From an optimization exercise on the open Yosys and OpenROAD flow, aimed at small area, a short achievable clock period and few clock cycles per item; shortcuts taken in it are not production practice.
The RTL was checked by simulation tests, not by an equivalence proof against the original design.
Some runs may be left out. An edit can pass the tests and still lose a function that they never use.

Run 1, signal wires on met1:
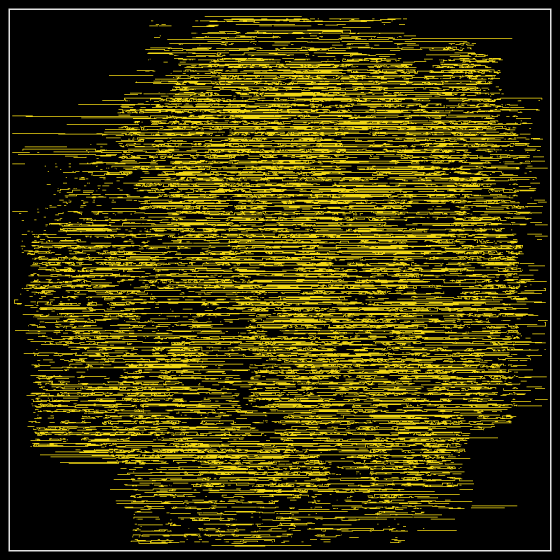
Run 1, the metal 2 layer:
Cells faint in the background.
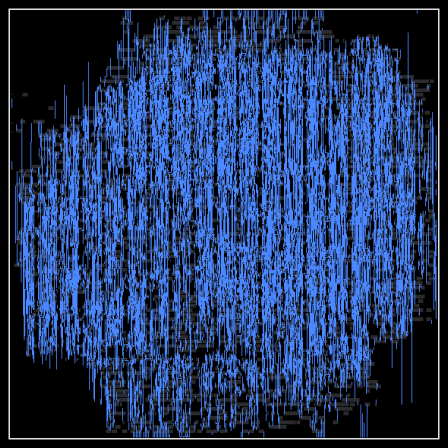
Run 1, M3 wires:
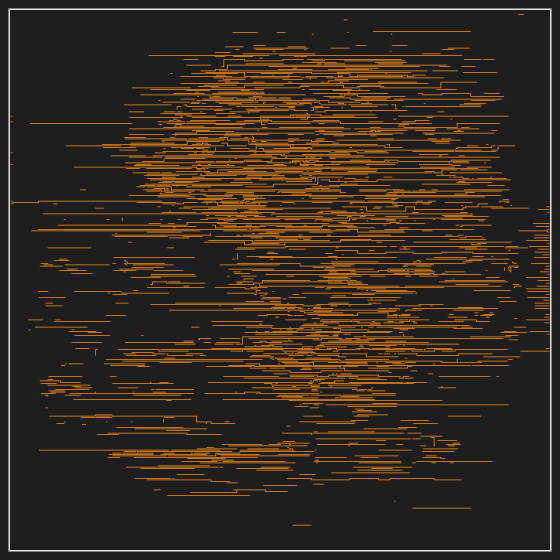
$ cat flow/config.mk
export PLATFORM = sky130hd
export DESIGN_NAME = alu_unit
export DESIGN_NICKNAME = alu_unit
export VERILOG_FILES = /design/flow/design.v
export SDC_FILE = /design/flow/constraint.sdc
export NUM_CORES = 4
export LEC_CHECK = 0
export CAP_MARGIN = 20
export CORE_MARGIN = 2
export CORE_UTILIZATION = 40
export SLEW_MARGIN = 20
$ cat flow/constraint.sdc
create_clock -name core_clock -period 85.0 [get_ports {clk}]
set_input_delay 17.0000 -clock core_clock [delete_from_list [all_inputs] [get_ports {clk}]]
set_output_delay 17.0000 -clock core_clock [all_outputs]
set_load 0.01 [all_outputs]
$ cat flow/design.v
module ALU #(parameter W = 32) (
    input  [W-1:0] x,
    input  [W-1:0] y,
    input          ci,
    output [W-1:0] s,
    output         co
);
    wire [W:0] c;
    assign c[0] = ci;
    genvar j;
    generate for (j = 0; j < W; j = j + 1) begin : g
        assign s[j]   = x[j] ^ y[j] ^ c[j];
        assign c[j+1] = (x[j] & y[j]) | (c[j] & (x[j] ^ y[j]));
    end endgenerate
    assign co = c[W];
endmodule
module alu_unit (
    input             clk,
    input             rst,
    input             in_valid,
    output            in_ready,
    input      [3:0]  op,
    input      [31:0] a,
    input      [31:0] b,
    output            out_valid,
    output     [63:0] result
);
    localparam OP_AND = 4'd0, OP_OR = 4'd1, OP_ADD = 4'd2, OP_SUB = 4'd3,
               OP_NEG = 4'd4, OP_NOT = 4'd5, OP_SHL = 4'd6, OP_SHR = 4'd7,
               OP_ROL = 4'd8, OP_ROR = 4'd9, OP_MUL = 4'd10, OP_DIV = 4'd11;
    localparam ST_IDLE = 3'd0, ST_FIRST = 3'd1, ST_MUL = 3'd2, ST_DALIGN = 3'd3,
               ST_DITER = 3'd4, ST_DFIXR = 3'd5, ST_DFIXQ = 3'd6;
    reg [31:0] ra, rb;
    reg [3:0]  rop;
    reg [2:0]  st;
    reg [5:0]  cnt;
    reg        rdy, ov;
    reg [63:0] rr;
    reg        bprev, sgn_a, sgn_q, sgn_b;
    assign in_ready  = rdy;
    assign out_valid = ov;
    assign result    = rr;
    wire accept = in_valid & rdy & ~rst;
    wire first  = (st == ST_FIRST);
    wire is_mul = first & (rop == OP_MUL);
    wire is_div = first & (rop == OP_DIV);
    wire inv_a = first ? ra[31] : 1'b0;
    wire inv_b = first ? rb[31] : 1'b1;
    wire [31:0] a1 = ra ^ {32{inv_a}};
    wire [31:0] b1 = rb ^ {32{inv_b}};
    reg  [5:0] clz_a, clz_b;
    integer k;
    always @(*) begin
        clz_a = 6'd32;
        for (k = 0; k < 32; k = k + 1)
            if (a1[k]) clz_a = 6'd31 - k[5:0];
        clz_b = 6'd32;
        for (k = 0; k < 32; k = k + 1)
            if (b1[k]) clz_b = 6'd31 - k[5:0];
    end
    wire [6:0] nq0 = {1'b0, clz_b} - {1'b0, clz_a} + {6'd0, inv_a} + 7'd1;
    wire       nq_le0 = nq0[6] | (nq0 == 7'd0);
    wire [6:0] nq = (!nq0[6] && nq0 > 7'd32) ? 7'd32 : nq0;
    wire       b_zero = (rb == 32'd0);
    wire in_diter = (st == ST_DITER);
    wire [31:0] rprime = {rr[62:32], rr[31]};
    reg  [31:0] ax, ay;
    reg         acin;
    always @(*) begin
        ax = 32'd0; ay = ~rb; acin = 1'b1;
        case (st)
            ST_DITER:  begin ax = rprime; ay = rb;        acin = ~sgn_b; end
            ST_DFIXR:  begin ay = ~rr[63:32]; end
            ST_DFIXQ:  begin ay = ~rr[31:0]; end
            default: begin
                if (rop == OP_DIV)      begin ay = ~ra; end
                else if (rop == OP_ADD) begin ax = ra; ay = rb; acin = 1'b0; end
                else if (rop == OP_SUB) begin ax = ra; end
            end
        endcase
    end
    wire [31:0] asum;
    wire        aco;
    ALU #(32) add0 (.x(ax), .y(ay), .ci(acin), .s(asum), .co(aco));
    wire       sh_div = (rop == OP_DIV);
    wire [4:0] amt    = sh_div ? nq[4:0] : rb[4:0];
    wire       rneg   = sh_div | (rop == OP_ROR) | (rop == OP_SHR);
    wire [4:0] rot    = rneg ? (5'd0 - amt) : amt;
    wire [63:0] rot2  = {ra, ra} << rot;
    wire [31:0] rotv  = rot2[63:32];
    wire [5:0] mk     = ((rop == OP_SHR) && (rb[4:0] == 5'd0)) ? 6'd32 : {1'b0, rot};
    wire [31:0] m     = 32'hFFFFFFFF << mk;
    reg  [31:0] sh_lo, sh_hi;
    always @(*) begin
        sh_lo = 32'd0; sh_hi = 32'd0;
        case (rop)
            OP_SHL: if (rb[31:6] == 26'd0) begin
                        if (rb[5]) sh_hi = rotv & m;
                        else begin sh_lo = rotv & m; sh_hi = rotv & ~m; end
                    end
            OP_SHR: if (rb[31:5] == 27'd0) sh_lo = rotv & ~m;
            OP_ROL, OP_ROR: sh_lo = rotv;
            default: begin sh_lo = rotv & m; sh_hi = rotv & ~m; end
        endcase
    end
    wire [31:0] mult = first ? ra : rr[31:0];
    wire [31:0] acc  = first ? 32'd0 : rr[63:32];
    wire [8:0]  mb   = {mult[7:0], first ? 1'b0 : bprev};
    wire [32:0] mext = {rb[31], rb};
    function [39:0] booth_row;
        input [2:0]  bits;    
        input [32:0] m;
        reg one, two;
        reg [32:0] mag;
        begin
            one = bits[1] ^ bits[0];
            two = (bits[2] & ~bits[1] & ~bits[0]) | (~bits[2] & bits[1] & bits[0]);
            mag = ({33{one}} & m) | ({33{two}} & {m[31:0], 1'b0});
            booth_row = {{7{mag[32] ^ bits[2]}}, mag ^ {33{bits[2]}}};
        end
    endfunction
    wire [39:0] pp0 = booth_row(mb[2:0], mext);
    wire [39:0] pp1 = booth_row(mb[4:2], mext) << 2;
    wire [39:0] pp2 = booth_row(mb[6:4], mext) << 4;
    wire [39:0] pp3 = booth_row(mb[8:6], mext) << 6;
    wire [3:0]  pneg = {mb[8], mb[6], mb[4], mb[2]};
    wire [39:0] accx = {{8{acc[31]}}, acc};
    wire [39:0] negv = {33'd0, pneg[3], 1'b0, pneg[2], 1'b0, pneg[1], 1'b0, pneg[0]};
    wire [39:0] s1 = accx ^ pp0 ^ pp1;
    wire [39:0] c1 = ((accx & pp0) | (accx & pp1) | (pp0 & pp1)) << 1;
    wire [39:0] s2 = pp2 ^ pp3 ^ negv;
    wire [39:0] c2 = ((pp2 & pp3) | (pp2 & negv) | (pp3 & negv)) << 1;
    wire [39:0] s3 = s1 ^ c1 ^ s2;
    wire [39:0] c3 = ((s1 & c1) | (s1 & s2) | (c1 & s2)) << 1;
    wire [39:0] s4 = s3 ^ c3 ^ c2;
    wire [39:0] c4 = ((s3 & c3) | (s3 & c2) | (c3 & c2)) << 1;
    wire [39:0] msum;
    wire        mco;
    ALU #(40) add1 (.x(s4), .y(c4), .ci(1'b0), .s(msum), .co(mco));
    reg [2:0]  st_n;
    reg [5:0]  cnt_n;
    reg        fin;         
    reg [63:0] rr_n;
    reg [31:0] ra_n, rb_n;
    reg        sa_n, sq_n, sb_n;
    always @(*) begin
        st_n = st; cnt_n = cnt; fin = 1'b0; rr_n = rr;
        ra_n = ra; rb_n = rb;
        sa_n = sgn_a; sq_n = sgn_q; sb_n = sgn_b;
        case (st)
            ST_FIRST: begin
                fin = 1'b1;
                case (rop)
                    OP_AND: rr_n = {32'd0, ra & rb};
                    OP_OR:  rr_n = {32'd0, ra | rb};
                    OP_ADD: rr_n = {31'd0, aco, asum};
                    OP_SUB, OP_NEG: rr_n = {{32{~aco}}, asum};
                    OP_NOT: rr_n = {32'd0, ~rb};
                    OP_SHL, OP_SHR, OP_ROL, OP_ROR: rr_n = {sh_hi, sh_lo};
                    OP_MUL: begin
                        fin = 1'b0;
                        rr_n = {msum[39:8], msum[7:0], mult[31:8]};
                        st_n = ST_MUL; cnt_n = 6'd3;
                    end
                    OP_DIV: begin
                        sa_n = ra[31]; sb_n = rb[31]; sq_n = ra[31] ^ rb[31];
                        if (b_zero)      rr_n = {ra, 32'hFFFFFFFF};
                        else if (nq_le0) rr_n = {ra, 32'd0};
                        else begin
                            fin = 1'b0;
                            rb_n = rb ^ {32{~rb[31]}};
                            cnt_n = nq[5:0];
                            if (ra[31]) begin
                                ra_n = asum;
                                st_n = ST_DALIGN;
                            end else begin
                                rr_n = {sh_hi, sh_lo};
                                st_n = ST_DITER;
                            end
                        end
                    end
                    default: rr_n = 64'd0;
                endcase
            end
            ST_MUL: begin
                rr_n = {msum[39:8], msum[7:0], mult[31:8]};
                cnt_n = cnt - 6'd1;
                if (cnt == 6'd1) fin = 1'b1;
            end
            ST_DALIGN: begin
                cnt_n = nq[5:0];
                if (nq_le0) begin
                    rr_n = {ra, 32'd0};
                    st_n = ST_DFIXR;
                end else begin
                    rr_n = {sh_hi, sh_lo};
                    st_n = ST_DITER;
                end
            end
            ST_DITER: begin
                rr_n = {aco ? asum : rprime, rr[30:0], aco};
                cnt_n = cnt - 6'd1;
                if (cnt == 6'd1) begin
                    if (sgn_a)      st_n = ST_DFIXR;
                    else if (sgn_q) st_n = ST_DFIXQ;
                    else            fin = 1'b1;
                end
            end
            ST_DFIXR: begin
                rr_n = {asum, rr[31:0]};
                if (sgn_q) st_n = ST_DFIXQ;
                else       fin = 1'b1;
            end
            ST_DFIXQ: begin
                rr_n = {rr[63:32], asum};
                fin = 1'b1;
            end
            default: ;
        endcase
        if (fin) st_n = ST_IDLE;
        if (accept) st_n = ST_FIRST;
    end
    reg rdy_n;
    always @(*) begin
        case (st_n)
            ST_IDLE:   rdy_n = 1'b1;
            ST_FIRST:  rdy_n = accept ? ((op != OP_MUL) && (op != OP_DIV))
                                      : ((rop != OP_MUL) && (rop != OP_DIV));
            ST_MUL:    rdy_n = (cnt_n == 6'd1);
            ST_DITER:  rdy_n = (cnt_n == 6'd1) && !sa_n && !sq_n;
            ST_DFIXR:  rdy_n = !sq_n;
            ST_DFIXQ:  rdy_n = 1'b1;
            default:   rdy_n = 1'b0;
        endcase
    end
    always @(posedge clk) begin
        if (rst) begin
            st  <= ST_IDLE;
            rdy <= 1'b1;
            ov  <= 1'b0;
        end else begin
            st  <= st_n;
            rdy <= rdy_n;
            ov  <= fin;
        end
        if (accept) begin
            rop <= op;
            ra  <= a;
            rb  <= b;
        end else begin
            ra  <= ra_n;
            rb  <= rb_n;
        end
        rr    <= rr_n;
        cnt   <= cnt_n;
        bprev <= mult[7];
        sgn_a <= sa_n;
        sgn_q <= sq_n;
        sgn_b <= sb_n;
    end
endmodule
$ cat flow/run.sh
#!/bin/bash
# synth_recipe.tcl (not shown) runs the flow's synth.tcl, then flattens the netlist and writes it again
# the make line also repeats each setting of config.mk as NAME=value (left out here)
make -C /OpenROAD-flow-scripts/flow DESIGN_CONFIG=/design/flow/config.mk WORK_HOME=/design/flow/orfs CLKGATE_MAP_FILE= SYNTH_SCRIPT=/design/flow/synth_recipe.tcl finish
==> flow_metrics.env, run 1 <==
export IMPL_ys_ff_latch=147
export IMPL_gr_max_usage_layer="met2"
export IMPL_portBuffers=136
export IMPL_synth_top_area_share_pct=15.3
export IMPL_die_w_um=259
export IMPL_path_common_cell="fa_1"
export IMPL_coreArea_um2=64500
export IMPL_start_kind="flop"
export IMPL_drcViolationCount=0
export IMPL_yosysWarnings=1
export IMPL_clk_latency_ns=0.53
export IMPL_drive_gt1_share_pct=9.28
export IMPL_synth_nets=3725
export IMPL_via_per_inst=7.00
export IMPL_min_period_ns=22.69
export IMPL_postSynthAreaPerCell_um2=7.63
export IMPL_final_nets=3610
export IMPL_path_class="reg -> reg"
export IMPL_synthArstFlopShare_pct=0
export IMPL_setup_viol=0
export IMPL_finalInstanceArea_um2=28700
export IMPL_gp_congestion=1.15
export IMPL_num_io_pins=137
export IMPL_initialDrtViolationCount=5315
export IMPL_ant_nets=0
export IMPL_finalHoldViolCount=0
export IMPL_crit_required_ns=85.25
export IMPL_cts_resized=0
export IMPL_antenna_found_initial=7
export IMPL_place_hpwl_um=97500
export IMPL_rows=93
export IMPL_clock_root_buffer="clkbuf_16"
export IMPL_clk_pin_slew_worst_paths_ns=0.08
export IMPL_clock_sinks=147
export IMPL_layout_common_cells="nand2_1 (408), a21oi_1 (314), nor2_1 (294), o21ai_0 (271), fa_1 (172)"
export IMPL_synth_area_leader_cell="edfxtp_1"
export IMPL_cp_num_buf_inv=2
export IMPL_start_util_pct=40.5
export IMPL_numCtsBuffers=17
export IMPL_cts_setup_buffers=0
export IMPL_post_drt_wl_per_cell_um=33.0
export IMPL_grt_pass1_vias=26900
export IMPL_placed_area_um2=28100
export IMPL_cts_path_max_buffers=2
export IMPL_hold_path_class="reg -> reg"
export IMPL_cp_slowest_stage_delay_ns=0.86
export IMPL_worstMarginPinSlew_ns=1.22
export IMPL_firstDrtPassIters=10
export IMPL_critical_path_top_delay_family="adder cells"
export IMPL_hold_buffers=0
export IMPL_grt_max_degree=63
export IMPL_synth_distinct_cells=93
export IMPL_cts_tree="built"
export IMPL_maxSlewViolCount=0
export IMPL_cp_slowest_cell="dfxtp_4"
export IMPL_yosysMostFrequentCell="nand2_1"
export IMPL_critPathCaptureType="flop"
export IMPL_fmax_mhz=44.1
export IMPL_max_cap_viol_count=0
export IMPL_slew_headroom_pct=18.4
export IMPL_h_tree_depth=4
export IMPL_synth_edf_count=133
export IMPL_grt_overflow_total=0
export IMPL_final_cells=4180
export IMPL_syn_area_um2=26100
export IMPL_ys_flop_type="edfxtp_1"
export IMPL_outcome="complete, no violations"
export IMPL_setup_tns_ns=0
export IMPL_min_period_over_period_pct=26.7
export IMPL_grt_pass1_wl_um=197000
export IMPL_dp_cells=4143
export IMPL_syn2layout_area_growth_pct=9.90
export IMPL_die_area_um2=67300
export IMPL_die_y_um=259
export IMPL_grt_util_all_layers_pct=40.2
export IMPL_syn_inst=3422
export IMPL_synth_area_leaders="edfxtp_1 (15%), fa_1 (13%), a21oi_1 (6.1%)"
export IMPL_critPathMaxFanout=57
export IMPL_worstPathArrival_ns=22.95
export IMPL_final_common_cell="nand2_1"
export IMPL_yosys_top_cells_count="nand2_1 (408), a21oi_1 (318), clkbuf_1 (313), nor2_1 (305), o21ai_0 (273)"
export IMPL_finClkSkew_ns=0.0234
export IMPL_rsz0062_at_grt="no"
export IMPL_yosysSeqAreaShare_pct=16.4
Testbench counts for the RTL of run 1, summed over its fixed seeds: cycles 40,837, items 24,000.
Notes on 'signal wires on met1' above:
nets with wire on the layer = 3,356
longest straight run = 94.3 µm
main direction = horizontal
wire length on this layer = 50.6 mm
Total Routed Length: 138,000 µm
met1 usage: 50.5%

Notes on 'the metal 2 layer' above:
nets with wire on the layer = 2,775
share of all routed wire = 41%
main direction = vertical
GR Util met2: 57.4%
vias: 29,300

Notes on 'M3 wires' above:
wire length on this layer = 20.4 mm
main direction = horizontal
share of all routed wire = 15%
M3 GR Usage: 15.9%

-- run 1: worst paths after layout --
check | startpoint | to | slack (ns) | depth (start not counted)
max | st[0] | rr[63] | 62.31 | 54
min | sgn_a | sgn_a | 0.55 | 1
max reg2reg | st[0] | rr[63] | 62.31 | 54
min reg2reg | sgn_a | sgn_a | 0.55 | 1
-- run 1: state kept, by name, summed over array words and instances, names as in the netlist --
name and count:
bprev 1, rdy 1, ov 1, rr 64, cnt 6, rb 32, st 3, sgn_q 1
ra 32, sgn_b 1, rop 4, sgn_a 1
-- run 1: final cells by class --
| type | instances | area, µm² |
|---|---|---|
| tap | 855 | 1070 |
| clock inverter | 14 | 126 |
| timing repair buffer | 256 | 2260 |
| multi-input combinational | 2766 | 20000 |
| fill | 6575 | 35800 |
| antenna | 5 | 12.5 |
| sequential | 147 | 4290 |
| inverter | 119 | 447 |
| clock buffer | 18 | 429 |
-- run 1: stage by stage --
step | hold WS, ns | setup slack [ns] | utilization (%)
final | 0.555 | 62.31 | 44.5
after global routing | 0.575 | 61.43 | 44.5
after CTS | 0.548 | 62.27 | 44.5
after detailed placement | 0.536 | 62.29 | 43.6
after global placement | 0.522 | 62.34 | 43.6
after floorplan | 0.487 | 63.86 | -
-- run 1: layer usage --
layer / up-vias / share of wire, %
met5: - / 0.029
met4: 8 / 7.8
met3: 562 / 15
met2: 2357 / 41
met1: 14100 / 37
li1: 12300 / -
-- run 1: kinds of logic after synthesis --
kind of cell,count (synthesis),synth area share (%)
buffers and inverters,509,7.65
xor gates and xnor gates,147,4.93
adders and majority gates,233,16.1
DFF,147,16.4
muxes,185,7.99
AOI/OAI and AO/OA,1189,29.9
and+or+nand+nor,1012,17.0
-- run 1: worst reg2reg max path: cells and delay by family, from the launching register on --
family,cells,cell delay [ns]
AOI/OAI and AO/OA,6,1.43
DFF,1,0.86
adders and majority gates,39,17.54
xor gates and xnor gates,3,0.47
and+or+nand+nor,4,1.56
buffers and inverters,2,0.59
Run 1, the clock network:
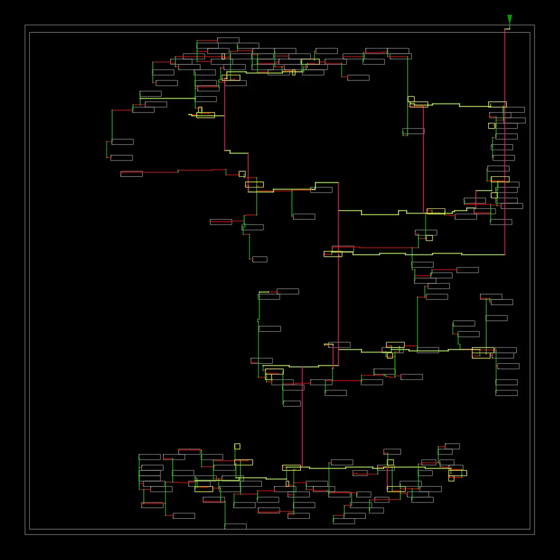

## Run 2: files that changed since run 1, shown whole
removed: flow/run.sh
==> flow/design.v <==
module ALU #(parameter W = 32) (
    input  [W-1:0] x,
    input  [W-1:0] y,
    input          ci,
    output [W-1:0] s,
    output         co
);
    wire [W:0] c;
    assign c[0] = ci;
    genvar j;
    generate for (j = 0; j < W; j = j + 1) begin : g
        assign s[j]   = x[j] ^ y[j] ^ c[j];
        assign c[j+1] = (x[j] & y[j]) | (c[j] & (x[j] ^ y[j]));
    end endgenerate
    assign co = c[W];
endmodule
module alu_unit (
    input             clk,
    input             rst,
    input             in_valid,
    output            in_ready,
    input      [3:0]  op,
    input      [31:0] a,
    input      [31:0] b,
    output            out_valid,
    output     [63:0] result
);
    localparam OP_AND = 4'd0, OP_OR = 4'd1, OP_ADD = 4'd2, OP_SUB = 4'd3,
               OP_NEG = 4'd4, OP_NOT = 4'd5, OP_SHL = 4'd6, OP_SHR = 4'd7,
               OP_ROL = 4'd8, OP_ROR = 4'd9, OP_MUL = 4'd10, OP_DIV = 4'd11;
    reg [31:0] ra, rb;
    reg [63:0] rr;
    reg [5:0]  cnt;
    reg        rdy, ov;
    reg        bprev, sgn_a, sgn_q;
    reg s_first, s_mul, s_dalign, s_diter, s_dfixr, s_dfixq;
    reg f_and, f_or, f_not, f_add, f_subneg, f_shl, f_shr, f_rot, f_rneg,
        f_mul, f_div;
    reg xs_acc, xs_rp, xs_a, xs_lo, xinv, xsgn_a, mm_mul, mm_p1, mm_m1,
        m_signed, m_first;
    assign in_ready  = rdy;
    assign out_valid = ov;
    assign result    = rr;
    wire accept = in_valid & rdy & ~rst;
    function [5:0] lzc32;
        input [31:0] x;
        reg [1:0] c2 [0:15]; reg z2 [0:15];
        reg [2:0] c4 [0:7];  reg z4 [0:7];
        reg [3:0] c8 [0:3];  reg z8 [0:3];
        reg [4:0] c16 [0:1]; reg z16 [0:1];
        integer i;
        begin
            for (i = 0; i < 16; i = i + 1) begin
                z2[i] = ~(x[2*i+1] | x[2*i]);
                c2[i] = {1'b0, ~x[2*i+1]};
            end
            for (i = 0; i < 8; i = i + 1) begin
                z4[i] = z2[2*i+1] & z2[2*i];
                c4[i] = z2[2*i+1] ? {1'b1, c2[2*i][0:0]} : {1'b0, c2[2*i+1][0:0]};
            end
            for (i = 0; i < 4; i = i + 1) begin
                z8[i] = z4[2*i+1] & z4[2*i];
                c8[i] = z4[2*i+1] ? {1'b1, c4[2*i][1:0]} : {1'b0, c4[2*i+1][1:0]};
            end
            for (i = 0; i < 2; i = i + 1) begin
                z16[i] = z8[2*i+1] & z8[2*i];
                c16[i] = z8[2*i+1] ? {1'b1, c8[2*i][2:0]} : {1'b0, c8[2*i+1][2:0]};
            end
            lzc32 = (z16[1] & z16[0]) ? 6'd32 :
                    z16[1] ? {2'b01, c16[0][3:0]} : {2'b00, c16[1][3:0]};
        end
    endfunction
    wire inv_a = s_first & ra[31];
    wire [5:0] clz_a = lzc32(ra ^ {32{inv_a}});
    wire [5:0] clz_b = lzc32(rb ^ {32{rb[31]}});
    wire [6:0] nq0 = {1'b0, clz_b} - {1'b0, clz_a} + {6'd0, inv_a} + 7'd1;
    wire       nq_le0 = nq0[6] | (nq0 == 7'd0);
    wire [5:0] nq = (!nq0[6] && nq0 > 7'd32) ? 6'd32 : nq0[5:0];
    wire       b_zero = (rb == 32'd0);
    wire       d_quick = f_div & (b_zero | nq_le0);    
    wire       d_abs   = f_div & ~d_quick & ra[31];    
    wire       d_go    = f_div & ~d_quick & ~ra[31];   
    wire [31:0] rprime = {rr[62:32], rr[31]};
    wire [32:0] xop = (({33{xs_acc}} & {rr[63], rr[63:32]})
                     | ({33{xs_rp}}  & {1'b0, rprime})
                     | ({33{xs_a}}   & {ra[31] & xsgn_a, ra})
                     | ({33{xs_lo}}  & {1'b0, rr[31:0]})) ^ {33{xinv}};
    wire        cin = xinv;
    wire [31:0] mult = m_first ? ra : rr[31:0];
    wire [8:0]  mb = mm_mul ? {mult[7:0], bprev & ~m_first} : {{8{mm_m1}}, mm_p1};
    wire [32:0] mext = {rb[31] & m_signed, rb};
    function [33:0] booth_row;
        input [2:0]  bits;    
        input [32:0] m;
        reg one, two;
        reg [33:0] mag;
        begin
            one = bits[1] ^ bits[0];
            two = (bits[2] & ~bits[1] & ~bits[0]) | (~bits[2] & bits[1] & bits[0]);
            mag = ({34{one}} & {m[32], m}) | ({34{two}} & {m, 1'b0});
            booth_row = mag ^ {34{bits[2]}};
        end
    endfunction
    wire [33:0] pp0 = booth_row(mb[2:0], mext);
    wire [33:0] pp1 = booth_row(mb[4:2], mext);
    wire [33:0] pp2 = booth_row(mb[6:4], mext);
    wire [33:0] pp3 = booth_row(mb[8:6], mext);
    wire [3:0]  pneg = {mb[8], mb[6], mb[4], mb[2]};
    wire [39:0] msum;
    wire t0_s = xop[4] ^ pp0[4];
    wire t0_c = xop[4] & pp0[4];
    wire t1_s = xop[5] ^ pp0[5];
    wire t1_c = xop[5] & pp0[5];
    wire t2_s = xop[6] ^ pp0[6] ^ pp1[4];
    wire t2_c = (xop[6] & pp0[6]) | (xop[6] & pp1[4]) | (pp0[6] & pp1[4]);
    wire t3_s = pp2[2] ^ pp3[0];
    wire t3_c = pp2[2] & pp3[0];
    wire t4_s = xop[7] ^ pp0[7] ^ pp1[5];
    wire t4_c = (xop[7] & pp0[7]) | (xop[7] & pp1[5]) | (pp0[7] & pp1[5]);
    wire t5_s = pp2[3] ^ pp3[1];
    wire t5_c = pp2[3] & pp3[1];
    wire t6_s = xop[8] ^ pp0[8] ^ pp1[6];
    wire t6_c = (xop[8] & pp0[8]) | (xop[8] & pp1[6]) | (pp0[8] & pp1[6]);
    wire t7_s = pp2[4] ^ pp3[2];
    wire t7_c = pp2[4] & pp3[2];
    wire t8_s = xop[9] ^ pp0[9] ^ pp1[7];
    wire t8_c = (xop[9] & pp0[9]) | (xop[9] & pp1[7]) | (pp0[9] & pp1[7]);
    wire t9_s = pp2[5] ^ pp3[3];
    wire t9_c = pp2[5] & pp3[3];
    wire t10_s = xop[10] ^ pp0[10] ^ pp1[8];
    wire t10_c = (xop[10] & pp0[10]) | (xop[10] & pp1[8]) | (pp0[10] & pp1[8]);
    wire t11_s = pp2[6] ^ pp3[4];
    wire t11_c = pp2[6] & pp3[4];
    wire t12_s = xop[11] ^ pp0[11] ^ pp1[9];
    wire t12_c = (xop[11] & pp0[11]) | (xop[11] & pp1[9]) | (pp0[11] & pp1[9]);
    wire t13_s = pp2[7] ^ pp3[5];
    wire t13_c = pp2[7] & pp3[5];
    wire t14_s = xop[12] ^ pp0[12] ^ pp1[10];
    wire t14_c = (xop[12] & pp0[12]) | (xop[12] & pp1[10]) | (pp0[12] & pp1[10]);
    wire t15_s = pp2[8] ^ pp3[6];
    wire t15_c = pp2[8] & pp3[6];
    wire t16_s = xop[13] ^ pp0[13] ^ pp1[11];
    wire t16_c = (xop[13] & pp0[13]) | (xop[13] & pp1[11]) | (pp0[13] & pp1[11]);
    wire t17_s = pp2[9] ^ pp3[7];
    wire t17_c = pp2[9] & pp3[7];
    wire t18_s = xop[14] ^ pp0[14] ^ pp1[12];
    wire t18_c = (xop[14] & pp0[14]) | (xop[14] & pp1[12]) | (pp0[14] & pp1[12]);
    wire t19_s = pp2[10] ^ pp3[8];
    wire t19_c = pp2[10] & pp3[8];
    wire t20_s = xop[15] ^ pp0[15] ^ pp1[13];
    wire t20_c = (xop[15] & pp0[15]) | (xop[15] & pp1[13]) | (pp0[15] & pp1[13]);
    wire t21_s = pp2[11] ^ pp3[9];
    wire t21_c = pp2[11] & pp3[9];
    wire t22_s = xop[16] ^ pp0[16] ^ pp1[14];
    wire t22_c = (xop[16] & pp0[16]) | (xop[16] & pp1[14]) | (pp0[16] & pp1[14]);
    wire t23_s = pp2[12] ^ pp3[10];
    wire t23_c = pp2[12] & pp3[10];
    wire t24_s = xop[17] ^ pp0[17] ^ pp1[15];
    wire t24_c = (xop[17] & pp0[17]) | (xop[17] & pp1[15]) | (pp0[17] & pp1[15]);
    wire t25_s = pp2[13] ^ pp3[11];
    wire t25_c = pp2[13] & pp3[11];
    wire t26_s = xop[18] ^ pp0[18] ^ pp1[16];
    wire t26_c = (xop[18] & pp0[18]) | (xop[18] & pp1[16]) | (pp0[18] & pp1[16]);
    wire t27_s = pp2[14] ^ pp3[12];
    wire t27_c = pp2[14] & pp3[12];
    wire t28_s = xop[19] ^ pp0[19] ^ pp1[17];
    wire t28_c = (xop[19] & pp0[19]) | (xop[19] & pp1[17]) | (pp0[19] & pp1[17]);
    wire t29_s = pp2[15] ^ pp3[13];
    wire t29_c = pp2[15] & pp3[13];
    wire t30_s = xop[20] ^ pp0[20] ^ pp1[18];
    wire t30_c = (xop[20] & pp0[20]) | (xop[20] & pp1[18]) | (pp0[20] & pp1[18]);
    wire t31_s = pp2[16] ^ pp3[14];
    wire t31_c = pp2[16] & pp3[14];
    wire t32_s = xop[21] ^ pp0[21] ^ pp1[19];
    wire t32_c = (xop[21] & pp0[21]) | (xop[21] & pp1[19]) | (pp0[21] & pp1[19]);
    wire t33_s = pp2[17] ^ pp3[15];
    wire t33_c = pp2[17] & pp3[15];
    wire t34_s = xop[22] ^ pp0[22] ^ pp1[20];
    wire t34_c = (xop[22] & pp0[22]) | (xop[22] & pp1[20]) | (pp0[22] & pp1[20]);
    wire t35_s = pp2[18] ^ pp3[16];
    wire t35_c = pp2[18] & pp3[16];
    wire t36_s = xop[23] ^ pp0[23] ^ pp1[21];
    wire t36_c = (xop[23] & pp0[23]) | (xop[23] & pp1[21]) | (pp0[23] & pp1[21]);
    wire t37_s = pp2[19] ^ pp3[17];
    wire t37_c = pp2[19] & pp3[17];
    wire t38_s = xop[24] ^ pp0[24] ^ pp1[22];
    wire t38_c = (xop[24] & pp0[24]) | (xop[24] & pp1[22]) | (pp0[24] & pp1[22]);
    wire t39_s = pp2[20] ^ pp3[18];
    wire t39_c = pp2[20] & pp3[18];
    wire t40_s = xop[25] ^ pp0[25] ^ pp1[23];
    wire t40_c = (xop[25] & pp0[25]) | (xop[25] & pp1[23]) | (pp0[25] & pp1[23]);
    wire t41_s = pp2[21] ^ pp3[19];
    wire t41_c = pp2[21] & pp3[19];
    wire t42_s = xop[26] ^ pp0[26] ^ pp1[24];
    wire t42_c = (xop[26] & pp0[26]) | (xop[26] & pp1[24]) | (pp0[26] & pp1[24]);
    wire t43_s = pp2[22] ^ pp3[20];
    wire t43_c = pp2[22] & pp3[20];
    wire t44_s = xop[27] ^ pp0[27] ^ pp1[25];
    wire t44_c = (xop[27] & pp0[27]) | (xop[27] & pp1[25]) | (pp0[27] & pp1[25]);
    wire t45_s = pp2[23] ^ pp3[21];
    wire t45_c = pp2[23] & pp3[21];
    wire t46_s = xop[28] ^ pp0[28] ^ pp1[26];
    wire t46_c = (xop[28] & pp0[28]) | (xop[28] & pp1[26]) | (pp0[28] & pp1[26]);
    wire t47_s = pp2[24] ^ pp3[22];
    wire t47_c = pp2[24] & pp3[22];
    wire t48_s = xop[29] ^ pp0[29] ^ pp1[27];
    wire t48_c = (xop[29] & pp0[29]) | (xop[29] & pp1[27]) | (pp0[29] & pp1[27]);
    wire t49_s = pp2[25] ^ pp3[23];
    wire t49_c = pp2[25] & pp3[23];
    wire t50_s = xop[30] ^ pp0[30] ^ pp1[28];
    wire t50_c = (xop[30] & pp0[30]) | (xop[30] & pp1[28]) | (pp0[30] & pp1[28]);
    wire t51_s = pp2[26] ^ pp3[24];
    wire t51_c = pp2[26] & pp3[24];
    wire t52_s = xop[31] ^ pp0[31] ^ pp1[29];
    wire t52_c = (xop[31] & pp0[31]) | (xop[31] & pp1[29]) | (pp0[31] & pp1[29]);
    wire t53_s = pp2[27] ^ pp3[25];
    wire t53_c = pp2[27] & pp3[25];
    wire t54_s = ~xop[32] ^ pp0[32] ^ pp1[30];
    wire t54_c = (~xop[32] & pp0[32]) | (~xop[32] & pp1[30]) | (pp0[32] & pp1[30]);
    wire t55_s = pp2[28] ^ pp3[26] ^ 1'b1;
    wire t55_c = (pp2[28] & pp3[26]) | (pp2[28] & 1'b1) | (pp3[26] & 1'b1);
    wire t56_s = ~pp0[33] ^ pp1[31] ^ pp2[29];
    wire t56_c = (~pp0[33] & pp1[31]) | (~pp0[33] & pp2[29]) | (pp1[31] & pp2[29]);
    wire t57_s = pp1[32] ^ pp2[30];
    wire t57_c = pp1[32] & pp2[30];
    wire t58_s = xop[0] ^ pp0[0];
    wire t58_c = xop[0] & pp0[0];
    wire t59_s = xop[2] ^ pp0[2];
    wire t59_c = xop[2] & pp0[2];
    wire t60_s = xop[3] ^ pp0[3];
    wire t60_c = xop[3] & pp0[3];
    wire t61_s = pp1[2] ^ pp2[0] ^ pneg[2];
    wire t61_c = (pp1[2] & pp2[0]) | (pp1[2] & pneg[2]) | (pp2[0] & pneg[2]);
    wire t62_s = pp1[3] ^ pp2[1] ^ t1_s;
    wire t62_c = (pp1[3] & pp2[1]) | (pp1[3] & t1_s) | (pp2[1] & t1_s);
    wire t63_s = pneg[3] ^ t2_s ^ t3_s;
    wire t63_c = (pneg[3] & t2_s) | (pneg[3] & t3_s) | (t2_s & t3_s);
    wire t64_s = t4_s ^ t5_s ^ t2_c;
    wire t64_c = (t4_s & t5_s) | (t4_s & t2_c) | (t5_s & t2_c);
    wire t65_s = t6_s ^ t7_s ^ t4_c;
    wire t65_c = (t6_s & t7_s) | (t6_s & t4_c) | (t7_s & t4_c);
    wire t66_s = t8_s ^ t9_s ^ t6_c;
    wire t66_c = (t8_s & t9_s) | (t8_s & t6_c) | (t9_s & t6_c);
    wire t67_s = t10_s ^ t11_s ^ t8_c;
    wire t67_c = (t10_s & t11_s) | (t10_s & t8_c) | (t11_s & t8_c);
    wire t68_s = t12_s ^ t13_s ^ t10_c;
    wire t68_c = (t12_s & t13_s) | (t12_s & t10_c) | (t13_s & t10_c);
    wire t69_s = t14_s ^ t15_s ^ t12_c;
    wire t69_c = (t14_s & t15_s) | (t14_s & t12_c) | (t15_s & t12_c);
    wire t70_s = t16_s ^ t17_s ^ t14_c;
    wire t70_c = (t16_s & t17_s) | (t16_s & t14_c) | (t17_s & t14_c);
    wire t71_s = t18_s ^ t19_s ^ t16_c;
    wire t71_c = (t18_s & t19_s) | (t18_s & t16_c) | (t19_s & t16_c);
    wire t72_s = t20_s ^ t21_s ^ t18_c;
    wire t72_c = (t20_s & t21_s) | (t20_s & t18_c) | (t21_s & t18_c);
    wire t73_s = t22_s ^ t23_s ^ t20_c;
    wire t73_c = (t22_s & t23_s) | (t22_s & t20_c) | (t23_s & t20_c);
    wire t74_s = t24_s ^ t25_s ^ t22_c;
    wire t74_c = (t24_s & t25_s) | (t24_s & t22_c) | (t25_s & t22_c);
    wire t75_s = t26_s ^ t27_s ^ t24_c;
    wire t75_c = (t26_s & t27_s) | (t26_s & t24_c) | (t27_s & t24_c);
    wire t76_s = t28_s ^ t29_s ^ t26_c;
    wire t76_c = (t28_s & t29_s) | (t28_s & t26_c) | (t29_s & t26_c);
    wire t77_s = t30_s ^ t31_s ^ t28_c;
    wire t77_c = (t30_s & t31_s) | (t30_s & t28_c) | (t31_s & t28_c);
    wire t78_s = t32_s ^ t33_s ^ t30_c;
    wire t78_c = (t32_s & t33_s) | (t32_s & t30_c) | (t33_s & t30_c);
    wire t79_s = t34_s ^ t35_s ^ t32_c;
    wire t79_c = (t34_s & t35_s) | (t34_s & t32_c) | (t35_s & t32_c);
    wire t80_s = t36_s ^ t37_s ^ t34_c;
    wire t80_c = (t36_s & t37_s) | (t36_s & t34_c) | (t37_s & t34_c);
    wire t81_s = t38_s ^ t39_s ^ t36_c;
    wire t81_c = (t38_s & t39_s) | (t38_s & t36_c) | (t39_s & t36_c);
    wire t82_s = t40_s ^ t41_s ^ t38_c;
    wire t82_c = (t40_s & t41_s) | (t40_s & t38_c) | (t41_s & t38_c);
    wire t83_s = t42_s ^ t43_s ^ t40_c;
    wire t83_c = (t42_s & t43_s) | (t42_s & t40_c) | (t43_s & t40_c);
    wire t84_s = t44_s ^ t45_s ^ t42_c;
    wire t84_c = (t44_s & t45_s) | (t44_s & t42_c) | (t45_s & t42_c);
    wire t85_s = t46_s ^ t47_s ^ t44_c;
    wire t85_c = (t46_s & t47_s) | (t46_s & t44_c) | (t47_s & t44_c);
    wire t86_s = t48_s ^ t49_s ^ t46_c;
    wire t86_c = (t48_s & t49_s) | (t48_s & t46_c) | (t49_s & t46_c);
    wire t87_s = t50_s ^ t51_s ^ t48_c;
    wire t87_c = (t50_s & t51_s) | (t50_s & t48_c) | (t51_s & t48_c);
    wire t88_s = t52_s ^ t53_s ^ t50_c;
    wire t88_c = (t52_s & t53_s) | (t52_s & t50_c) | (t53_s & t50_c);
    wire t89_s = t54_s ^ t55_s ^ t52_c;
    wire t89_c = (t54_s & t55_s) | (t54_s & t52_c) | (t55_s & t52_c);
    wire t90_s = pp3[27] ^ t56_s ^ t54_c;
    wire t90_c = (pp3[27] & t56_s) | (pp3[27] & t54_c) | (t56_s & t54_c);
    wire t91_s = pp3[28] ^ 1'b1 ^ t57_s;
    wire t91_c = (pp3[28] & 1'b1) | (pp3[28] & t57_s) | (1'b1 & t57_s);
    wire t92_s = ~pp1[33] ^ pp2[31] ^ pp3[29];
    wire t92_c = (~pp1[33] & pp2[31]) | (~pp1[33] & pp3[29]) | (pp2[31] & pp3[29]);
    wire t93_s = pp2[32] ^ pp3[30];
    wire t93_c = pp2[32] & pp3[30];
    wire t94_s = pneg[0] ^ cin;
    wire t94_c = pneg[0] & cin;
    wire t95_s = xop[1] ^ pp0[1] ^ t58_c;
    wire t95_c = (xop[1] & pp0[1]) | (xop[1] & t58_c) | (pp0[1] & t58_c);
    wire t96_s = pp1[0] ^ pneg[1] ^ t59_s;
    wire t96_c = (pp1[0] & pneg[1]) | (pp1[0] & t59_s) | (pneg[1] & t59_s);
    wire t97_s = pp1[1] ^ t60_s ^ t59_c;
    wire t97_c = (pp1[1] & t60_s) | (pp1[1] & t59_c) | (t60_s & t59_c);
    wire t98_s = t0_s ^ t61_s ^ t60_c;
    wire t98_c = (t0_s & t61_s) | (t0_s & t60_c) | (t61_s & t60_c);
    wire t99_s = t0_c ^ t62_s ^ t61_c;
    wire t99_c = (t0_c & t62_s) | (t0_c & t61_c) | (t62_s & t61_c);
    wire t100_s = t1_c ^ t63_s ^ t62_c;
    wire t100_c = (t1_c & t63_s) | (t1_c & t62_c) | (t63_s & t62_c);
    wire t101_s = t3_c ^ t64_s ^ t63_c;
    wire t101_c = (t3_c & t64_s) | (t3_c & t63_c) | (t64_s & t63_c);
    wire t102_s = t5_c ^ t65_s ^ t64_c;
    wire t102_c = (t5_c & t65_s) | (t5_c & t64_c) | (t65_s & t64_c);
    wire t103_s = t7_c ^ t66_s ^ t65_c;
    wire t103_c = (t7_c & t66_s) | (t7_c & t65_c) | (t66_s & t65_c);
    wire t104_s = t9_c ^ t67_s ^ t66_c;
    wire t104_c = (t9_c & t67_s) | (t9_c & t66_c) | (t67_s & t66_c);
    wire t105_s = t11_c ^ t68_s ^ t67_c;
    wire t105_c = (t11_c & t68_s) | (t11_c & t67_c) | (t68_s & t67_c);
    wire t106_s = t13_c ^ t69_s ^ t68_c;
    wire t106_c = (t13_c & t69_s) | (t13_c & t68_c) | (t69_s & t68_c);
    wire t107_s = t15_c ^ t70_s ^ t69_c;
    wire t107_c = (t15_c & t70_s) | (t15_c & t69_c) | (t70_s & t69_c);
    wire t108_s = t17_c ^ t71_s ^ t70_c;
    wire t108_c = (t17_c & t71_s) | (t17_c & t70_c) | (t71_s & t70_c);
    wire t109_s = t19_c ^ t72_s ^ t71_c;
    wire t109_c = (t19_c & t72_s) | (t19_c & t71_c) | (t72_s & t71_c);
    wire t110_s = t21_c ^ t73_s ^ t72_c;
    wire t110_c = (t21_c & t73_s) | (t21_c & t72_c) | (t73_s & t72_c);
    wire t111_s = t23_c ^ t74_s ^ t73_c;
    wire t111_c = (t23_c & t74_s) | (t23_c & t73_c) | (t74_s & t73_c);
    wire t112_s = t25_c ^ t75_s ^ t74_c;
    wire t112_c = (t25_c & t75_s) | (t25_c & t74_c) | (t75_s & t74_c);
    wire t113_s = t27_c ^ t76_s ^ t75_c;
    wire t113_c = (t27_c & t76_s) | (t27_c & t75_c) | (t76_s & t75_c);
    wire t114_s = t29_c ^ t77_s ^ t76_c;
    wire t114_c = (t29_c & t77_s) | (t29_c & t76_c) | (t77_s & t76_c);
    wire t115_s = t31_c ^ t78_s ^ t77_c;
    wire t115_c = (t31_c & t78_s) | (t31_c & t77_c) | (t78_s & t77_c);
    wire t116_s = t33_c ^ t79_s ^ t78_c;
    wire t116_c = (t33_c & t79_s) | (t33_c & t78_c) | (t79_s & t78_c);
    wire t117_s = t35_c ^ t80_s ^ t79_c;
    wire t117_c = (t35_c & t80_s) | (t35_c & t79_c) | (t80_s & t79_c);
    wire t118_s = t37_c ^ t81_s ^ t80_c;
    wire t118_c = (t37_c & t81_s) | (t37_c & t80_c) | (t81_s & t80_c);
    wire t119_s = t39_c ^ t82_s ^ t81_c;
    wire t119_c = (t39_c & t82_s) | (t39_c & t81_c) | (t82_s & t81_c);
    wire t120_s = t41_c ^ t83_s ^ t82_c;
    wire t120_c = (t41_c & t83_s) | (t41_c & t82_c) | (t83_s & t82_c);
    wire t121_s = t43_c ^ t84_s ^ t83_c;
    wire t121_c = (t43_c & t84_s) | (t43_c & t83_c) | (t84_s & t83_c);
    wire t122_s = t45_c ^ t85_s ^ t84_c;
    wire t122_c = (t45_c & t85_s) | (t45_c & t84_c) | (t85_s & t84_c);
    wire t123_s = t47_c ^ t86_s ^ t85_c;
    wire t123_c = (t47_c & t86_s) | (t47_c & t85_c) | (t86_s & t85_c);
    wire t124_s = t49_c ^ t87_s ^ t86_c;
    wire t124_c = (t49_c & t87_s) | (t49_c & t86_c) | (t87_s & t86_c);
    wire t125_s = t51_c ^ t88_s ^ t87_c;
    wire t125_c = (t51_c & t88_s) | (t51_c & t87_c) | (t88_s & t87_c);
    wire t126_s = t53_c ^ t89_s ^ t88_c;
    wire t126_c = (t53_c & t89_s) | (t53_c & t88_c) | (t89_s & t88_c);
    wire t127_s = t55_c ^ t90_s ^ t89_c;
    wire t127_c = (t55_c & t90_s) | (t55_c & t89_c) | (t90_s & t89_c);
    wire t128_s = t56_c ^ t91_s ^ t90_c;
    wire t128_c = (t56_c & t91_s) | (t56_c & t90_c) | (t91_s & t90_c);
    wire t129_s = t57_c ^ t92_s ^ t91_c;
    wire t129_c = (t57_c & t92_s) | (t57_c & t91_c) | (t92_s & t91_c);
    wire t130_s = 1'b1 ^ t93_s ^ t92_c;
    wire t130_c = (1'b1 & t93_s) | (1'b1 & t92_c) | (t93_s & t92_c);
    wire t131_s = ~pp2[33] ^ pp3[31] ^ t93_c;
    wire t131_c = (~pp2[33] & pp3[31]) | (~pp2[33] & t93_c) | (pp3[31] & t93_c);
    wire t132_s = pp3[32] ^ 1'b1;
    wire t132_c = pp3[32] & 1'b1;
    wire [39:0] csa_a = {~pp3[33], t132_s, t131_s, t130_s, t129_s, t128_s, t127_s, t126_s, t125_s, t124_s, t123_s, t122_s, t121_s, t120_s, t119_s, t118_s, t117_s, t116_s, t115_s, t114_s, t113_s, t112_s, t111_s, t110_s, t109_s, t108_s, t107_s, t106_s, t105_s, t104_s, t103_s, t102_s, t101_s, t100_s, t99_s, t98_s, t97_s, t96_s, t95_s, t58_s};
    wire [39:0] csa_b = {t132_c, t131_c, t130_c, t129_c, t128_c, t127_c, t126_c, t125_c, t124_c, t123_c, t122_c, t121_c, t120_c, t119_c, t118_c, t117_c, t116_c, t115_c, t114_c, t113_c, t112_c, t111_c, t110_c, t109_c, t108_c, t107_c, t106_c, t105_c, t104_c, t103_c, t102_c, t101_c, t100_c, t99_c, t98_c, t97_c, t96_c, t95_c, t94_c, t94_s};
    wire [24:0] rc;
    assign rc[0] = 1'b0;
    genvar gj;
    generate for (gj = 0; gj < 24; gj = gj + 1) begin : g_cpa
        assign msum[gj] = csa_a[gj] ^ csa_b[gj] ^ rc[gj];
        assign rc[gj+1] = (csa_a[gj] & csa_b[gj]) | (rc[gj] & (csa_a[gj] ^ csa_b[gj]));
    end endgenerate
    wire [40-24:0] hsum = {csa_a[39:24], 1'b1} + {csa_b[39:24], rc[24]};
    assign msum[39:24] = hsum[40-24:1];
    wire       sh_div = f_div | s_dalign;
    wire [4:0] amt  = sh_div ? nq[4:0] : rb[4:0];
    wire [4:0] rot  = (sh_div | f_rneg) ? (5'd0 - amt) : amt;
    wire [31:0] r1 = rot[0] ? {ra[30:0], ra[31]}    : ra;
    wire [31:0] r2 = rot[1] ? {r1[29:0], r1[31:30]} : r1;
    wire [31:0] r3 = rot[2] ? {r2[27:0], r2[31:28]} : r2;
    wire [31:0] r4 = rot[3] ? {r3[23:0], r3[31:24]} : r3;
    wire [31:0] rotv = rot[4] ? {r4[15:0], r4[31:16]} : r4;
    wire       mk32 = f_shr && (rb[4:0] == 5'd0);
    reg  [31:0] m;
    integer mj;
    always @(*)
        for (mj = 0; mj < 32; mj = mj + 1)
            m[mj] = !mk32 && (mj[4:0] >= rot);
    wire shl_ok = (rb[31:6] == 26'd0);
    wire shr_ok = (rb[31:5] == 27'd0);
    wire lo_m  = (f_shl & shl_ok & ~rb[5]) | sh_div;         
    wire lo_nm = f_shr & shr_ok;                             
    wire hi_nm = (f_shl & shl_ok & ~rb[5]) | sh_div;         
    wire hi_m  = f_shl & shl_ok & rb[5];                     
    wire [31:0] sh_lo = rotv & (({32{lo_m}} & m) | ({32{lo_nm}} & ~m) | {32{f_rot}});
    wire [31:0] sh_hi = rotv & (({32{hi_nm}} & ~m) | ({32{hi_m}} & m));
    wire qbit = ~msum[32];
    wire t_shift = f_shl | f_shr | f_rot | d_go | (s_dalign & ~nq_le0);
    wire t_mul   = f_mul | s_mul;
    wire t_ra    = d_quick | (s_dalign & nq_le0);    
    wire [63:0] rr_n =
          ({64{f_and}}    & {32'd0, ra & rb})
        | ({64{f_or}}     & {32'd0, ra | rb})
        | ({64{f_not}}    & {32'd0, ~rb})
        | ({64{f_add}}    & {31'd0, msum[32:0]})
        | ({64{f_subneg}} & {{32{msum[32]}}, msum[31:0]})
        | ({64{t_shift}}  & {sh_hi, sh_lo})
        | ({64{t_mul}}    & {msum[39:8], msum[7:0], mult[31:8]})
        | ({64{t_ra}}     & {ra, {32{b_zero & f_div}}})
        | ({64{s_diter}}  & {qbit ? msum[31:0] : rprime, rr[30:0], qbit})
        | ({64{s_dfixr}}  & {msum[31:0], rr[31:0]})
        | ({64{s_dfixq}}  & {rr[63:32], msum[31:0]});
    wire last_mul  = (cnt == 6'd1);
    wire first_end = s_first & ~f_mul & ~(f_div & ~d_quick);
    wire fin = first_end | (s_mul & last_mul)
             | (s_diter & last_mul & ~sgn_a & ~sgn_q)
             | (s_dfixr & ~sgn_q) | s_dfixq;
    wire sa_n = f_div ? ra[31] : sgn_a;
    wire sq_n = f_div ? (ra[31] ^ rb[31]) : sgn_q;
    wire n_mul    = (s_first & f_mul) | (s_mul & ~last_mul);
    wire n_dalign = d_abs;
    wire n_diter  = d_go | (s_dalign & ~nq_le0) | (s_diter & ~last_mul);
    wire n_dfixr  = (s_dalign & nq_le0) | (s_diter & last_mul & sgn_a);
    wire n_dfixq  = (s_diter & last_mul & ~sgn_a & sgn_q) | (s_dfixr & sgn_q);
    wire [5:0] cnt_n = (f_mul) ? 6'd3 :
                       (d_go | s_dalign) ? nq : cnt - 6'd1;
    wire busy_n = (n_mul & (cnt_n != 6'd1)) | n_dalign
                | (n_diter & ~((cnt_n == 6'd1) & ~sa_n & ~sq_n))
                | (n_dfixr & sq_n);
    wire op_multi = (op == OP_MUL) || (op == OP_DIV);
    always @(posedge clk) begin
        if (rst) begin
            rdy <= 1'b1; ov <= 1'b0;
            s_first <= 1'b0; s_mul <= 1'b0; s_dalign <= 1'b0;
            s_diter <= 1'b0; s_dfixr <= 1'b0; s_dfixq <= 1'b0;
        end else begin
            rdy <= accept ? ~op_multi : ~busy_n;
            ov  <= fin;
            s_first  <= accept;
            s_mul    <= n_mul;
            s_dalign <= n_dalign;
            s_diter  <= n_diter;
            s_dfixr  <= n_dfixr;
            s_dfixq  <= n_dfixq;
        end
        f_and    <= accept & (op == OP_AND);
        f_or     <= accept & (op == OP_OR);
        f_not    <= accept & (op == OP_NOT);
        f_add    <= accept & (op == OP_ADD);
        f_subneg <= accept & ((op == OP_SUB) | (op == OP_NEG));
        f_shl    <= accept & (op == OP_SHL);
        f_shr    <= accept & (op == OP_SHR);
        f_rot    <= accept & ((op == OP_ROL) | (op == OP_ROR));
        f_rneg   <= accept & ((op == OP_ROR) | (op == OP_SHR));
        f_mul    <= accept & (op == OP_MUL);
        f_div    <= accept & (op == OP_DIV);
        xs_acc   <= n_mul | n_dfixr;
        xs_rp    <= n_diter;
        xs_a     <= accept & ((op == OP_ADD) | (op == OP_SUB) | (op == OP_DIV));
        xs_lo    <= n_dfixq;
        xinv     <= (accept & (op == OP_DIV)) | n_dfixr | n_dfixq;
        xsgn_a   <= accept & (op == OP_DIV);
        mm_mul   <= (accept & (op == OP_MUL)) | n_mul;
        mm_p1    <= (accept & (op == OP_ADD)) | (n_diter & rb[31]);
        mm_m1    <= (accept & ((op == OP_SUB) | (op == OP_NEG))) | (n_diter & ~rb[31]);
        m_signed <= (accept & ((op == OP_MUL) | (op == OP_DIV))) | n_mul | n_diter;
        m_first  <= accept & (op == OP_MUL);
        if (rdy) begin
            ra <= a;
            rb <= b;
        end else if (d_abs) begin
            ra <= msum[31:0];
        end
        rr    <= rr_n;
        cnt   <= cnt_n;
        bprev <= mult[7];
        sgn_a <= sa_n;
        sgn_q <= sq_n;
    end
endmodule
==> flow/flow/run.sh <==
#!/bin/bash
set -euo pipefail
export BUFFER_PORTS_ARGS="-buffer_cell sky130_fd_sc_hd__buf_2"
bash standard.sh synth > synth.log 2>&1
bash standard.sh floorplan > floorplan.log 2>&1
bash standard.sh place > place.log 2>&1
bash standard.sh cts > cts.log 2>&1
bash standard.sh route > route.log 2>&1
bash standard.sh finish > finish.log 2>&1
==> flow/standard.sh <==
#!/bin/bash
# synth_recipe.tcl (not shown) runs the flow's synth.tcl, then flattens the netlist and writes it again
# the make line also repeats each setting of config.mk as NAME=value (left out here)
make -C /OpenROAD-flow-scripts/flow DESIGN_CONFIG=/design/flow/config.mk WORK_HOME=/design/flow/orfs CLKGATE_MAP_FILE= SYNTH_SCRIPT=/design/flow/synth_recipe.tcl "${@:-finish}"
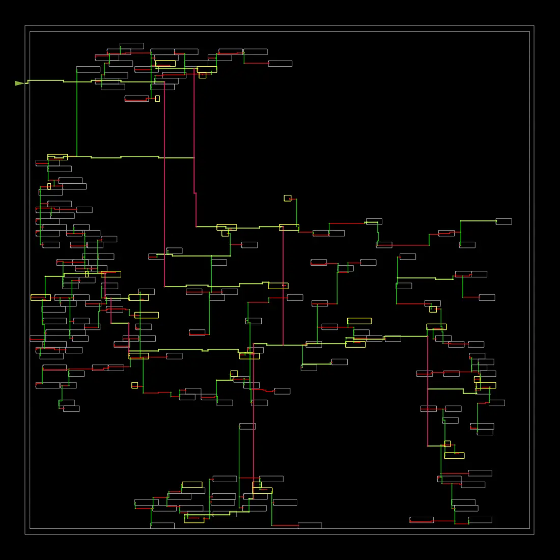
Run 2: the clock network
CTS buffer count: 17
CTS Sinks: 165
clock skew: 0.0135 ns
sequential cell count: 165

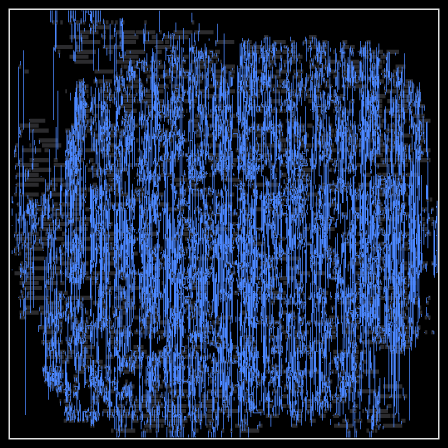
Run 2: the metal 2 layer
Cells faint in the background.
longest straight run = 94.0 µm
nets with wire on the layer = 2,356

==> run 2 against run 1 <==
Compared with the run above:
- sequential cell count rose by 18
- critical path type is now reg -> out
- count of clock-buffer cells in the layout up 2
- worst hold slack better by 0.0061 ns
- fmax is 23% higher
==> flow_metrics.env, run 2 <==
export IMPL_finalHoldViolCount=0
export IMPL_post_place_ws_ns=66.59
export IMPL_synth_nets=2960
export IMPL_largest_registers="rr (64), ra (32), rb (32)"
export IMPL_setup_tns_ns=0
export IMPL_antenna_found_initial=8
export IMPL_rr_worst_depth=47
export IMPL_drive_gt1_share_pct=14.1
export IMPL_ys_ff_latch=165
export IMPL_grt_pass1_wl_um=152000
export IMPL_clk_pin_slew_worst_paths_ns=0.08
export IMPL_cts_path_max_buffers=2
export IMPL_min_period_ns=18.39
export IMPL_yosysSeqAreaShare_pct=18.2
export IMPL_num_io_pins=137
export IMPL_h_tree_depth=4
export IMPL_muxShareOfSynthArea_pct=9.12
export IMPL_initialDrtViolationCount=3811
export IMPL_grt_max_degree=70
export IMPL_hold_buffers=0
export IMPL_synth_distinct_cells=94
export IMPL_r2r_slack_ns=67.75
export IMPL_place_hpwl_um=77000
export IMPL_cts_resized=0
export IMPL_firstDrtPassIters=10
export IMPL_syn_area_um2=21700
export IMPL_syn2layout_area_growth_pct=8.67
export IMPL_cts_setup_buffers=0
export IMPL_path_class="reg -> out"
export IMPL_outcome="complete, no violations"
export IMPL_routed_wl_um=106000
export IMPL_hold_start="sgn_a"
export IMPL_final_nets=2933
export IMPL_synth_compound_area_share_pct=29.5
export IMPL_cp_num_buf_inv=1
export IMPL_largest_reg_flops=64
export IMPL_final_common_cell="nand2_1"
export IMPL_hold_path_class="reg -> reg"
export IMPL_synthArstFlopShare_pct=0
export IMPL_slew_headroom_pct=20.1
export IMPL_synth_top_area_share_pct=11.0
export IMPL_via_per_inst=6.84
export IMPL_fin_util_pct=43.8
export IMPL_rows=85
export IMPL_fill_cells=5331
export IMPL_whs_ns=0.561
export IMPL_grt_pass1_vias=21400
export IMPL_synth_area_leaders="fa_1 (11%), dfxtp_1 (9.3%), edfxtp_1 (8.9%)"
export IMPL_start_kind="flop"
export IMPL_rr_startpoint="f_mul"
export IMPL_max_cap_viol_count=0
export IMPL_coreArea_um2=53700
export IMPL_clk_latency_ns=0.50
export IMPL_clock_root_buffer="clkbuf_16"
export IMPL_cp_startpoint="rr[31]"
export IMPL_synth_top_family_by_area="compound AO/OA/AOI/OAI gates"
export IMPL_die_area_um2=56000
export IMPL_cp_slowest_stage_delay_ns=0.65
export IMPL_setup_ws_ns=66.61
export IMPL_grt_overflow_total=0
export IMPL_synth_simple_gate_area_share_pct=13.4
export IMPL_maxSlewViolCount=0
export IMPL_syn_inst=2699
export IMPL_grt_util_all_layers_pct=36.9
export IMPL_start_util_pct=40.3
export IMPL_synth_edf_count=64
export IMPL_critPathMaxFanout=6
export IMPL_yosysWarnings=17
Testbench counts for the RTL of run 2, summed over its fixed seeds: cycles 40,837, items 24,000.
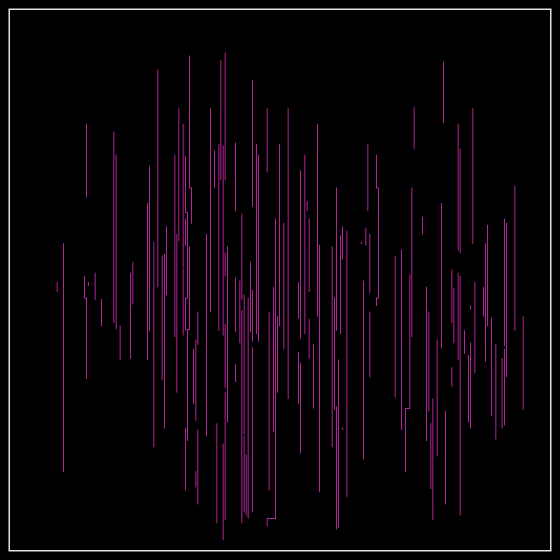
Run 2: metal 4
main direction = vertical
longest straight run = 131 µm
nets with wire on the layer = 97
wire length on this layer = 6,610 µm
share of all routed wire = 6.3%

==> run 2: cell types whose count changed after synthesis, sizes merged, moves of 39 or more <==
| cell | before | now |
|---|---|---|
| nand2 | 410 | 225 |
| a21oi | 323 | 169 |
| o21ai | 288 | 168 |
| nor2 | 306 | 202 |
| dfxtp | 14 | 101 |
| clkbuf | 313 | 238 |
| inv | 112 | 182 |
| edfxtp | 133 | 64 |
| fa | 172 | 119 |
| buf | 77 | 31 |
| a211oi | 68 | 27 |
| a222oi | 31 | 70 |
==> run 2: layer usage <==
layer	vias to the layer above	GRT usage [%]	wire [µm]
met3	297	11.2	14000
met4	10	21.1	6610
met5	-	0	69
met1	11200	50.0	42200
met2	1712	51.8	42800
li1	9899	-	-
==> run 2: area by class of cell <==
type / count / area (µm²) / area share (%)
multi-input cells: 2081 / 16100 / 68.3
flip-flops and latches: 165 / 3950 / 16.8
repair buffers: 223 / 1340 / 5.71
well taps: 696 / 871 / 3.70
inverters: 184 / 691 / 2.93
clock buffers: 20 / 458 / 1.95
clock inverters: 12 / 143 / 0.606
diodes: 1 / 2.50 / 0.0106
==> run 2: worst register-to-register path: cells and delay by family (launching register included) <==
kind | cells | cell delay [ns]
xor+xnor | 2 | 0.37
fa+ha+maj | 25 | 11.35
flops | 1 | 0.31
compound gates | 8 | 1.69
buf+inv | 7 | 2.03
simple gates | 5 | 1.43
==> run 2: worst max path at each step <==
stage            endpoint  cells past startpoint
6_report       result[31]                      1
5_1_grt        result[31]                      1
4_1_cts        result[31]                      1
3_5_place_dp         xinv                      7
3_3_place_gp         xinv                      7
2_1_floorplan         rdy                      7
==> run 2: through the flow <==
| step | instance area, µm² | std cells |
|---|---|---|
| finish | 23500 | 3382 |
| global route | 23500 | 3381 |
| CTS | 23500 | 3379 |
| detailed placement | 22900 | 3347 |
| global placement | 22900 | 3347 |
| floorplan | 21700 | 2699 |
Run 2, signal wires on met1:
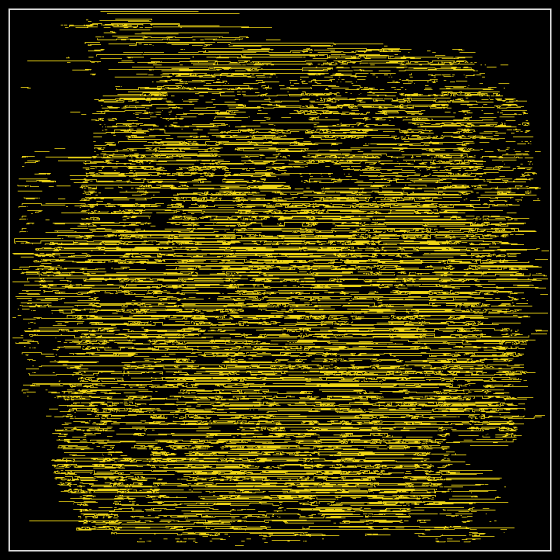

## Run 3: what changed since run 2
--- a/flow/config.mk
+++ b/flow/config.mk
@@ -5,7 +5,8 @@
 export SDC_FILE = /design/flow/constraint.sdc
 export NUM_CORES = 4
 export LEC_CHECK = 0
-export CAP_MARGIN = 20
+export ABC_AREA = 1
+export CAP_MARGIN = 0
 export CORE_MARGIN = 2
 export CORE_UTILIZATION = 40
-export SLEW_MARGIN = 20
+export SLEW_MARGIN = 0
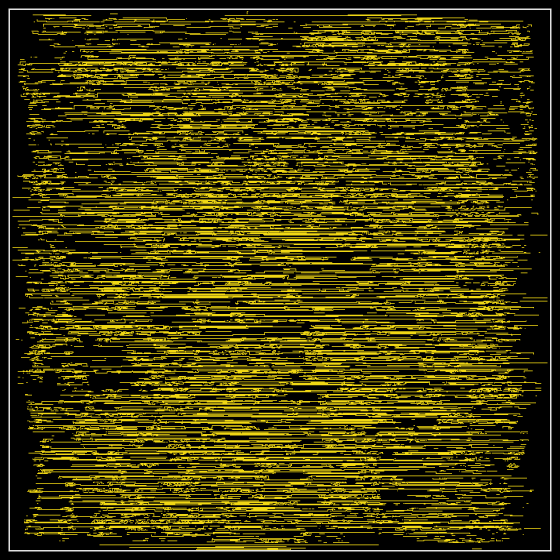
Run 3: signal wires on met1
nets with wire on the layer = 3,234
main direction = horizontal
longest straight run = 121 µm
wire length on this layer = 47.0 mm
Total Routed Length: 120,000 µm
vias: 24,900

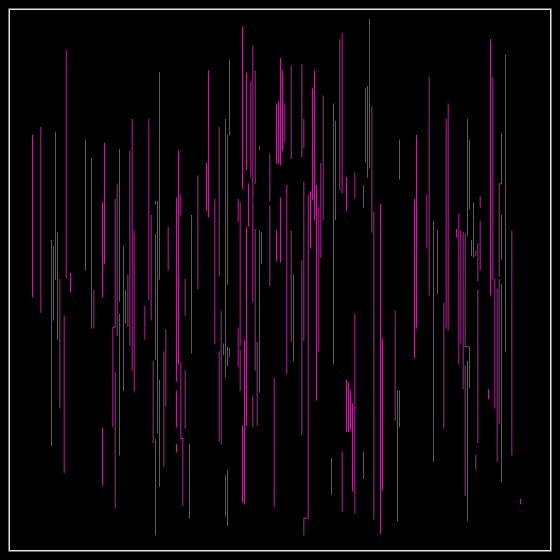
Run 3: metal 4
wire length on this layer = 8,550 µm
nets with wire on the layer = 156
longest straight run = 143 µm
main direction = vertical
share of all routed wire = 7.1%

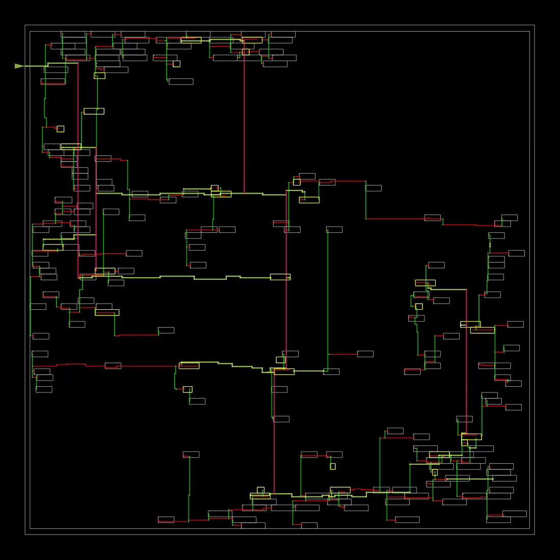
Run 3: the clock network
Worst-Skew Late Latency: 0.51 ns
clock skew: 0.0167 ns
clock buffers: 19

==> run 3 against run 2 <==
Compared with the run above:
- setup slack improved by 0.021 ns
- non-clock buffer count decreased by 29
- synthesized area decreased by 2.2%
==> flow_metrics.env, run 3 <==
export IMPL_syn_inst=3162
export IMPL_gp_congestion=1.05
export IMPL_fill_cells=5595
export IMPL_grt_pass1_wl_um=165000
export IMPL_via_per_inst=6.40
export IMPL_hold_start="sgn_q"
export IMPL_synth_distinct_cells=57
export IMPL_largest_registers="rr (64), ra (32), rb (32)"
export IMPL_slew_headroom_pct=19.2
export IMPL_fmax_mhz=54.4
export IMPL_syn2layout_area_growth_pct=8.52
export IMPL_maxSlewViolCount=0
export IMPL_synth_top_area_share_pct=13.2
export IMPL_yosysSeqAreaShare_pct=18.6
export IMPL_cts_resized=0
export IMPL_largest_reg_flops=64
export IMPL_post_drt_wl_per_cell_um=30.8
export IMPL_antenna_found_initial=10
export IMPL_cp_slowest_stage_delay_ns=0.63
export IMPL_synth_nets=3423
export IMPL_cts_path_max_buffers=2
export IMPL_clock_sinks=165
export IMPL_rr_worst_depth=48
export IMPL_drive_gt1_share_pct=8.64
export IMPL_post_place_ws_ns=66.95
export IMPL_cts_tree="built"
export IMPL_hold_buffers=0
export IMPL_critPathMaxFanout=34
export IMPL_syn_area_um2=21200
export IMPL_rr_startpoint="ra[1]"
export IMPL_initialDrtViolationCount=3934
export IMPL_grt_util_all_layers_pct=42.9
export IMPL_synth_edf_count=64
export IMPL_synth_area_leader_cell="nand2_1"
export IMPL_outcome="complete, no violations"
export IMPL_rows=84
export IMPL_ys_ff_latch=165
export IMPL_cp_num_buf_inv=1
export IMPL_finalHoldViolCount=0
export IMPL_firstDrtPassIters=8
export IMPL_crit_required_ns=68.00
export IMPL_min_period_ns=18.37
export IMPL_ant_nets=0
export IMPL_path_class="reg -> out"
export IMPL_start_kind="flop"
export IMPL_place_hpwl_um=92700
export IMPL_setup_viol=0
export IMPL_grt_max_degree=67
export IMPL_critPathCaptureType="output port"
export IMPL_synthArstFlopShare_pct=0
export IMPL_synth_area_leaders="nand2_1 (13%), fa_1 (11%), dfxtp_1 (9.5%)"
export IMPL_max_cap_viol_count=0
export IMPL_setup_ws_ns=66.63
export IMPL_r2r_slack_ns=67.50
export IMPL_die_area_um2=54800
export IMPL_cp_slowest_cell="dfxtp_4"
export IMPL_final_common_cell="nand2_1"
export IMPL_hold_path_class="reg -> reg"
export IMPL_grt_overflow_total=0
export IMPL_layout_common_cells="nand2_1 (743), inv_1 (374), o22ai_1 (232), nand3_1 (216), xor2_1 (194)"
export IMPL_regArea_um2=3950
export IMPL_multi_input_area_um2=14900
export IMPL_regMostFlops="rr"
export IMPL_coreArea_um2=52400
export IMPL_min_period_over_period_pct=21.6
export IMPL_die_w_um=234
export IMPL_clock_root_buffer="clkbuf_16"
export IMPL_numCtsBuffers=17
export IMPL_critical_path_top_delay_family="flip-flops"
export IMPL_cts_setup_buffers=0
export IMPL_yosysWarnings=17
export IMPL_num_io_pins=137
export IMPL_clk_pin_slew_worst_paths_ns=0.08
export IMPL_start_util_pct=40.4
export IMPL_setup_tns_ns=0
export IMPL_final_nets=3441
export IMPL_h_tree_depth=4
export IMPL_grt_pass1_vias=22600
export IMPL_drcViolationCount=0
export IMPL_min_path_cells=2
==> run 3: cell type report <==
class                   count  area share [%]
flip-flops and latches    165            17.2
well taps                 688            3.75
diodes                      3          0.0327
clock buffers              19            1.94
inverters                 409            6.68
clock inverters            13           0.680
multi-input cells        2393            64.9
repair buffers            194            4.86
==> run 3: per-layer routing <==
metal	up-vias	global-route usage [%]	wire length, µm
met3	378	11.5	14500
met5	-	1.70	218
met1	11900	56.5	47000
met2	1845	62.0	49300
met4	6	26.9	8550
li1	10700	-	-
==> run 3: worst max path at each step <==
stage                     slack (ns)  start       end  cells after the start
after floorplan                66.93    rdy  in_ready                      0
after global routing           66.56    rdy  in_ready                      1
final                          66.63    rdy  in_ready                      1
after CTS                      66.59    rdy  in_ready                      1
after global placement         66.98    rst      xs_a                      8
after detailed placement       66.95    rst    mm_mul                      8
==> run 3: cells by family (layout without fill, tap and decap cells) <==
group	Yosys count	in the layout	share of synthesized area (%)
and+or+nand+nor	1264	1264	25.1
AOI/OAI and AO/OA	737	737	21.3
buffers and inverters	604	635	11.2
xor gates and xnor gates	201	201	8.31
adders and majority gates	190	190	15.4
DFF	165	165	18.6
muxes	1	1	0.0473
other	0	3	0
==> run 3: metrics by stage <==
stage               hold slack (ns)  cell area (µm²)  cells  util (%)
global route                  0.534            23000   3881      43.8
finish                        0.516            23000   3884      43.8
detailed placement            0.499            22400   3849      42.7
floorplan                     0.450            21200   3162         -
CTS                           0.513            23000   3881      43.8
global placement              0.496            22400   3849      42.7
Run 3, M3 wires:
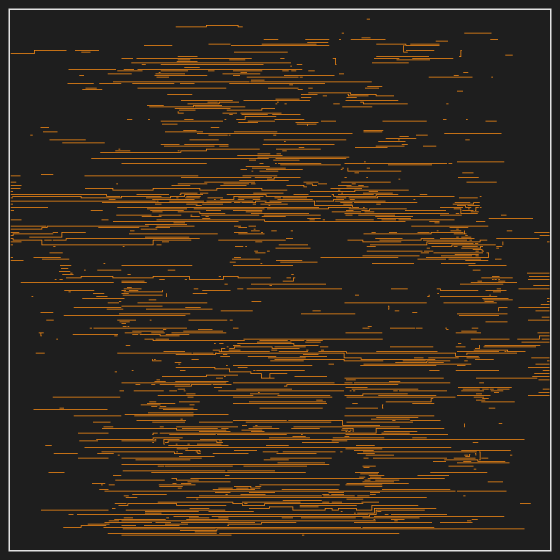

## Run 4: what changed since run 3
==> flow/run.sh (new file) <==
#!/bin/bash
# synth_recipe.tcl (not shown) runs the flow's synth.tcl, then flattens the netlist and writes it again
# the make line also repeats each setting of config.mk as NAME=value (left out here)
make -C /OpenROAD-flow-scripts/flow DESIGN_CONFIG=/design/flow/config.mk WORK_HOME=/design/flow/orfs CLKGATE_MAP_FILE= SYNTH_SCRIPT=/design/flow/synth_recipe.tcl finish
--- a/flow/config.mk
+++ b/flow/config.mk
@@ -5,8 +5,7 @@
 export SDC_FILE = /design/flow/constraint.sdc
 export NUM_CORES = 4
 export LEC_CHECK = 0
-export ABC_AREA = 1
-export CAP_MARGIN = 0
+export CAP_MARGIN = 20
 export CORE_MARGIN = 2
 export CORE_UTILIZATION = 40
-export SLEW_MARGIN = 0
+export SLEW_MARGIN = 20
removed: flow/flow/run.sh
removed: flow/standard.sh
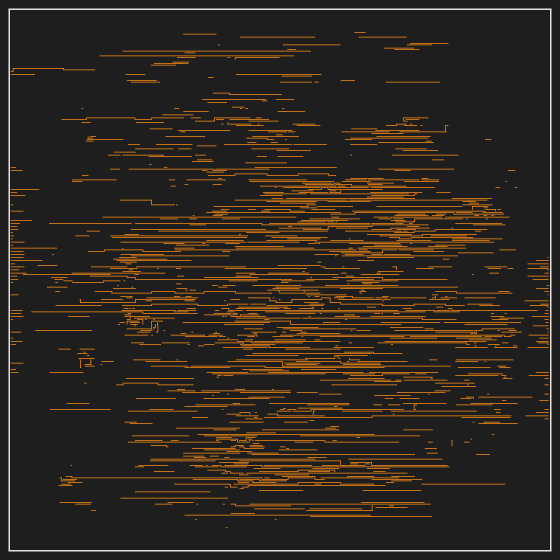
Run 4: M3 wires
main direction = horizontal
longest straight run = 98.2 µm
wire length on this layer = 13,400 µm
nets with wire on the layer = 449
share of all routed wire = 12%
Total Routed Length: 108,000 µm
vias: 23,300
M3 GR Usage: 11.3%

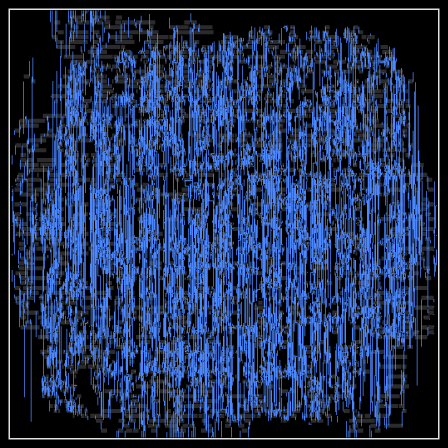
Run 4: the metal 2 layer
Cells faint in the background.
nets with wire on the layer = 2,343
share of all routed wire = 42%

==> run 4 against run 3 <==
Compared with the run above:
- cell count is 13% lower
- sequential share of layout area is 0.84 points lower
- clock skew is 0.0029 ns higher
- setup slack worse by 0.41 ns
- register-to-register slack worse by 0.25 ns
- critical endpoint is now result[31]
- largest cell class unchanged
- highest routed layer unchanged
==> flow_metrics.env, run 4 <==
export IMPL_post_drt_wl_per_cell_um=32.0
export IMPL_final_nets=2931
export IMPL_num_io_pins=137
export IMPL_rr_worst_depth=47
export IMPL_yosysWarnings=17
export IMPL_cp_slowest_stage_delay_ns=0.64
export IMPL_min_period_ns=18.78
export IMPL_largest_reg_flops=64
export IMPL_coreArea_um2=53700
export IMPL_critPathMaxFanout=6
export IMPL_finalHoldViolCount=0
export IMPL_hold_start="sgn_q"
export IMPL_drcViolationCount=0
export IMPL_initialDrtViolationCount=4028
export IMPL_min_period_over_period_pct=22.1
export IMPL_largest_registers="rr (64), ra (32), rb (32)"
export IMPL_synth_nets=2960
export IMPL_firstDrtPassIters=13
export IMPL_syn_area_um2=21700
export IMPL_fin_util_pct=45.0
export IMPL_path_class="reg -> out"
export IMPL_setup_tns_ns=0
export IMPL_synth_edf_count=64
export IMPL_yosysSeqAreaShare_pct=18.2
export IMPL_synth_distinct_cells=94
export IMPL_setup_ws_ns=66.22
export IMPL_grt_util_all_layers_pct=37.9
export IMPL_muxShareOfSynthArea_pct=9.12
export IMPL_start_util_pct=40.3
export IMPL_synth_top_area_share_pct=11.0
export IMPL_critical_path_top_delay_family="buffers and inverters"
export IMPL_max_cap_viol_count=0
export IMPL_antenna_found_initial=8
export IMPL_cts_resized=0
export IMPL_cp_num_buf_inv=1
export IMPL_synth_xor_area_share_pct=6.59
export IMPL_layout_common_cells="nand2_1 (224), nor2_1 (198), inv_1 (181), a21oi_1 (165), o21ai_0 (147)"
export IMPL_grt_pass1_wl_um=155000
export IMPL_via_per_inst=6.89
export IMPL_final_cells=3380
export IMPL_start_kind="flop"
export IMPL_placed_area_um2=23600
export IMPL_grt_overflow_total=0
export IMPL_h_tree_depth=4
export IMPL_hold_buffers=0
export IMPL_r2r_slack_ns=67.25
export IMPL_dp_cells=3347
export IMPL_synthAdderAreaFrac_pct=15.1
export IMPL_synth_top_family_by_area="compound AO/OA/AOI/OAI gates"
export IMPL_maxSlewViolCount=0
export IMPL_rows=85
export IMPL_setup_viol=0
export IMPL_numCtsBuffers=17
export IMPL_syn_inst=2699
export IMPL_final_common_cell="nand2_1"
export IMPL_cts_tree="built"
export IMPL_regMostFlops="rr"
export IMPL_place_hpwl_um=78000
export IMPL_synth_compound_area_share_pct=29.5
export IMPL_fmax_mhz=53.2
export IMPL_outcome="complete, no violations"
export IMPL_slew_headroom_pct=14.5
export IMPL_die_area_um2=56000
export IMPL_synthArstFlopShare_pct=0
export IMPL_clock_sinks=165
export IMPL_grt_pass1_vias=21800
export IMPL_clock_root_buffer="clkbuf_16"
export IMPL_synth_area_leader_cell="fa_1"
export IMPL_gp_congestion=1.02
export IMPL_min_path_cells=2
export IMPL_ys_ff_latch=165
export IMPL_cp_startpoint="rr[31]"
export IMPL_clk_pin_slew_worst_paths_ns=0.08
export IMPL_grt_max_degree=71
export IMPL_drive_gt1_share_pct=9.02
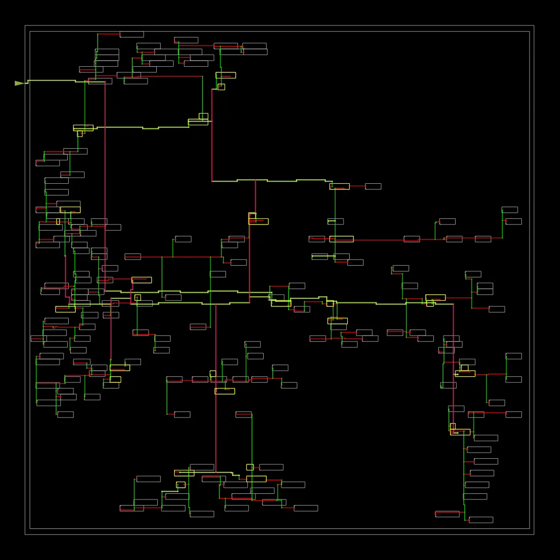
Run 4: the clock network
Worst-Skew Late Latency: 0.52 ns
clock skew: 0.0196 ns

-- run 4: cell count changes in the layout (fill, tap and decap cells not counted), sizes merged, moves of 114 or more --
cell	previous run	this run
inv	395	191
nand2	751	225
xor2	194	69
a22oi	11	125
nand3	219	58
o22ai	233	43
clkdlybuf4s50	0	136
mux2i	1	117
-- run 4: cell type report --
| cell class | instances | area [µm²] |
|---|---|---|
| Antenna cell | 1 | 2.50 |
| Clock buffer | 19 | 443 |
| Clock inverter | 13 | 133 |
| Fill cell | 5297 | 29500 |
| Inverter | 184 | 691 |
| Multi-Input combinational cell | 2081 | 16100 |
| Sequential cell | 165 | 3950 |
| Tap cell | 696 | 871 |
| Timing Repair Buffer | 221 | 2010 |
-- run 4: through the flow --
step / hold WS [ns]
6_report: 0.551
3_5_place_dp: 0.517
2_1_floorplan: 0.471
4_1_cts: 0.529
5_1_grt: 0.579
3_3_place_gp: 0.504
-- run 4: worst max-delay path by stage --
stage,depth (start not counted),to,slack (ns)
floorplan,7,rdy,66.63
global placement,7,xinv,66.17
detailed placement,7,xinv,66.11
CTS,1,result[10],66.28
global route,1,result[31],66.24
finish,1,result[31],66.22
-- run 4: cells by family after synthesis --
kind of cell,after synthesis
compound gates,900
simple gates,643
buf+inv,453
fa+ha+maj,190
mux,186
flops,165
xor+xnor,162
-- run 4: per-layer routing --
layer  wire length [µm]  part of all wire [%]  global-route usage, %  vias up
met1              43100                    40                   50.1    11300
met5                112                  0.10                      0        -
li1                   -                     -                      -     9882
met2              45000                    42                   55.5     1727
met4               6520                   6.0                   20.2       12
met3              13400                    12                   11.3      336
Run 4, metal 4:
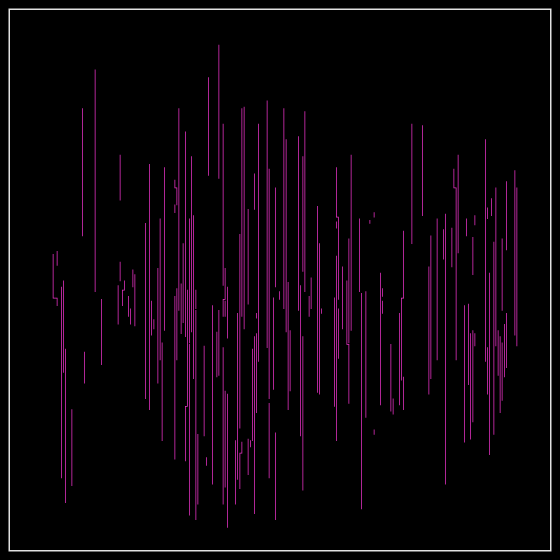

## Run 5: what changed since run 4
--- a/flow/design.v
+++ b/flow/design.v
@@ -410,18 +410,29 @@
     wire t_shift = f_shl | f_shr | f_rot | d_go | (s_dalign & ~nq_le0);
     wire t_mul   = f_mul | s_mul;
     wire t_ra    = d_quick | (s_dalign & nq_le0);    
-    wire [63:0] rr_n =
-          ({64{f_and}}    & {32'd0, ra & rb})
-        | ({64{f_or}}     & {32'd0, ra | rb})
-        | ({64{f_not}}    & {32'd0, ~rb})
-        | ({64{f_add}}    & {31'd0, msum[32:0]})
-        | ({64{f_subneg}} & {{32{msum[32]}}, msum[31:0]})
-        | ({64{t_shift}}  & {sh_hi, sh_lo})
-        | ({64{t_mul}}    & {msum[39:8], msum[7:0], mult[31:8]})
-        | ({64{t_ra}}     & {ra, {32{b_zero & f_div}}})
-        | ({64{s_diter}}  & {qbit ? msum[31:0] : rprime, rr[30:0], qbit})
-        | ({64{s_dfixr}}  & {msum[31:0], rr[31:0]})
-        | ({64{s_dfixq}}  & {rr[63:32], msum[31:0]});
+    wire l_sum  = f_add | f_subneg | s_dfixq;
+    wire h_msum = s_dfixr | (s_diter & qbit);
+    wire h_rp   = s_diter & ~qbit;
+    wire [31:0] rr_lo_n =
+          ({32{f_and}}   & (ra & rb))
+        | ({32{f_or}}    & (ra | rb))
+        | ({32{f_not}}   & ~rb)
+        | ({32{l_sum}}   & msum[31:0])
+        | ({32{t_shift}} & sh_lo)
+        | ({32{t_mul}}   & {msum[7:0], mult[31:8]})
+        | ({32{t_ra & b_zero & f_div}})
+        | ({32{s_diter}} & {rr[30:0], qbit})
+        | ({32{s_dfixr}} & rr[31:0]);
+    wire [31:0] rr_hi_n =
+          ({32{f_add}}    & {31'd0, msum[32]})
+        | ({32{f_subneg}} & {32{msum[32]}})
+        | ({32{t_shift}}  & sh_hi)
+        | ({32{t_mul}}    & msum[39:8])
+        | ({32{t_ra}}     & ra)
+        | ({32{h_msum}}   & msum[31:0])
+        | ({32{h_rp}}     & rprime)
+        | ({32{s_dfixq}}  & rr[63:32]);
+    wire [63:0] rr_n = {rr_hi_n, rr_lo_n};
     wire last_mul  = (cnt == 6'd1);
     wire first_end = s_first & ~f_mul & ~(f_div & ~d_quick);
     wire fin = first_end | (s_mul & last_mul)
@@ -477,12 +488,8 @@
         mm_m1    <= (accept & ((op == OP_SUB) | (op == OP_NEG))) | (n_diter & ~rb[31]);
         m_signed <= (accept & ((op == OP_MUL) | (op == OP_DIV))) | n_mul | n_diter;
         m_first  <= accept & (op == OP_MUL);
-        if (rdy) begin
-            ra <= a;
-            rb <= b;
-        end else if (d_abs) begin
-            ra <= msum[31:0];
-        end
+        ra <= rdy ? a : msum[31:0];
+        if (rdy) rb <= b;
         rr    <= rr_n;
         cnt   <= cnt_n;
         bprev <= mult[7];
==> flow/flow/run.sh (new file) <==
#!/bin/bash
# The standard layout (standard synthesis and ORFS steps unchanged) with
# two differences: the port buffers are buf_2 cells instead of the default
# delay buffer, and after the floorplan the flip-flops that drive the result
# port get the next drive strength of the same cell (dfxtp_1 -> dfxtp_2).
set -euo pipefail
export BUFFER_PORTS_ARGS="-buffer_cell sky130_fd_sc_hd__buf_2"
RES=orfs/results/${FLOW_PLATFORM}/alu_unit/base
bash standard.sh synth > synth.log 2>&1
bash standard.sh floorplan > floorplan.log 2>&1
cat > upsize.tcl <<EOS
read_liberty $FLOW_HOME/platforms/$FLOW_PLATFORM/lib/sky130_fd_sc_hd__tt_025C_1v80.lib
read_db $RES/2_floorplan.odb
set n 0
foreach inst [get_cells rr*] {
  set m [get_property \$inst ref_name]
  if {\$m eq "sky130_fd_sc_hd__dfxtp_1"} {
    replace_cell \$inst sky130_fd_sc_hd__dfxtp_2
    incr n
  }
}
puts "upsized \$n result flip-flops"
write_db $RES/2_floorplan.odb
EOS
openroad -no_init -exit upsize.tcl > upsize.log 2>&1
bash standard.sh place > place.log 2>&1
bash standard.sh cts > cts.log 2>&1
bash standard.sh route > route.log 2>&1
bash standard.sh finish > finish.log 2>&1
==> flow/standard.sh (new file) <==
#!/bin/bash
# synth_recipe.tcl (not shown) runs the flow's synth.tcl, then flattens the netlist and writes it again
# the make line also repeats each setting of config.mk as NAME=value (left out here)
make -C /OpenROAD-flow-scripts/flow DESIGN_CONFIG=/design/flow/config.mk WORK_HOME=/design/flow/orfs CLKGATE_MAP_FILE= SYNTH_SCRIPT=/design/flow/synth_recipe.tcl "${@:-finish}"
--- a/flow/config.mk
+++ b/flow/config.mk
@@ -5,7 +5,8 @@
 export SDC_FILE = /design/flow/constraint.sdc
 export NUM_CORES = 4
 export LEC_CHECK = 0
-export CAP_MARGIN = 20
+export ABC_AREA = 1
+export CAP_MARGIN = 0
 export CORE_MARGIN = 2
 export CORE_UTILIZATION = 40
-export SLEW_MARGIN = 20
+export SLEW_MARGIN = 0
removed: flow/run.sh
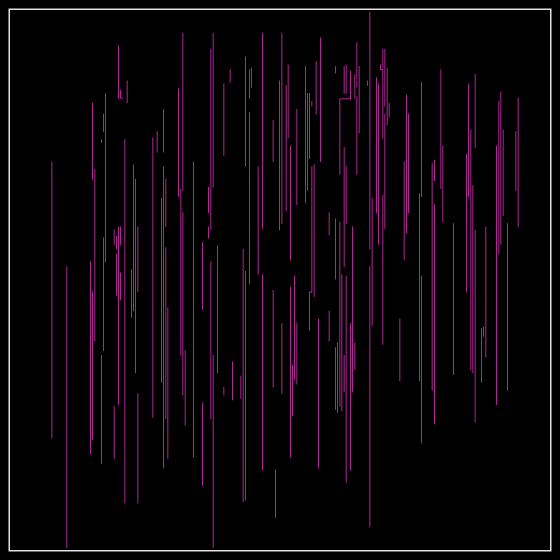
Run 5: metal 4
nets with wire on the layer = 130
main direction = vertical
vias: 23,800
Total Routed Length: 103,000 µm

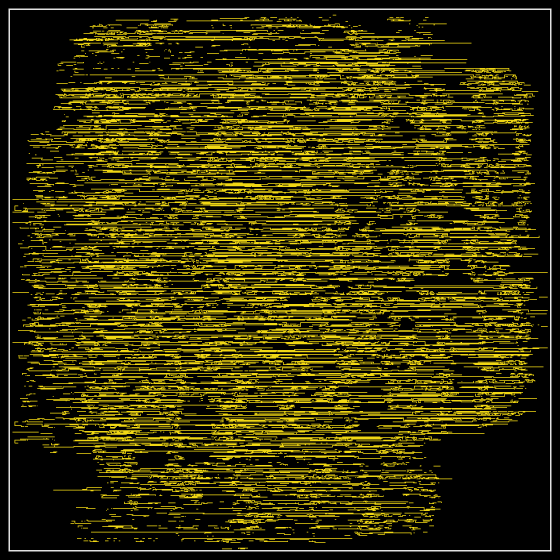
Run 5: signal wires on met1
share of all routed wire = 38%
main direction = horizontal
longest straight run = 73.1 µm
wire length on this layer = 39.6 mm
nets with wire on the layer = 3,175
met1 usage: 49.0%

==> run 5 against run 4 <==
Compared with the run above:
- critical endpoint is now in_ready
- clock skew is 0.0027 ns higher
- fmax is 1.5% higher
- sequential cell count unchanged
- worst hold slack lost 0.016 ns
- routed wire length is 4.6% lower
- cell area decreased by 7.3%
- highest routed layer is now met4
- core utilization is 1.2 points lower
- global-route usage hardly changed
- die area down 4.5%
==> flow_metrics.env, run 5 <==
export IMPL_rsz0062_at_grt="no"
export IMPL_die_area_um2=53500
export IMPL_syn_inst=3118
export IMPL_hold_path_class="reg -> reg"
export IMPL_hold_start="sgn_a"
export IMPL_start_kind="flop"
export IMPL_syn_area_um2=20700
export IMPL_synth_compound_area_share_pct=21.5
export IMPL_grt_pass1_wl_um=148000
export IMPL_setup_ws_ns=66.49
export IMPL_rr_worst_depth=49
export IMPL_whs_ns=0.536
export IMPL_cts_path_max_buffers=2
export IMPL_rows=83
export IMPL_start_util_pct=40.3
export IMPL_largest_registers="rr (64), ra (32), rb (32)"
export IMPL_rr_startpoint="f_mul"
export IMPL_h_tree_depth=4
export IMPL_initialDrtViolationCount=3387
export IMPL_synth_top_area_share_pct=12.9
export IMPL_path_class="reg -> out"
export IMPL_antenna_found_initial=3
export IMPL_synth_distinct_cells=55
export IMPL_synthAdderAreaFrac_pct=15.8
export IMPL_finalInstanceArea_um2=22400
export IMPL_finClkSkew_ns=0.0223
export IMPL_min_period_ns=18.51
export IMPL_worstMarginPinSlew_ns=1.22
export IMPL_yosysWarnings=17
export IMPL_finalHoldViolCount=0
export IMPL_crit_cells=1
export IMPL_largest_reg_flops=64
export IMPL_synthArstFlopShare_pct=0
export IMPL_min_path_cells=2
export IMPL_postSynthAreaPerCell_um2=6.62
export IMPL_setup_viol=0
export IMPL_critPathMaxFanout=49
export IMPL_synth_xor_area_share_pct=8.40
export IMPL_num_io_pins=137
export IMPL_cp_slowest_cell="dfxtp_4"
export IMPL_critical_path_top_delay_family="flip-flops"
export IMPL_coreArea_um2=51200
export IMPL_grt_util_all_layers_pct=37.9
export IMPL_cts_tree="built"
export IMPL_clk_pin_slew_worst_paths_ns=0.08
export IMPL_r2r_slack_ns=68.98
export IMPL_max_cap_viol_count=0
export IMPL_synth_area_leader_cell="dfxtp_1"
export IMPL_clk_latency_ns=0.50
export IMPL_slew_headroom_pct=18.3
export IMPL_cts_setup_buffers=0
export IMPL_path_cells="buf_2"
export IMPL_clock_sinks=165
export IMPL_cp_slowest_stage_delay_ns=0.76
export IMPL_cp_num_buf_inv=1
export IMPL_yosys_top_cells_count="nand2_1 (709), inv_1 (373), nor2_1 (225), nand3_1 (214)"
export IMPL_placed_area_um2=21800
export IMPL_hold_buffers=0
export IMPL_post_drt_wl_per_cell_um=27.0
export IMPL_drive_gt1_share_pct=10.6
export IMPL_setup_tns_ns=0
export IMPL_critPathCaptureType="output port"
export IMPL_ys_flop_type="dfxtp_1"
export IMPL_muxShareOfSynthArea_pct=0.212
export IMPL_fin_util_pct=43.8
export IMPL_outcome="complete, no violations"
export IMPL_synth_area_leaders="dfxtp_1 (13%), nand2_1 (13%), fa_1 (12%)"
export IMPL_grt_max_degree=62
export IMPL_firstDrtPassIters=7
export IMPL_drcViolationCount=0
export IMPL_dp_cells=3785
export IMPL_ys_ff_latch=165
export IMPL_numCtsBuffers=17
export IMPL_via_per_inst=6.24
export IMPL_final_common_cell="nand2_1"
export IMPL_place_hpwl_um=79500
export IMPL_regMostFlops="rr"
export IMPL_gp_congestion=1.05
export IMPL_synth_nets=3379
export IMPL_final_nets=3385
export IMPL_syn2layout_area_growth_pct=8.50
export IMPL_yosysSeqAreaShare_pct=17.5
export IMPL_fmax_mhz=54.0
export IMPL_cts_resized=0
export IMPL_yosysMostFrequentCell="nand2_1"
export IMPL_maxSlewViolCount=0
export IMPL_grt_overflow_total=0
export IMPL_layout_common_cells="nand2_1 (709), inv_1 (373), nor2_1 (220), nand3_1 (214), xor2_1 (193)"
export IMPL_synth_edf_count=32
export IMPL_worstPathArrival_ns=1.51
export IMPL_clock_root_buffer="clkbuf_16"
export IMPL_min_period_over_period_pct=21.8
export IMPL_grt_pass1_vias=22200
export IMPL_final_cells=3819
export IMPL_synth_top_family_by_area="simple AND/OR/NAND/NOR gates"
export IMPL_ant_nets=0
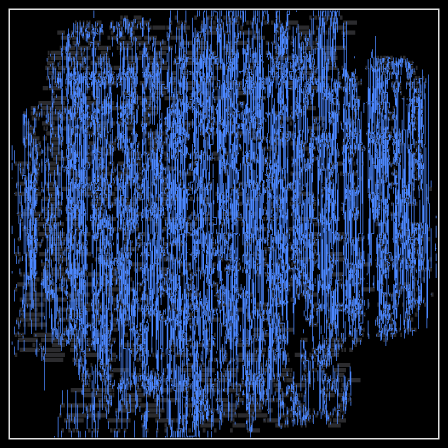
Run 5: the metal 2 layer
Cells faint in the background.
nets with wire on the layer = 2,731
longest straight run = 94.2 µm
main direction = vertical
share of all routed wire = 43%
wire length on this layer = 43.9 mm

run 5: cell count changes in the layout (fill, tap and decap cells not counted), moves of 136 or more:
cell | previous run | this run
buf_2 | 0 | 136
clkdlybuf4s50_1 | 136 | 0
inv_1 | 181 | 373
nand2_1 | 224 | 709
nand3_1 | 58 | 214
o22ai_1 | 43 | 192
run 5: per-layer routing:
metal / track usage, % / up-vias / wire, µm
li1: - / 10500 / -
met1: 49.0 / 11400 / 39600
met2: 56.4 / 1642 / 43900
met3: 9.42 / 332 / 12300
met4: 24.0 / 0 / 7200
met5: 0 / - / 0
run 5: worst max path at each step:
stage | startpoint | end
global placement | rst | xs_a
detailed placement | rst | xinv
CTS | rdy | in_ready
floorplan | rdy | in_ready
finish | rdy | in_ready
global route | rdy | in_ready
run 5: final cells by class:
type                    instances  area [µm²]
fillers                      5386       28800
multi-input cells            2352       14700
flip-flops and latches        165        3710
inverters                     407        1530
repair buffers                181        1020
well taps                     680         851
clock buffers                  17         425
clock inverters                15         175
diodes                          2        5.00
run 5: logic make-up after synthesis:
kind of cell               Yosys count
xor gates and xnor gates           198
muxes                                4
adders and majority gates          190
and+or+nand+nor                   1240
DFF                                165
AOI/OAI and AO/OA                  720
buffers and inverters              601
Run 5, the clock network:
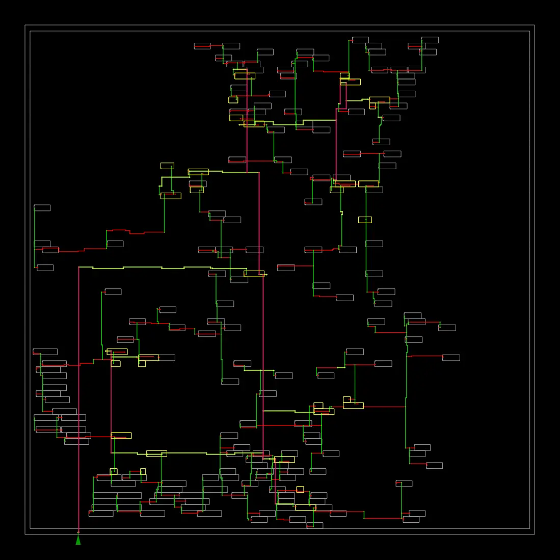

## Run 6: what changed since run 5
--- a/flow/design.v
+++ b/flow/design.v
@@ -385,27 +385,26 @@
     wire [40-24:0] hsum = {csa_a[39:24], 1'b1} + {csa_b[39:24], rc[24]};
     assign msum[39:24] = hsum[40-24:1];
     wire       sh_div = f_div | s_dalign;
-    wire [4:0] amt  = sh_div ? nq[4:0] : rb[4:0];
-    wire [4:0] rot  = (sh_div | f_rneg) ? (5'd0 - amt) : amt;
-    wire [31:0] r1 = rot[0] ? {ra[30:0], ra[31]}    : ra;
-    wire [31:0] r2 = rot[1] ? {r1[29:0], r1[31:30]} : r1;
-    wire [31:0] r3 = rot[2] ? {r2[27:0], r2[31:28]} : r2;
-    wire [31:0] r4 = rot[3] ? {r3[23:0], r3[31:24]} : r3;
-    wire [31:0] rotv = rot[4] ? {r4[15:0], r4[31:16]} : r4;
-    wire       mk32 = f_shr && (rb[4:0] == 5'd0);
-    reg  [31:0] m;
-    integer mj;
-    always @(*)
-        for (mj = 0; mj < 32; mj = mj + 1)
-            m[mj] = !mk32 && (mj[4:0] >= rot);
+    wire       kneg = sh_div | f_rneg;
+    wire [5:0] amt6 = sh_div ? nq : {1'b0, rb[4:0]};
+    wire [5:0] k    = f_shl ? rb[5:0] : kneg ? (6'd32 - amt6) : amt6;
+    wire [63:0] s0 = {32'd0, ra};
+    wire [63:0] s1 = k[0] ? {s0[62:0], 1'b0}  : s0;
+    wire [63:0] s2 = k[1] ? {s1[61:0], 2'b0}  : s1;
+    wire [63:0] s3 = k[2] ? {s2[59:0], 4'b0}  : s2;
+    wire [63:0] s4 = k[3] ? {s3[55:0], 8'b0}  : s3;
+    wire [63:0] s5 = k[4] ? {s4[47:0], 16'b0} : s4;
+    wire [31:0] s5l = s5[31:0], s5h = s5[63:32];
     wire shl_ok = (rb[31:6] == 26'd0);
     wire shr_ok = (rb[31:5] == 27'd0);
-    wire lo_m  = (f_shl & shl_ok & ~rb[5]) | sh_div;         
-    wire lo_nm = f_shr & shr_ok;                             
-    wire hi_nm = (f_shl & shl_ok & ~rb[5]) | sh_div;         
-    wire hi_m  = f_shl & shl_ok & rb[5];                     
-    wire [31:0] sh_lo = rotv & (({32{lo_m}} & m) | ({32{lo_nm}} & ~m) | {32{f_rot}});
-    wire [31:0] sh_hi = rotv & (({32{hi_nm}} & ~m) | ({32{hi_m}} & m));
+    wire both = (f_shl & shl_ok) | sh_div;
+    wire shr  = f_shr & shr_ok;
+    wire g1 = (both & ~k[5]) | f_rot | (shr & k[5]);
+    wire g2 = f_rot | (shr & ~k[5]);
+    wire g3 = both & k[5];
+    wire g4 = both & ~k[5];
+    wire [31:0] sh_lo = ({32{g1}} & s5l) | ({32{g2}} & s5h);
+    wire [31:0] sh_hi = ({32{g3}} & s5l) | ({32{g4}} & s5h);
     wire qbit = ~msum[32];
     wire t_shift = f_shl | f_shr | f_rot | d_go | (s_dalign & ~nq_le0);
     wire t_mul   = f_mul | s_mul;
==> flow/flow/run.sh (replaced) <==
#!/bin/bash
set -euo pipefail
export BUFFER_PORTS_ARGS="-buffer_cell sky130_fd_sc_hd__buf_2"
bash standard.sh synth > synth.log 2>&1
bash standard.sh floorplan > floorplan.log 2>&1
bash standard.sh place > place.log 2>&1
bash standard.sh cts > cts.log 2>&1
bash standard.sh route > route.log 2>&1
bash standard.sh finish > finish.log 2>&1
--- a/flow/config.mk
+++ b/flow/config.mk
@@ -6,7 +6,7 @@
 export NUM_CORES = 4
 export LEC_CHECK = 0
 export ABC_AREA = 1
-export CAP_MARGIN = 0
+export CAP_MARGIN = 10
 export CORE_MARGIN = 2
 export CORE_UTILIZATION = 40
-export SLEW_MARGIN = 0
+export SLEW_MARGIN = 10
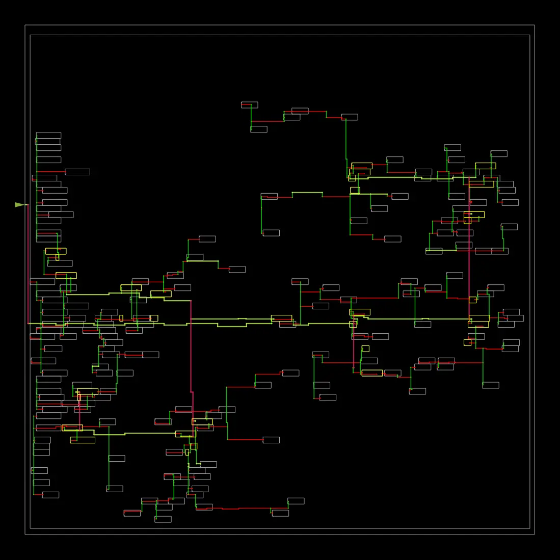
Run 6: the clock network
clock skew: 0.0143 ns
clock buffers: 20
Worst-Skew Late Latency: 0.48 ns

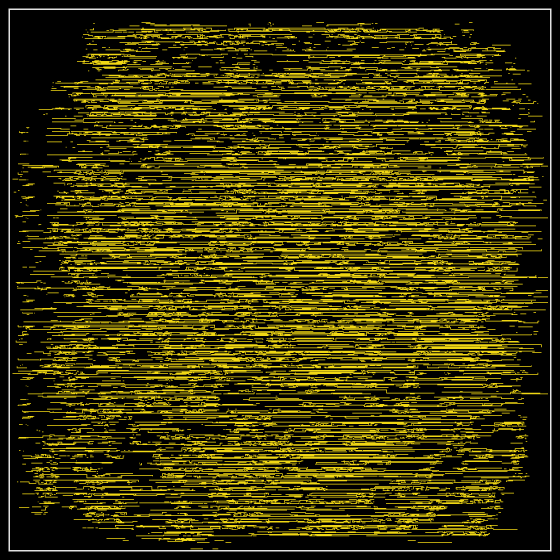
Run 6: signal wires on met1
main direction = horizontal
share of all routed wire = 39%
nets with wire on the layer = 2,968
wire length on this layer = 42.8 mm
longest straight run = 82.8 µm
met1 usage: 55.5%
vias: 23,400

==> run 6 against run 5 <==
Compared with the run above:
- critical path type unchanged
- register-to-register slack got worse by 0.68 ns
- core utilization increased by 0.30 points
- critical endpoint is now result[22]
- highest routed layer unchanged
==> flow_metrics.env, run 6 <==
export IMPL_fill_cells=5211
export IMPL_post_drt_wl_per_cell_um=30.1
export IMPL_grt_overflow_total=0
export IMPL_layout_common_cells="nand2_1 (591), nand3_1 (341), inv_1 (292), xor2_1 (198), o21ai_0 (172)"
export IMPL_antenna_found_initial=2
export IMPL_clock_root_buffer="clkbuf_16"
export IMPL_cts_path_max_buffers=2
export IMPL_largest_reg_flops=64
export IMPL_cp_slowest_stage_delay_ns=0.65
export IMPL_start_kind="flop"
export IMPL_wl_met2_um=43600
export IMPL_max_cap_viol_count=0
export IMPL_regArea_um2=3630
export IMPL_yosys_top_cells_count="nand2_1 (592), nand3_1 (341), inv_1 (292), xor2_1 (198), o21ai_0 (172)"
export IMPL_synth_nets=3178
export IMPL_critPathCaptureType="output port"
export IMPL_synth_distinct_cells=59
export IMPL_setup_viol=0
export IMPL_rows=81
export IMPL_finalHoldViolCount=0
export IMPL_worstPathArrival_ns=1.36
export IMPL_cp_slowest_cell="dfxtp_1"
export IMPL_path_class="reg -> out"
export IMPL_via_per_inst=6.48
export IMPL_wl_met3_um=14300
export IMPL_num_io_pins=137
export IMPL_clk_pin_slew_worst_paths_ns=0.08
export IMPL_regMostFlops="rr"
export IMPL_yosysSeqAreaShare_pct=18.1
export IMPL_grt_pass1_vias=21400
export IMPL_clock_sinks=165
export IMPL_gp_congestion=1.07
export IMPL_grt_max_degree=81
export IMPL_syn_inst=2919
export IMPL_maxSlewViolCount=0
export IMPL_synth_area_leader_cell="dfxtp_1"
export IMPL_ant_nets=0
export IMPL_outcome="complete, no violations"
export IMPL_cp_num_buf_inv=1
export IMPL_ys_ff_latch=165
export IMPL_critPathMaxFanout=5
export IMPL_rsz0062_at_grt="no"
export IMPL_met1_length_um=42800
Testbench counts for the RTL of run 6, summed over its fixed seeds: cycles 40,837, items 24,000.
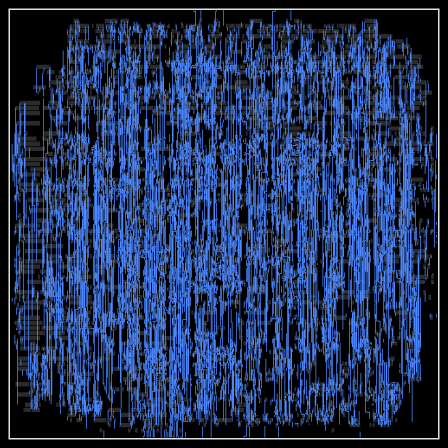
Run 6: the metal 2 layer
Cells faint in the background.
nets with wire on the layer = 2,603
longest straight run = 93.2 µm
wire length on this layer = 43.6 mm
main direction = vertical
Total Routed Length: 109,000 µm
GR Util met2: 58.5%

## run 6: layout make-up
cell class / instances / area share, %
clock inverter: 12 / 0.664
sequential: 165 / 16.8
clock buffer: 20 / 2.02
inverter: 324 / 5.61
antenna: 6 / 0.0693
multi-input combinational: 2249 / 66.4
timing repair buffer: 179 / 4.63
tap: 664 / 3.84
## run 6: per-layer routing
layer | track usage (%) | up-vias
li1 | - | 10100
met1 | 55.5 | 11100
met2 | 58.5 | 1944
met3 | 12.4 | 388
met4 | 25.7 | 0
met5 | 0.474 | -
## run 6: worst paths after layout
path | startpoint | endpoint | slack [ns] | cells after the start
worst max-delay path | rr[22] | result[22] | 66.64 | 1
worst min-delay path | sgn_a | sgn_a | 0.53 | 2
worst max register to register | f_mul | rr[53] | 68.30 | 52
worst min register to register | sgn_a | sgn_a | 0.53 | 2
## run 6: kinds of logic after synthesis
logic type / after synthesis / share of synthesized area [%]
flops: 165 / 18.1
simple gates: 1187 / 25.8
buf+inv: 505 / 10.1
compound gates: 669 / 20.7
xor+xnor: 204 / 8.94
mux: 1 / 0.0501
fa+ha+maj: 188 / 16.2
## run 6: stage by stage
step                instance area, µm²  utilization, %  cells
detailed placement               21100            42.9   3581
CTS                              21600            44.0   3613
floorplan                        20000               -   2919
global placement                 21100            42.9   3581
global route                     21600            44.0   3613
finish                           21700            44.1   3619
Run 6, M3 wires:
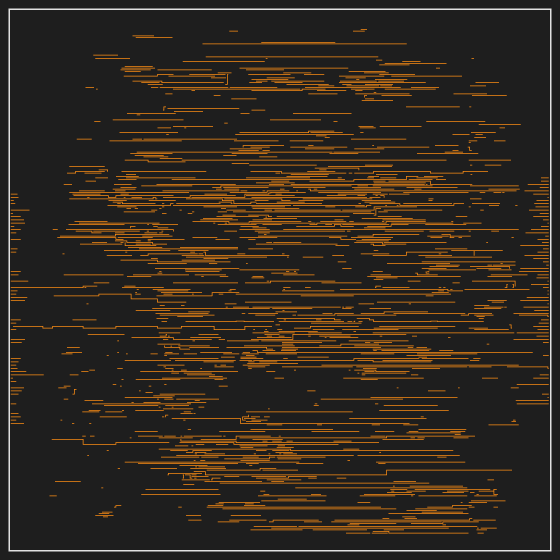

## Run 7: what changed since run 6
--- a/flow/design.v
+++ b/flow/design.v
@@ -31,17 +31,17 @@
     reg [31:0] ra, rb;
     reg [63:0] rr;
     reg [5:0]  cnt;
-    reg        rdy, ov;
+    reg        rdy, rdy_o, ov;
     reg        bprev, sgn_a, sgn_q;
     reg s_first, s_mul, s_dalign, s_diter, s_dfixr, s_dfixq;
     reg f_and, f_or, f_not, f_add, f_subneg, f_shl, f_shr, f_rot, f_rneg,
         f_mul, f_div;
     reg xs_acc, xs_rp, xs_a, xs_lo, xinv, xsgn_a, mm_mul, mm_p1, mm_m1,
         m_signed, m_first;
-    assign in_ready  = rdy;
+    assign in_ready  = rdy_o;
     assign out_valid = ov;
     assign result    = rr;
-    wire accept = in_valid & rdy & ~rst;
+    wire accept = in_valid & rdy;
     function [5:0] lzc32;
         input [31:0] x;
         reg [1:0] c2 [0:15]; reg z2 [0:15];
@@ -77,9 +77,10 @@
     wire       nq_le0 = nq0[6] | (nq0 == 7'd0);
     wire [5:0] nq = (!nq0[6] && nq0 > 7'd32) ? 6'd32 : nq0[5:0];
     wire       b_zero = (rb == 32'd0);
-    wire       d_quick = f_div & (b_zero | nq_le0);    
-    wire       d_abs   = f_div & ~d_quick & ra[31];    
-    wire       d_go    = f_div & ~d_quick & ~ra[31];   
+    wire       d_first = s_first & f_div;
+    wire       d_quick = d_first & (b_zero | nq_le0);    
+    wire       d_abs   = d_first & ~d_quick & ra[31];    
+    wire       d_go    = d_first & ~d_quick & ~ra[31];   
     wire [31:0] rprime = {rr[62:32], rr[31]};
     wire [32:0] xop = (({33{xs_acc}} & {rr[63], rr[63:32]})
                      | ({33{xs_rp}}  & {1'b0, rprime})
@@ -437,8 +438,8 @@
     wire fin = first_end | (s_mul & last_mul)
              | (s_diter & last_mul & ~sgn_a & ~sgn_q)
              | (s_dfixr & ~sgn_q) | s_dfixq;
-    wire sa_n = f_div ? ra[31] : sgn_a;
-    wire sq_n = f_div ? (ra[31] ^ rb[31]) : sgn_q;
+    wire sa_n = d_first ? ra[31] : sgn_a;
+    wire sq_n = d_first ? (ra[31] ^ rb[31]) : sgn_q;
     wire n_mul    = (s_first & f_mul) | (s_mul & ~last_mul);
     wire n_dalign = d_abs;
     wire n_diter  = d_go | (s_dalign & ~nq_le0) | (s_diter & ~last_mul);
@@ -449,14 +450,19 @@
     wire busy_n = (n_mul & (cnt_n != 6'd1)) | n_dalign
                 | (n_diter & ~((cnt_n == 6'd1) & ~sa_n & ~sq_n))
                 | (n_dfixr & sq_n);
+    wire busy_o_n = (n_mul & cnt_n[1]) | n_dalign
+                  | (n_diter & ~((cnt_n == 6'd1) & ~sa_n & ~sq_n))
+                  | (n_dfixr & sq_n);
     wire op_multi = (op == OP_MUL) || (op == OP_DIV);
+    wire rb_ld = ~(n_mul | n_dalign | n_diter);
     always @(posedge clk) begin
         if (rst) begin
-            rdy <= 1'b1; ov <= 1'b0;
+            rdy <= 1'b1; rdy_o <= 1'b1; ov <= 1'b0;
             s_first <= 1'b0; s_mul <= 1'b0; s_dalign <= 1'b0;
             s_diter <= 1'b0; s_dfixr <= 1'b0; s_dfixq <= 1'b0;
         end else begin
             rdy <= accept ? ~op_multi : ~busy_n;
+            rdy_o <= accept ? ~op_multi : ~busy_o_n;
             ov  <= fin;
             s_first  <= accept;
             s_mul    <= n_mul;
@@ -487,8 +493,8 @@
         mm_m1    <= (accept & ((op == OP_SUB) | (op == OP_NEG))) | (n_diter & ~rb[31]);
         m_signed <= (accept & ((op == OP_MUL) | (op == OP_DIV))) | n_mul | n_diter;
         m_first  <= accept & (op == OP_MUL);
-        ra <= rdy ? a : msum[31:0];
-        if (rdy) rb <= b;
+        ra <= d_abs ? msum[31:0] : a;
+        if (rb_ld) rb <= b;
         rr    <= rr_n;
         cnt   <= cnt_n;
         bprev <= mult[7];
==> flow/flow/run.sh (replaced) <==
#!/bin/bash
# The standard layout (standard synthesis and ORFS steps unchanged) with
# two differences: the port buffers are buf_2 cells instead of the default
# delay buffer, and after the floorplan the flip-flops that drive the result
# port get the next drive strength of the same cell (dfxtp_1 -> dfxtp_2).
set -euo pipefail
export BUFFER_PORTS_ARGS="-buffer_cell sky130_fd_sc_hd__buf_2"
RES=orfs/results/${FLOW_PLATFORM}/alu_unit/base
bash standard.sh synth > synth.log 2>&1
bash standard.sh floorplan > floorplan.log 2>&1
cat > upsize.tcl <<EOS
read_liberty $FLOW_HOME/platforms/$FLOW_PLATFORM/lib/sky130_fd_sc_hd__tt_025C_1v80.lib
read_db $RES/2_floorplan.odb
set n 0
foreach inst [get_cells rr*] {
  set m [get_property \$inst ref_name]
  if {\$m eq "sky130_fd_sc_hd__dfxtp_1"} {
    replace_cell \$inst sky130_fd_sc_hd__dfxtp_2
    incr n
  }
}
puts "upsized \$n result flip-flops"
write_db $RES/2_floorplan.odb
EOS
openroad -no_init -exit upsize.tcl > upsize.log 2>&1
bash standard.sh place > place.log 2>&1
bash standard.sh cts > cts.log 2>&1
bash standard.sh route > route.log 2>&1
bash standard.sh finish > finish.log 2>&1
--- a/flow/config.mk
+++ b/flow/config.mk
@@ -8,5 +8,7 @@
 export ABC_AREA = 1
 export CAP_MARGIN = 10
 export CORE_MARGIN = 2
-export CORE_UTILIZATION = 40
+export CORE_UTILIZATION = 50
+export CTS_BUF_LIST = sky130_fd_sc_hd__clkbuf_8
+export CTS_CLUSTER_SIZE = 30
 export SLEW_MARGIN = 10
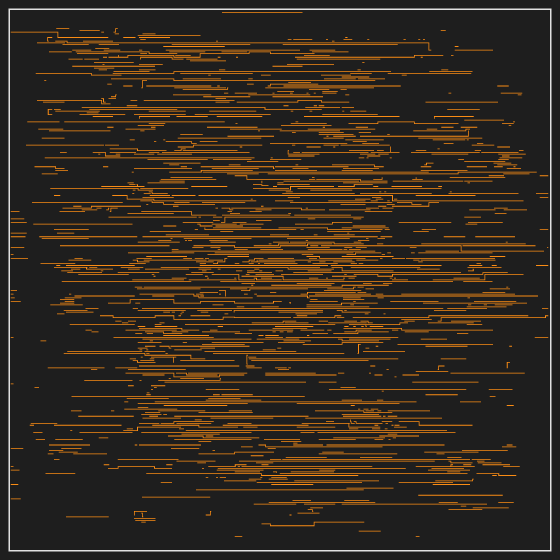
Run 7: M3 wires
nets with wire on the layer = 542
longest straight run = 137 µm
wire length on this layer = 14,100 µm
Total Routed Length: 103,000 µm
vias: 23,600

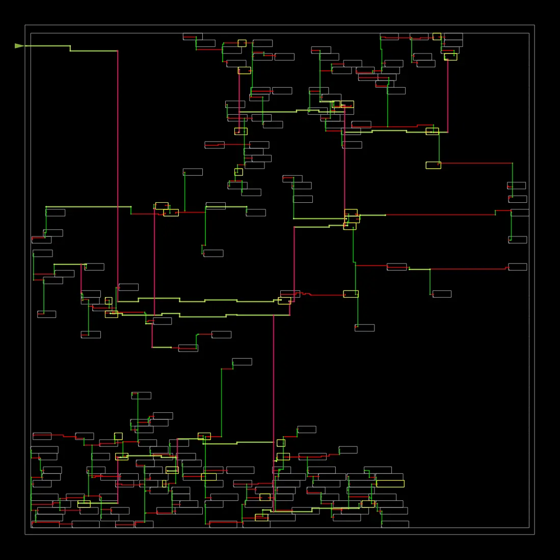
Run 7: the clock network
sequential cell count: 166
clock skew: 0.0274 ns
clock buffers: 17

==> run 7 against run 6 <==
Compared with the run above:
- still clean on timing, DRC and antenna
- routed wire length decreased by 5.4%
- sequential share of layout area increased by 0.62 points
- via count increased by 0.45%
- global-route usage increased by 7.3 points
- cell area decreased by 1.1%
- core utilization increased by 9.9 points
- critical path type unchanged
- largest cell class unchanged
==> flow_metrics.env, run 7 <==
export IMPL_outcome="complete, no violations"
export IMPL_yosys_top_cells_count="nand2_1 (506), nand3_1 (365), inv_1 (315), xor2_1 (197), o22ai_1 (187)"
export IMPL_path_class="reg -> out"
export IMPL_grt_pass1_vias=21900
export IMPL_num_io_pins=137
export IMPL_rows=73
export IMPL_layout_common_cells="nand2_1 (506), nand3_1 (365), inv_1 (316), xor2_1 (197), o22ai_1 (187)"
export IMPL_synth_nets=3160
export IMPL_largest_reg_flops=64
export IMPL_placed_area_um2=21000
export IMPL_worstPathArrival_ns=1.28
export IMPL_rr_startpoint="f_mul"
export IMPL_gp_congestion=1.07
export IMPL_clock_sinks=166
export IMPL_synth_area_leaders="dfxtp_1 (13%), fa_1 (12%), nand2_1 (9.4%)"
export IMPL_cp_slowest_cell="dfxtp_2"
export IMPL_cp_num_buf_inv=1
export IMPL_clock_root_buffer="clkbuf_8"
export IMPL_setup_viol=0
export IMPL_hold_start="sgn_q"
export IMPL_fmax_mhz=54.7
export IMPL_post_place_ws_ns=67.05
export IMPL_grt_overflow_total=0
export IMPL_synth_area_leader_cell="dfxtp_1"
export IMPL_finalHoldViolCount=0
export IMPL_critical_path_top_delay_family="flip-flops"
export IMPL_cp_startpoint="rr[35]"
export IMPL_ys_flop_type="dfxtp_1"
export IMPL_rsz0062_at_grt="no"
export IMPL_max_cap_viol_count=0
export IMPL_fin_util_pct=53.9
export IMPL_grt_max_degree=65
export IMPL_ys_ff_latch=166
export IMPL_cts_path_max_buffers=2
export IMPL_cp_slowest_stage_delay_ns=0.44
export IMPL_critPathMaxFanout=4
export IMPL_start_kind="flop"
export IMPL_via_per_inst=6.83
export IMPL_regMostFlops="rr"
export IMPL_ant_nets=0
export IMPL_antenna_found_initial=3
export IMPL_synth_distinct_cells=62
export IMPL_critPathCaptureType="output port"
export IMPL_clk_pin_slew_worst_paths_ns=0.13
export IMPL_clk_latency_ns=0.58
export IMPL_maxSlewViolCount=0
Testbench counts for the RTL of run 7, summed over its fixed seeds: cycles 40,837, items 24,000.
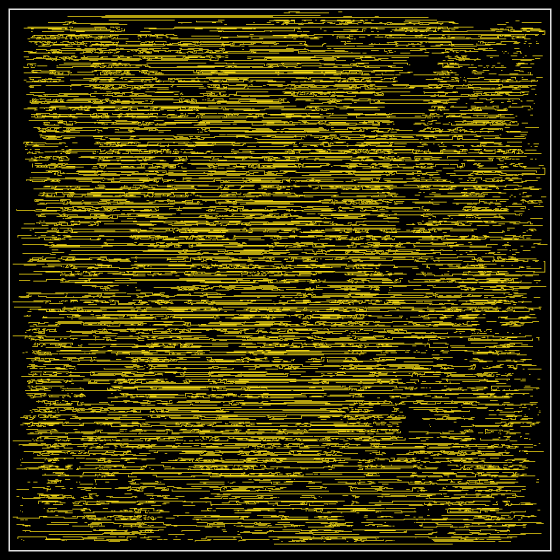
Run 7: signal wires on met1
main direction = horizontal
nets with wire on the layer = 2,994
share of all routed wire = 37%
longest straight run = 124 µm
wire length on this layer = 38.3 mm
met1 usage: 61.5%

[run 7: path summary, 6_finish.rpt]
check / endpoint / slack, ns / depth (start not counted)
min: xs_lo / 0.55 / 2
min reg2reg: xs_lo / 0.55 / 2
max reg2reg: rr[46] / 67.59 / 53
max: result[35] / 66.72 / 1
[run 7: cell families (layout without fill, tap and decap cells)]
logic type | count (synthesis) | count (layout) | share of synthesized area (%)
other cells | 0 | 2 | 0
simple gates | 1132 | 1132 | 25.0
fa+ha+maj | 188 | 188 | 16.1
xor+xnor | 202 | 202 | 8.80
flops | 166 | 166 | 18.1
buf+inv | 535 | 556 | 10.9
compound gates | 677 | 677 | 21.0
mux | 1 | 1 | 0.0498
[run 7: final cells by class]
class / instances / area (µm²)
Timing Repair Buffer: 178 / 996
Fill cell: 4031 / 18300
Inverter: 346 / 1300
Multi-Input combinational cell: 2200 / 14300
Tap cell: 525 / 657
Clock inverter: 15 / 186
Sequential cell: 166 / 3720
Antenna cell: 2 / 5.00
Clock buffer: 17 / 234
[run 7: layer usage]
layer | vias up | track usage [%] | wire length [µm]
met5 | - | 0.595 | 24
met4 | 4 | 30.6 | 8200
met3 | 507 | 17.3 | 14100
met2 | 1856 | 71.0 | 42500
met1 | 11200 | 61.5 | 38300
li1 | 9971 | - | -
[run 7: per-stage QoR]
step	hold WS, ns	instances
floorplan	0.470	2901
global placement	0.508	3414
detailed placement	0.521	3414
CTS	0.533	3446
global route	0.541	3448
finish	0.545	3449

==> notes/layouts.md <==
Pictures saved along the way, in no particular order.

Metal 4.
panel A
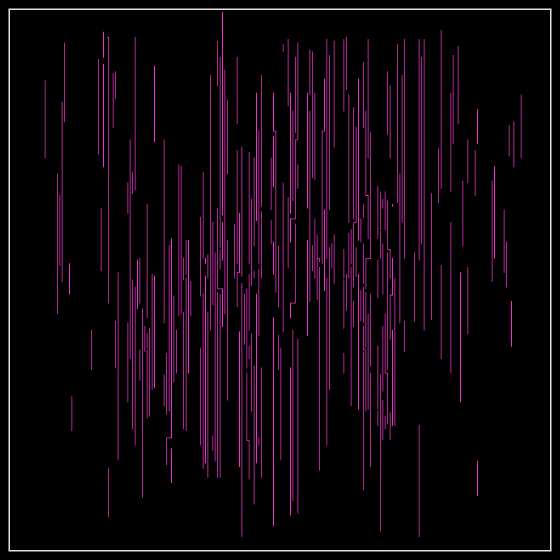
panel B
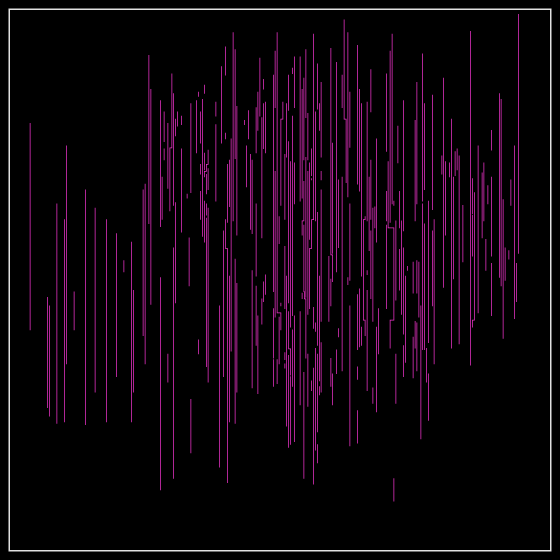
panel C
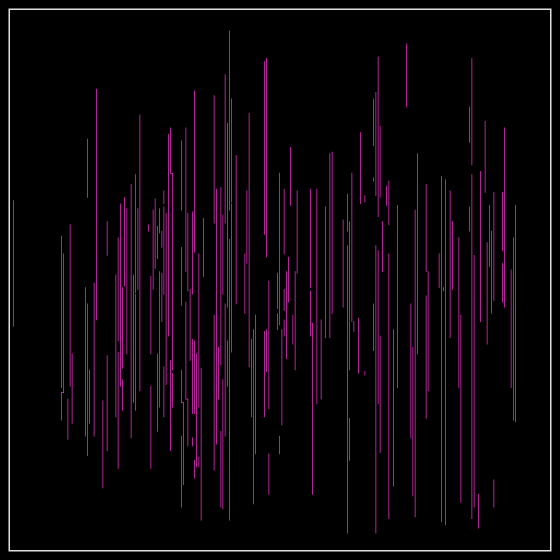
run 7: panel A
run 6: panel C
run 1: panel B

afterwards: timing with drivers on the ports:
The results above use ideal ports. As a check the final layouts listed here were re-extracted and re-timed, cells and wires unchanged. Step 1 (the two cells are an assumption about what drives the block):
set clk [get_ports {clk}]
set_driving_cell -lib_cell sky130_fd_sc_hd__clkbuf_16 $clk
set_driving_cell -lib_cell sky130_fd_sc_hd__buf_2 [delete_from_list [all_inputs] $clk]
Step 2 adds t to the input delays and takes it off the output delays; t is the mean of the earliest and latest rising clock arrival at the registers after step 1. Input paths then give back, and output paths get back, about the clock's delay inside the block. Slacks: ideal / step 1 / step 2; pairs: ideal / step 1.
| run | t, ns | setup WS [ns] | worst setup path after step 2 |
|---|---|---|---|
| run 1 | 0.583 | 62.306 / 62.306 / 62.306 | register to register |
| run 2 | 0.556 | 66.607 / 66.546 / 66.582 | input to register |
| run 3 | 0.565 | 66.628 / 66.566 / 66.931 | input to register |
| run 4 | 0.572 | 66.218 / 66.152 / 66.055 | input to register |
| run 5 | 0.545 | 66.492 / 66.433 / 66.734 | input to register |
| run 6 | 0.524 | 66.639 / 66.584 / 66.862 | input to register |
| run 7 | 0.633 | 66.724 / 66.662 / 66.997 | input to register |
After both steps every run listed still meets setup and hold. The setup slack of run 4, which loses most, moves by -0.066 ns with the drivers and by -0.163 ns with both steps.
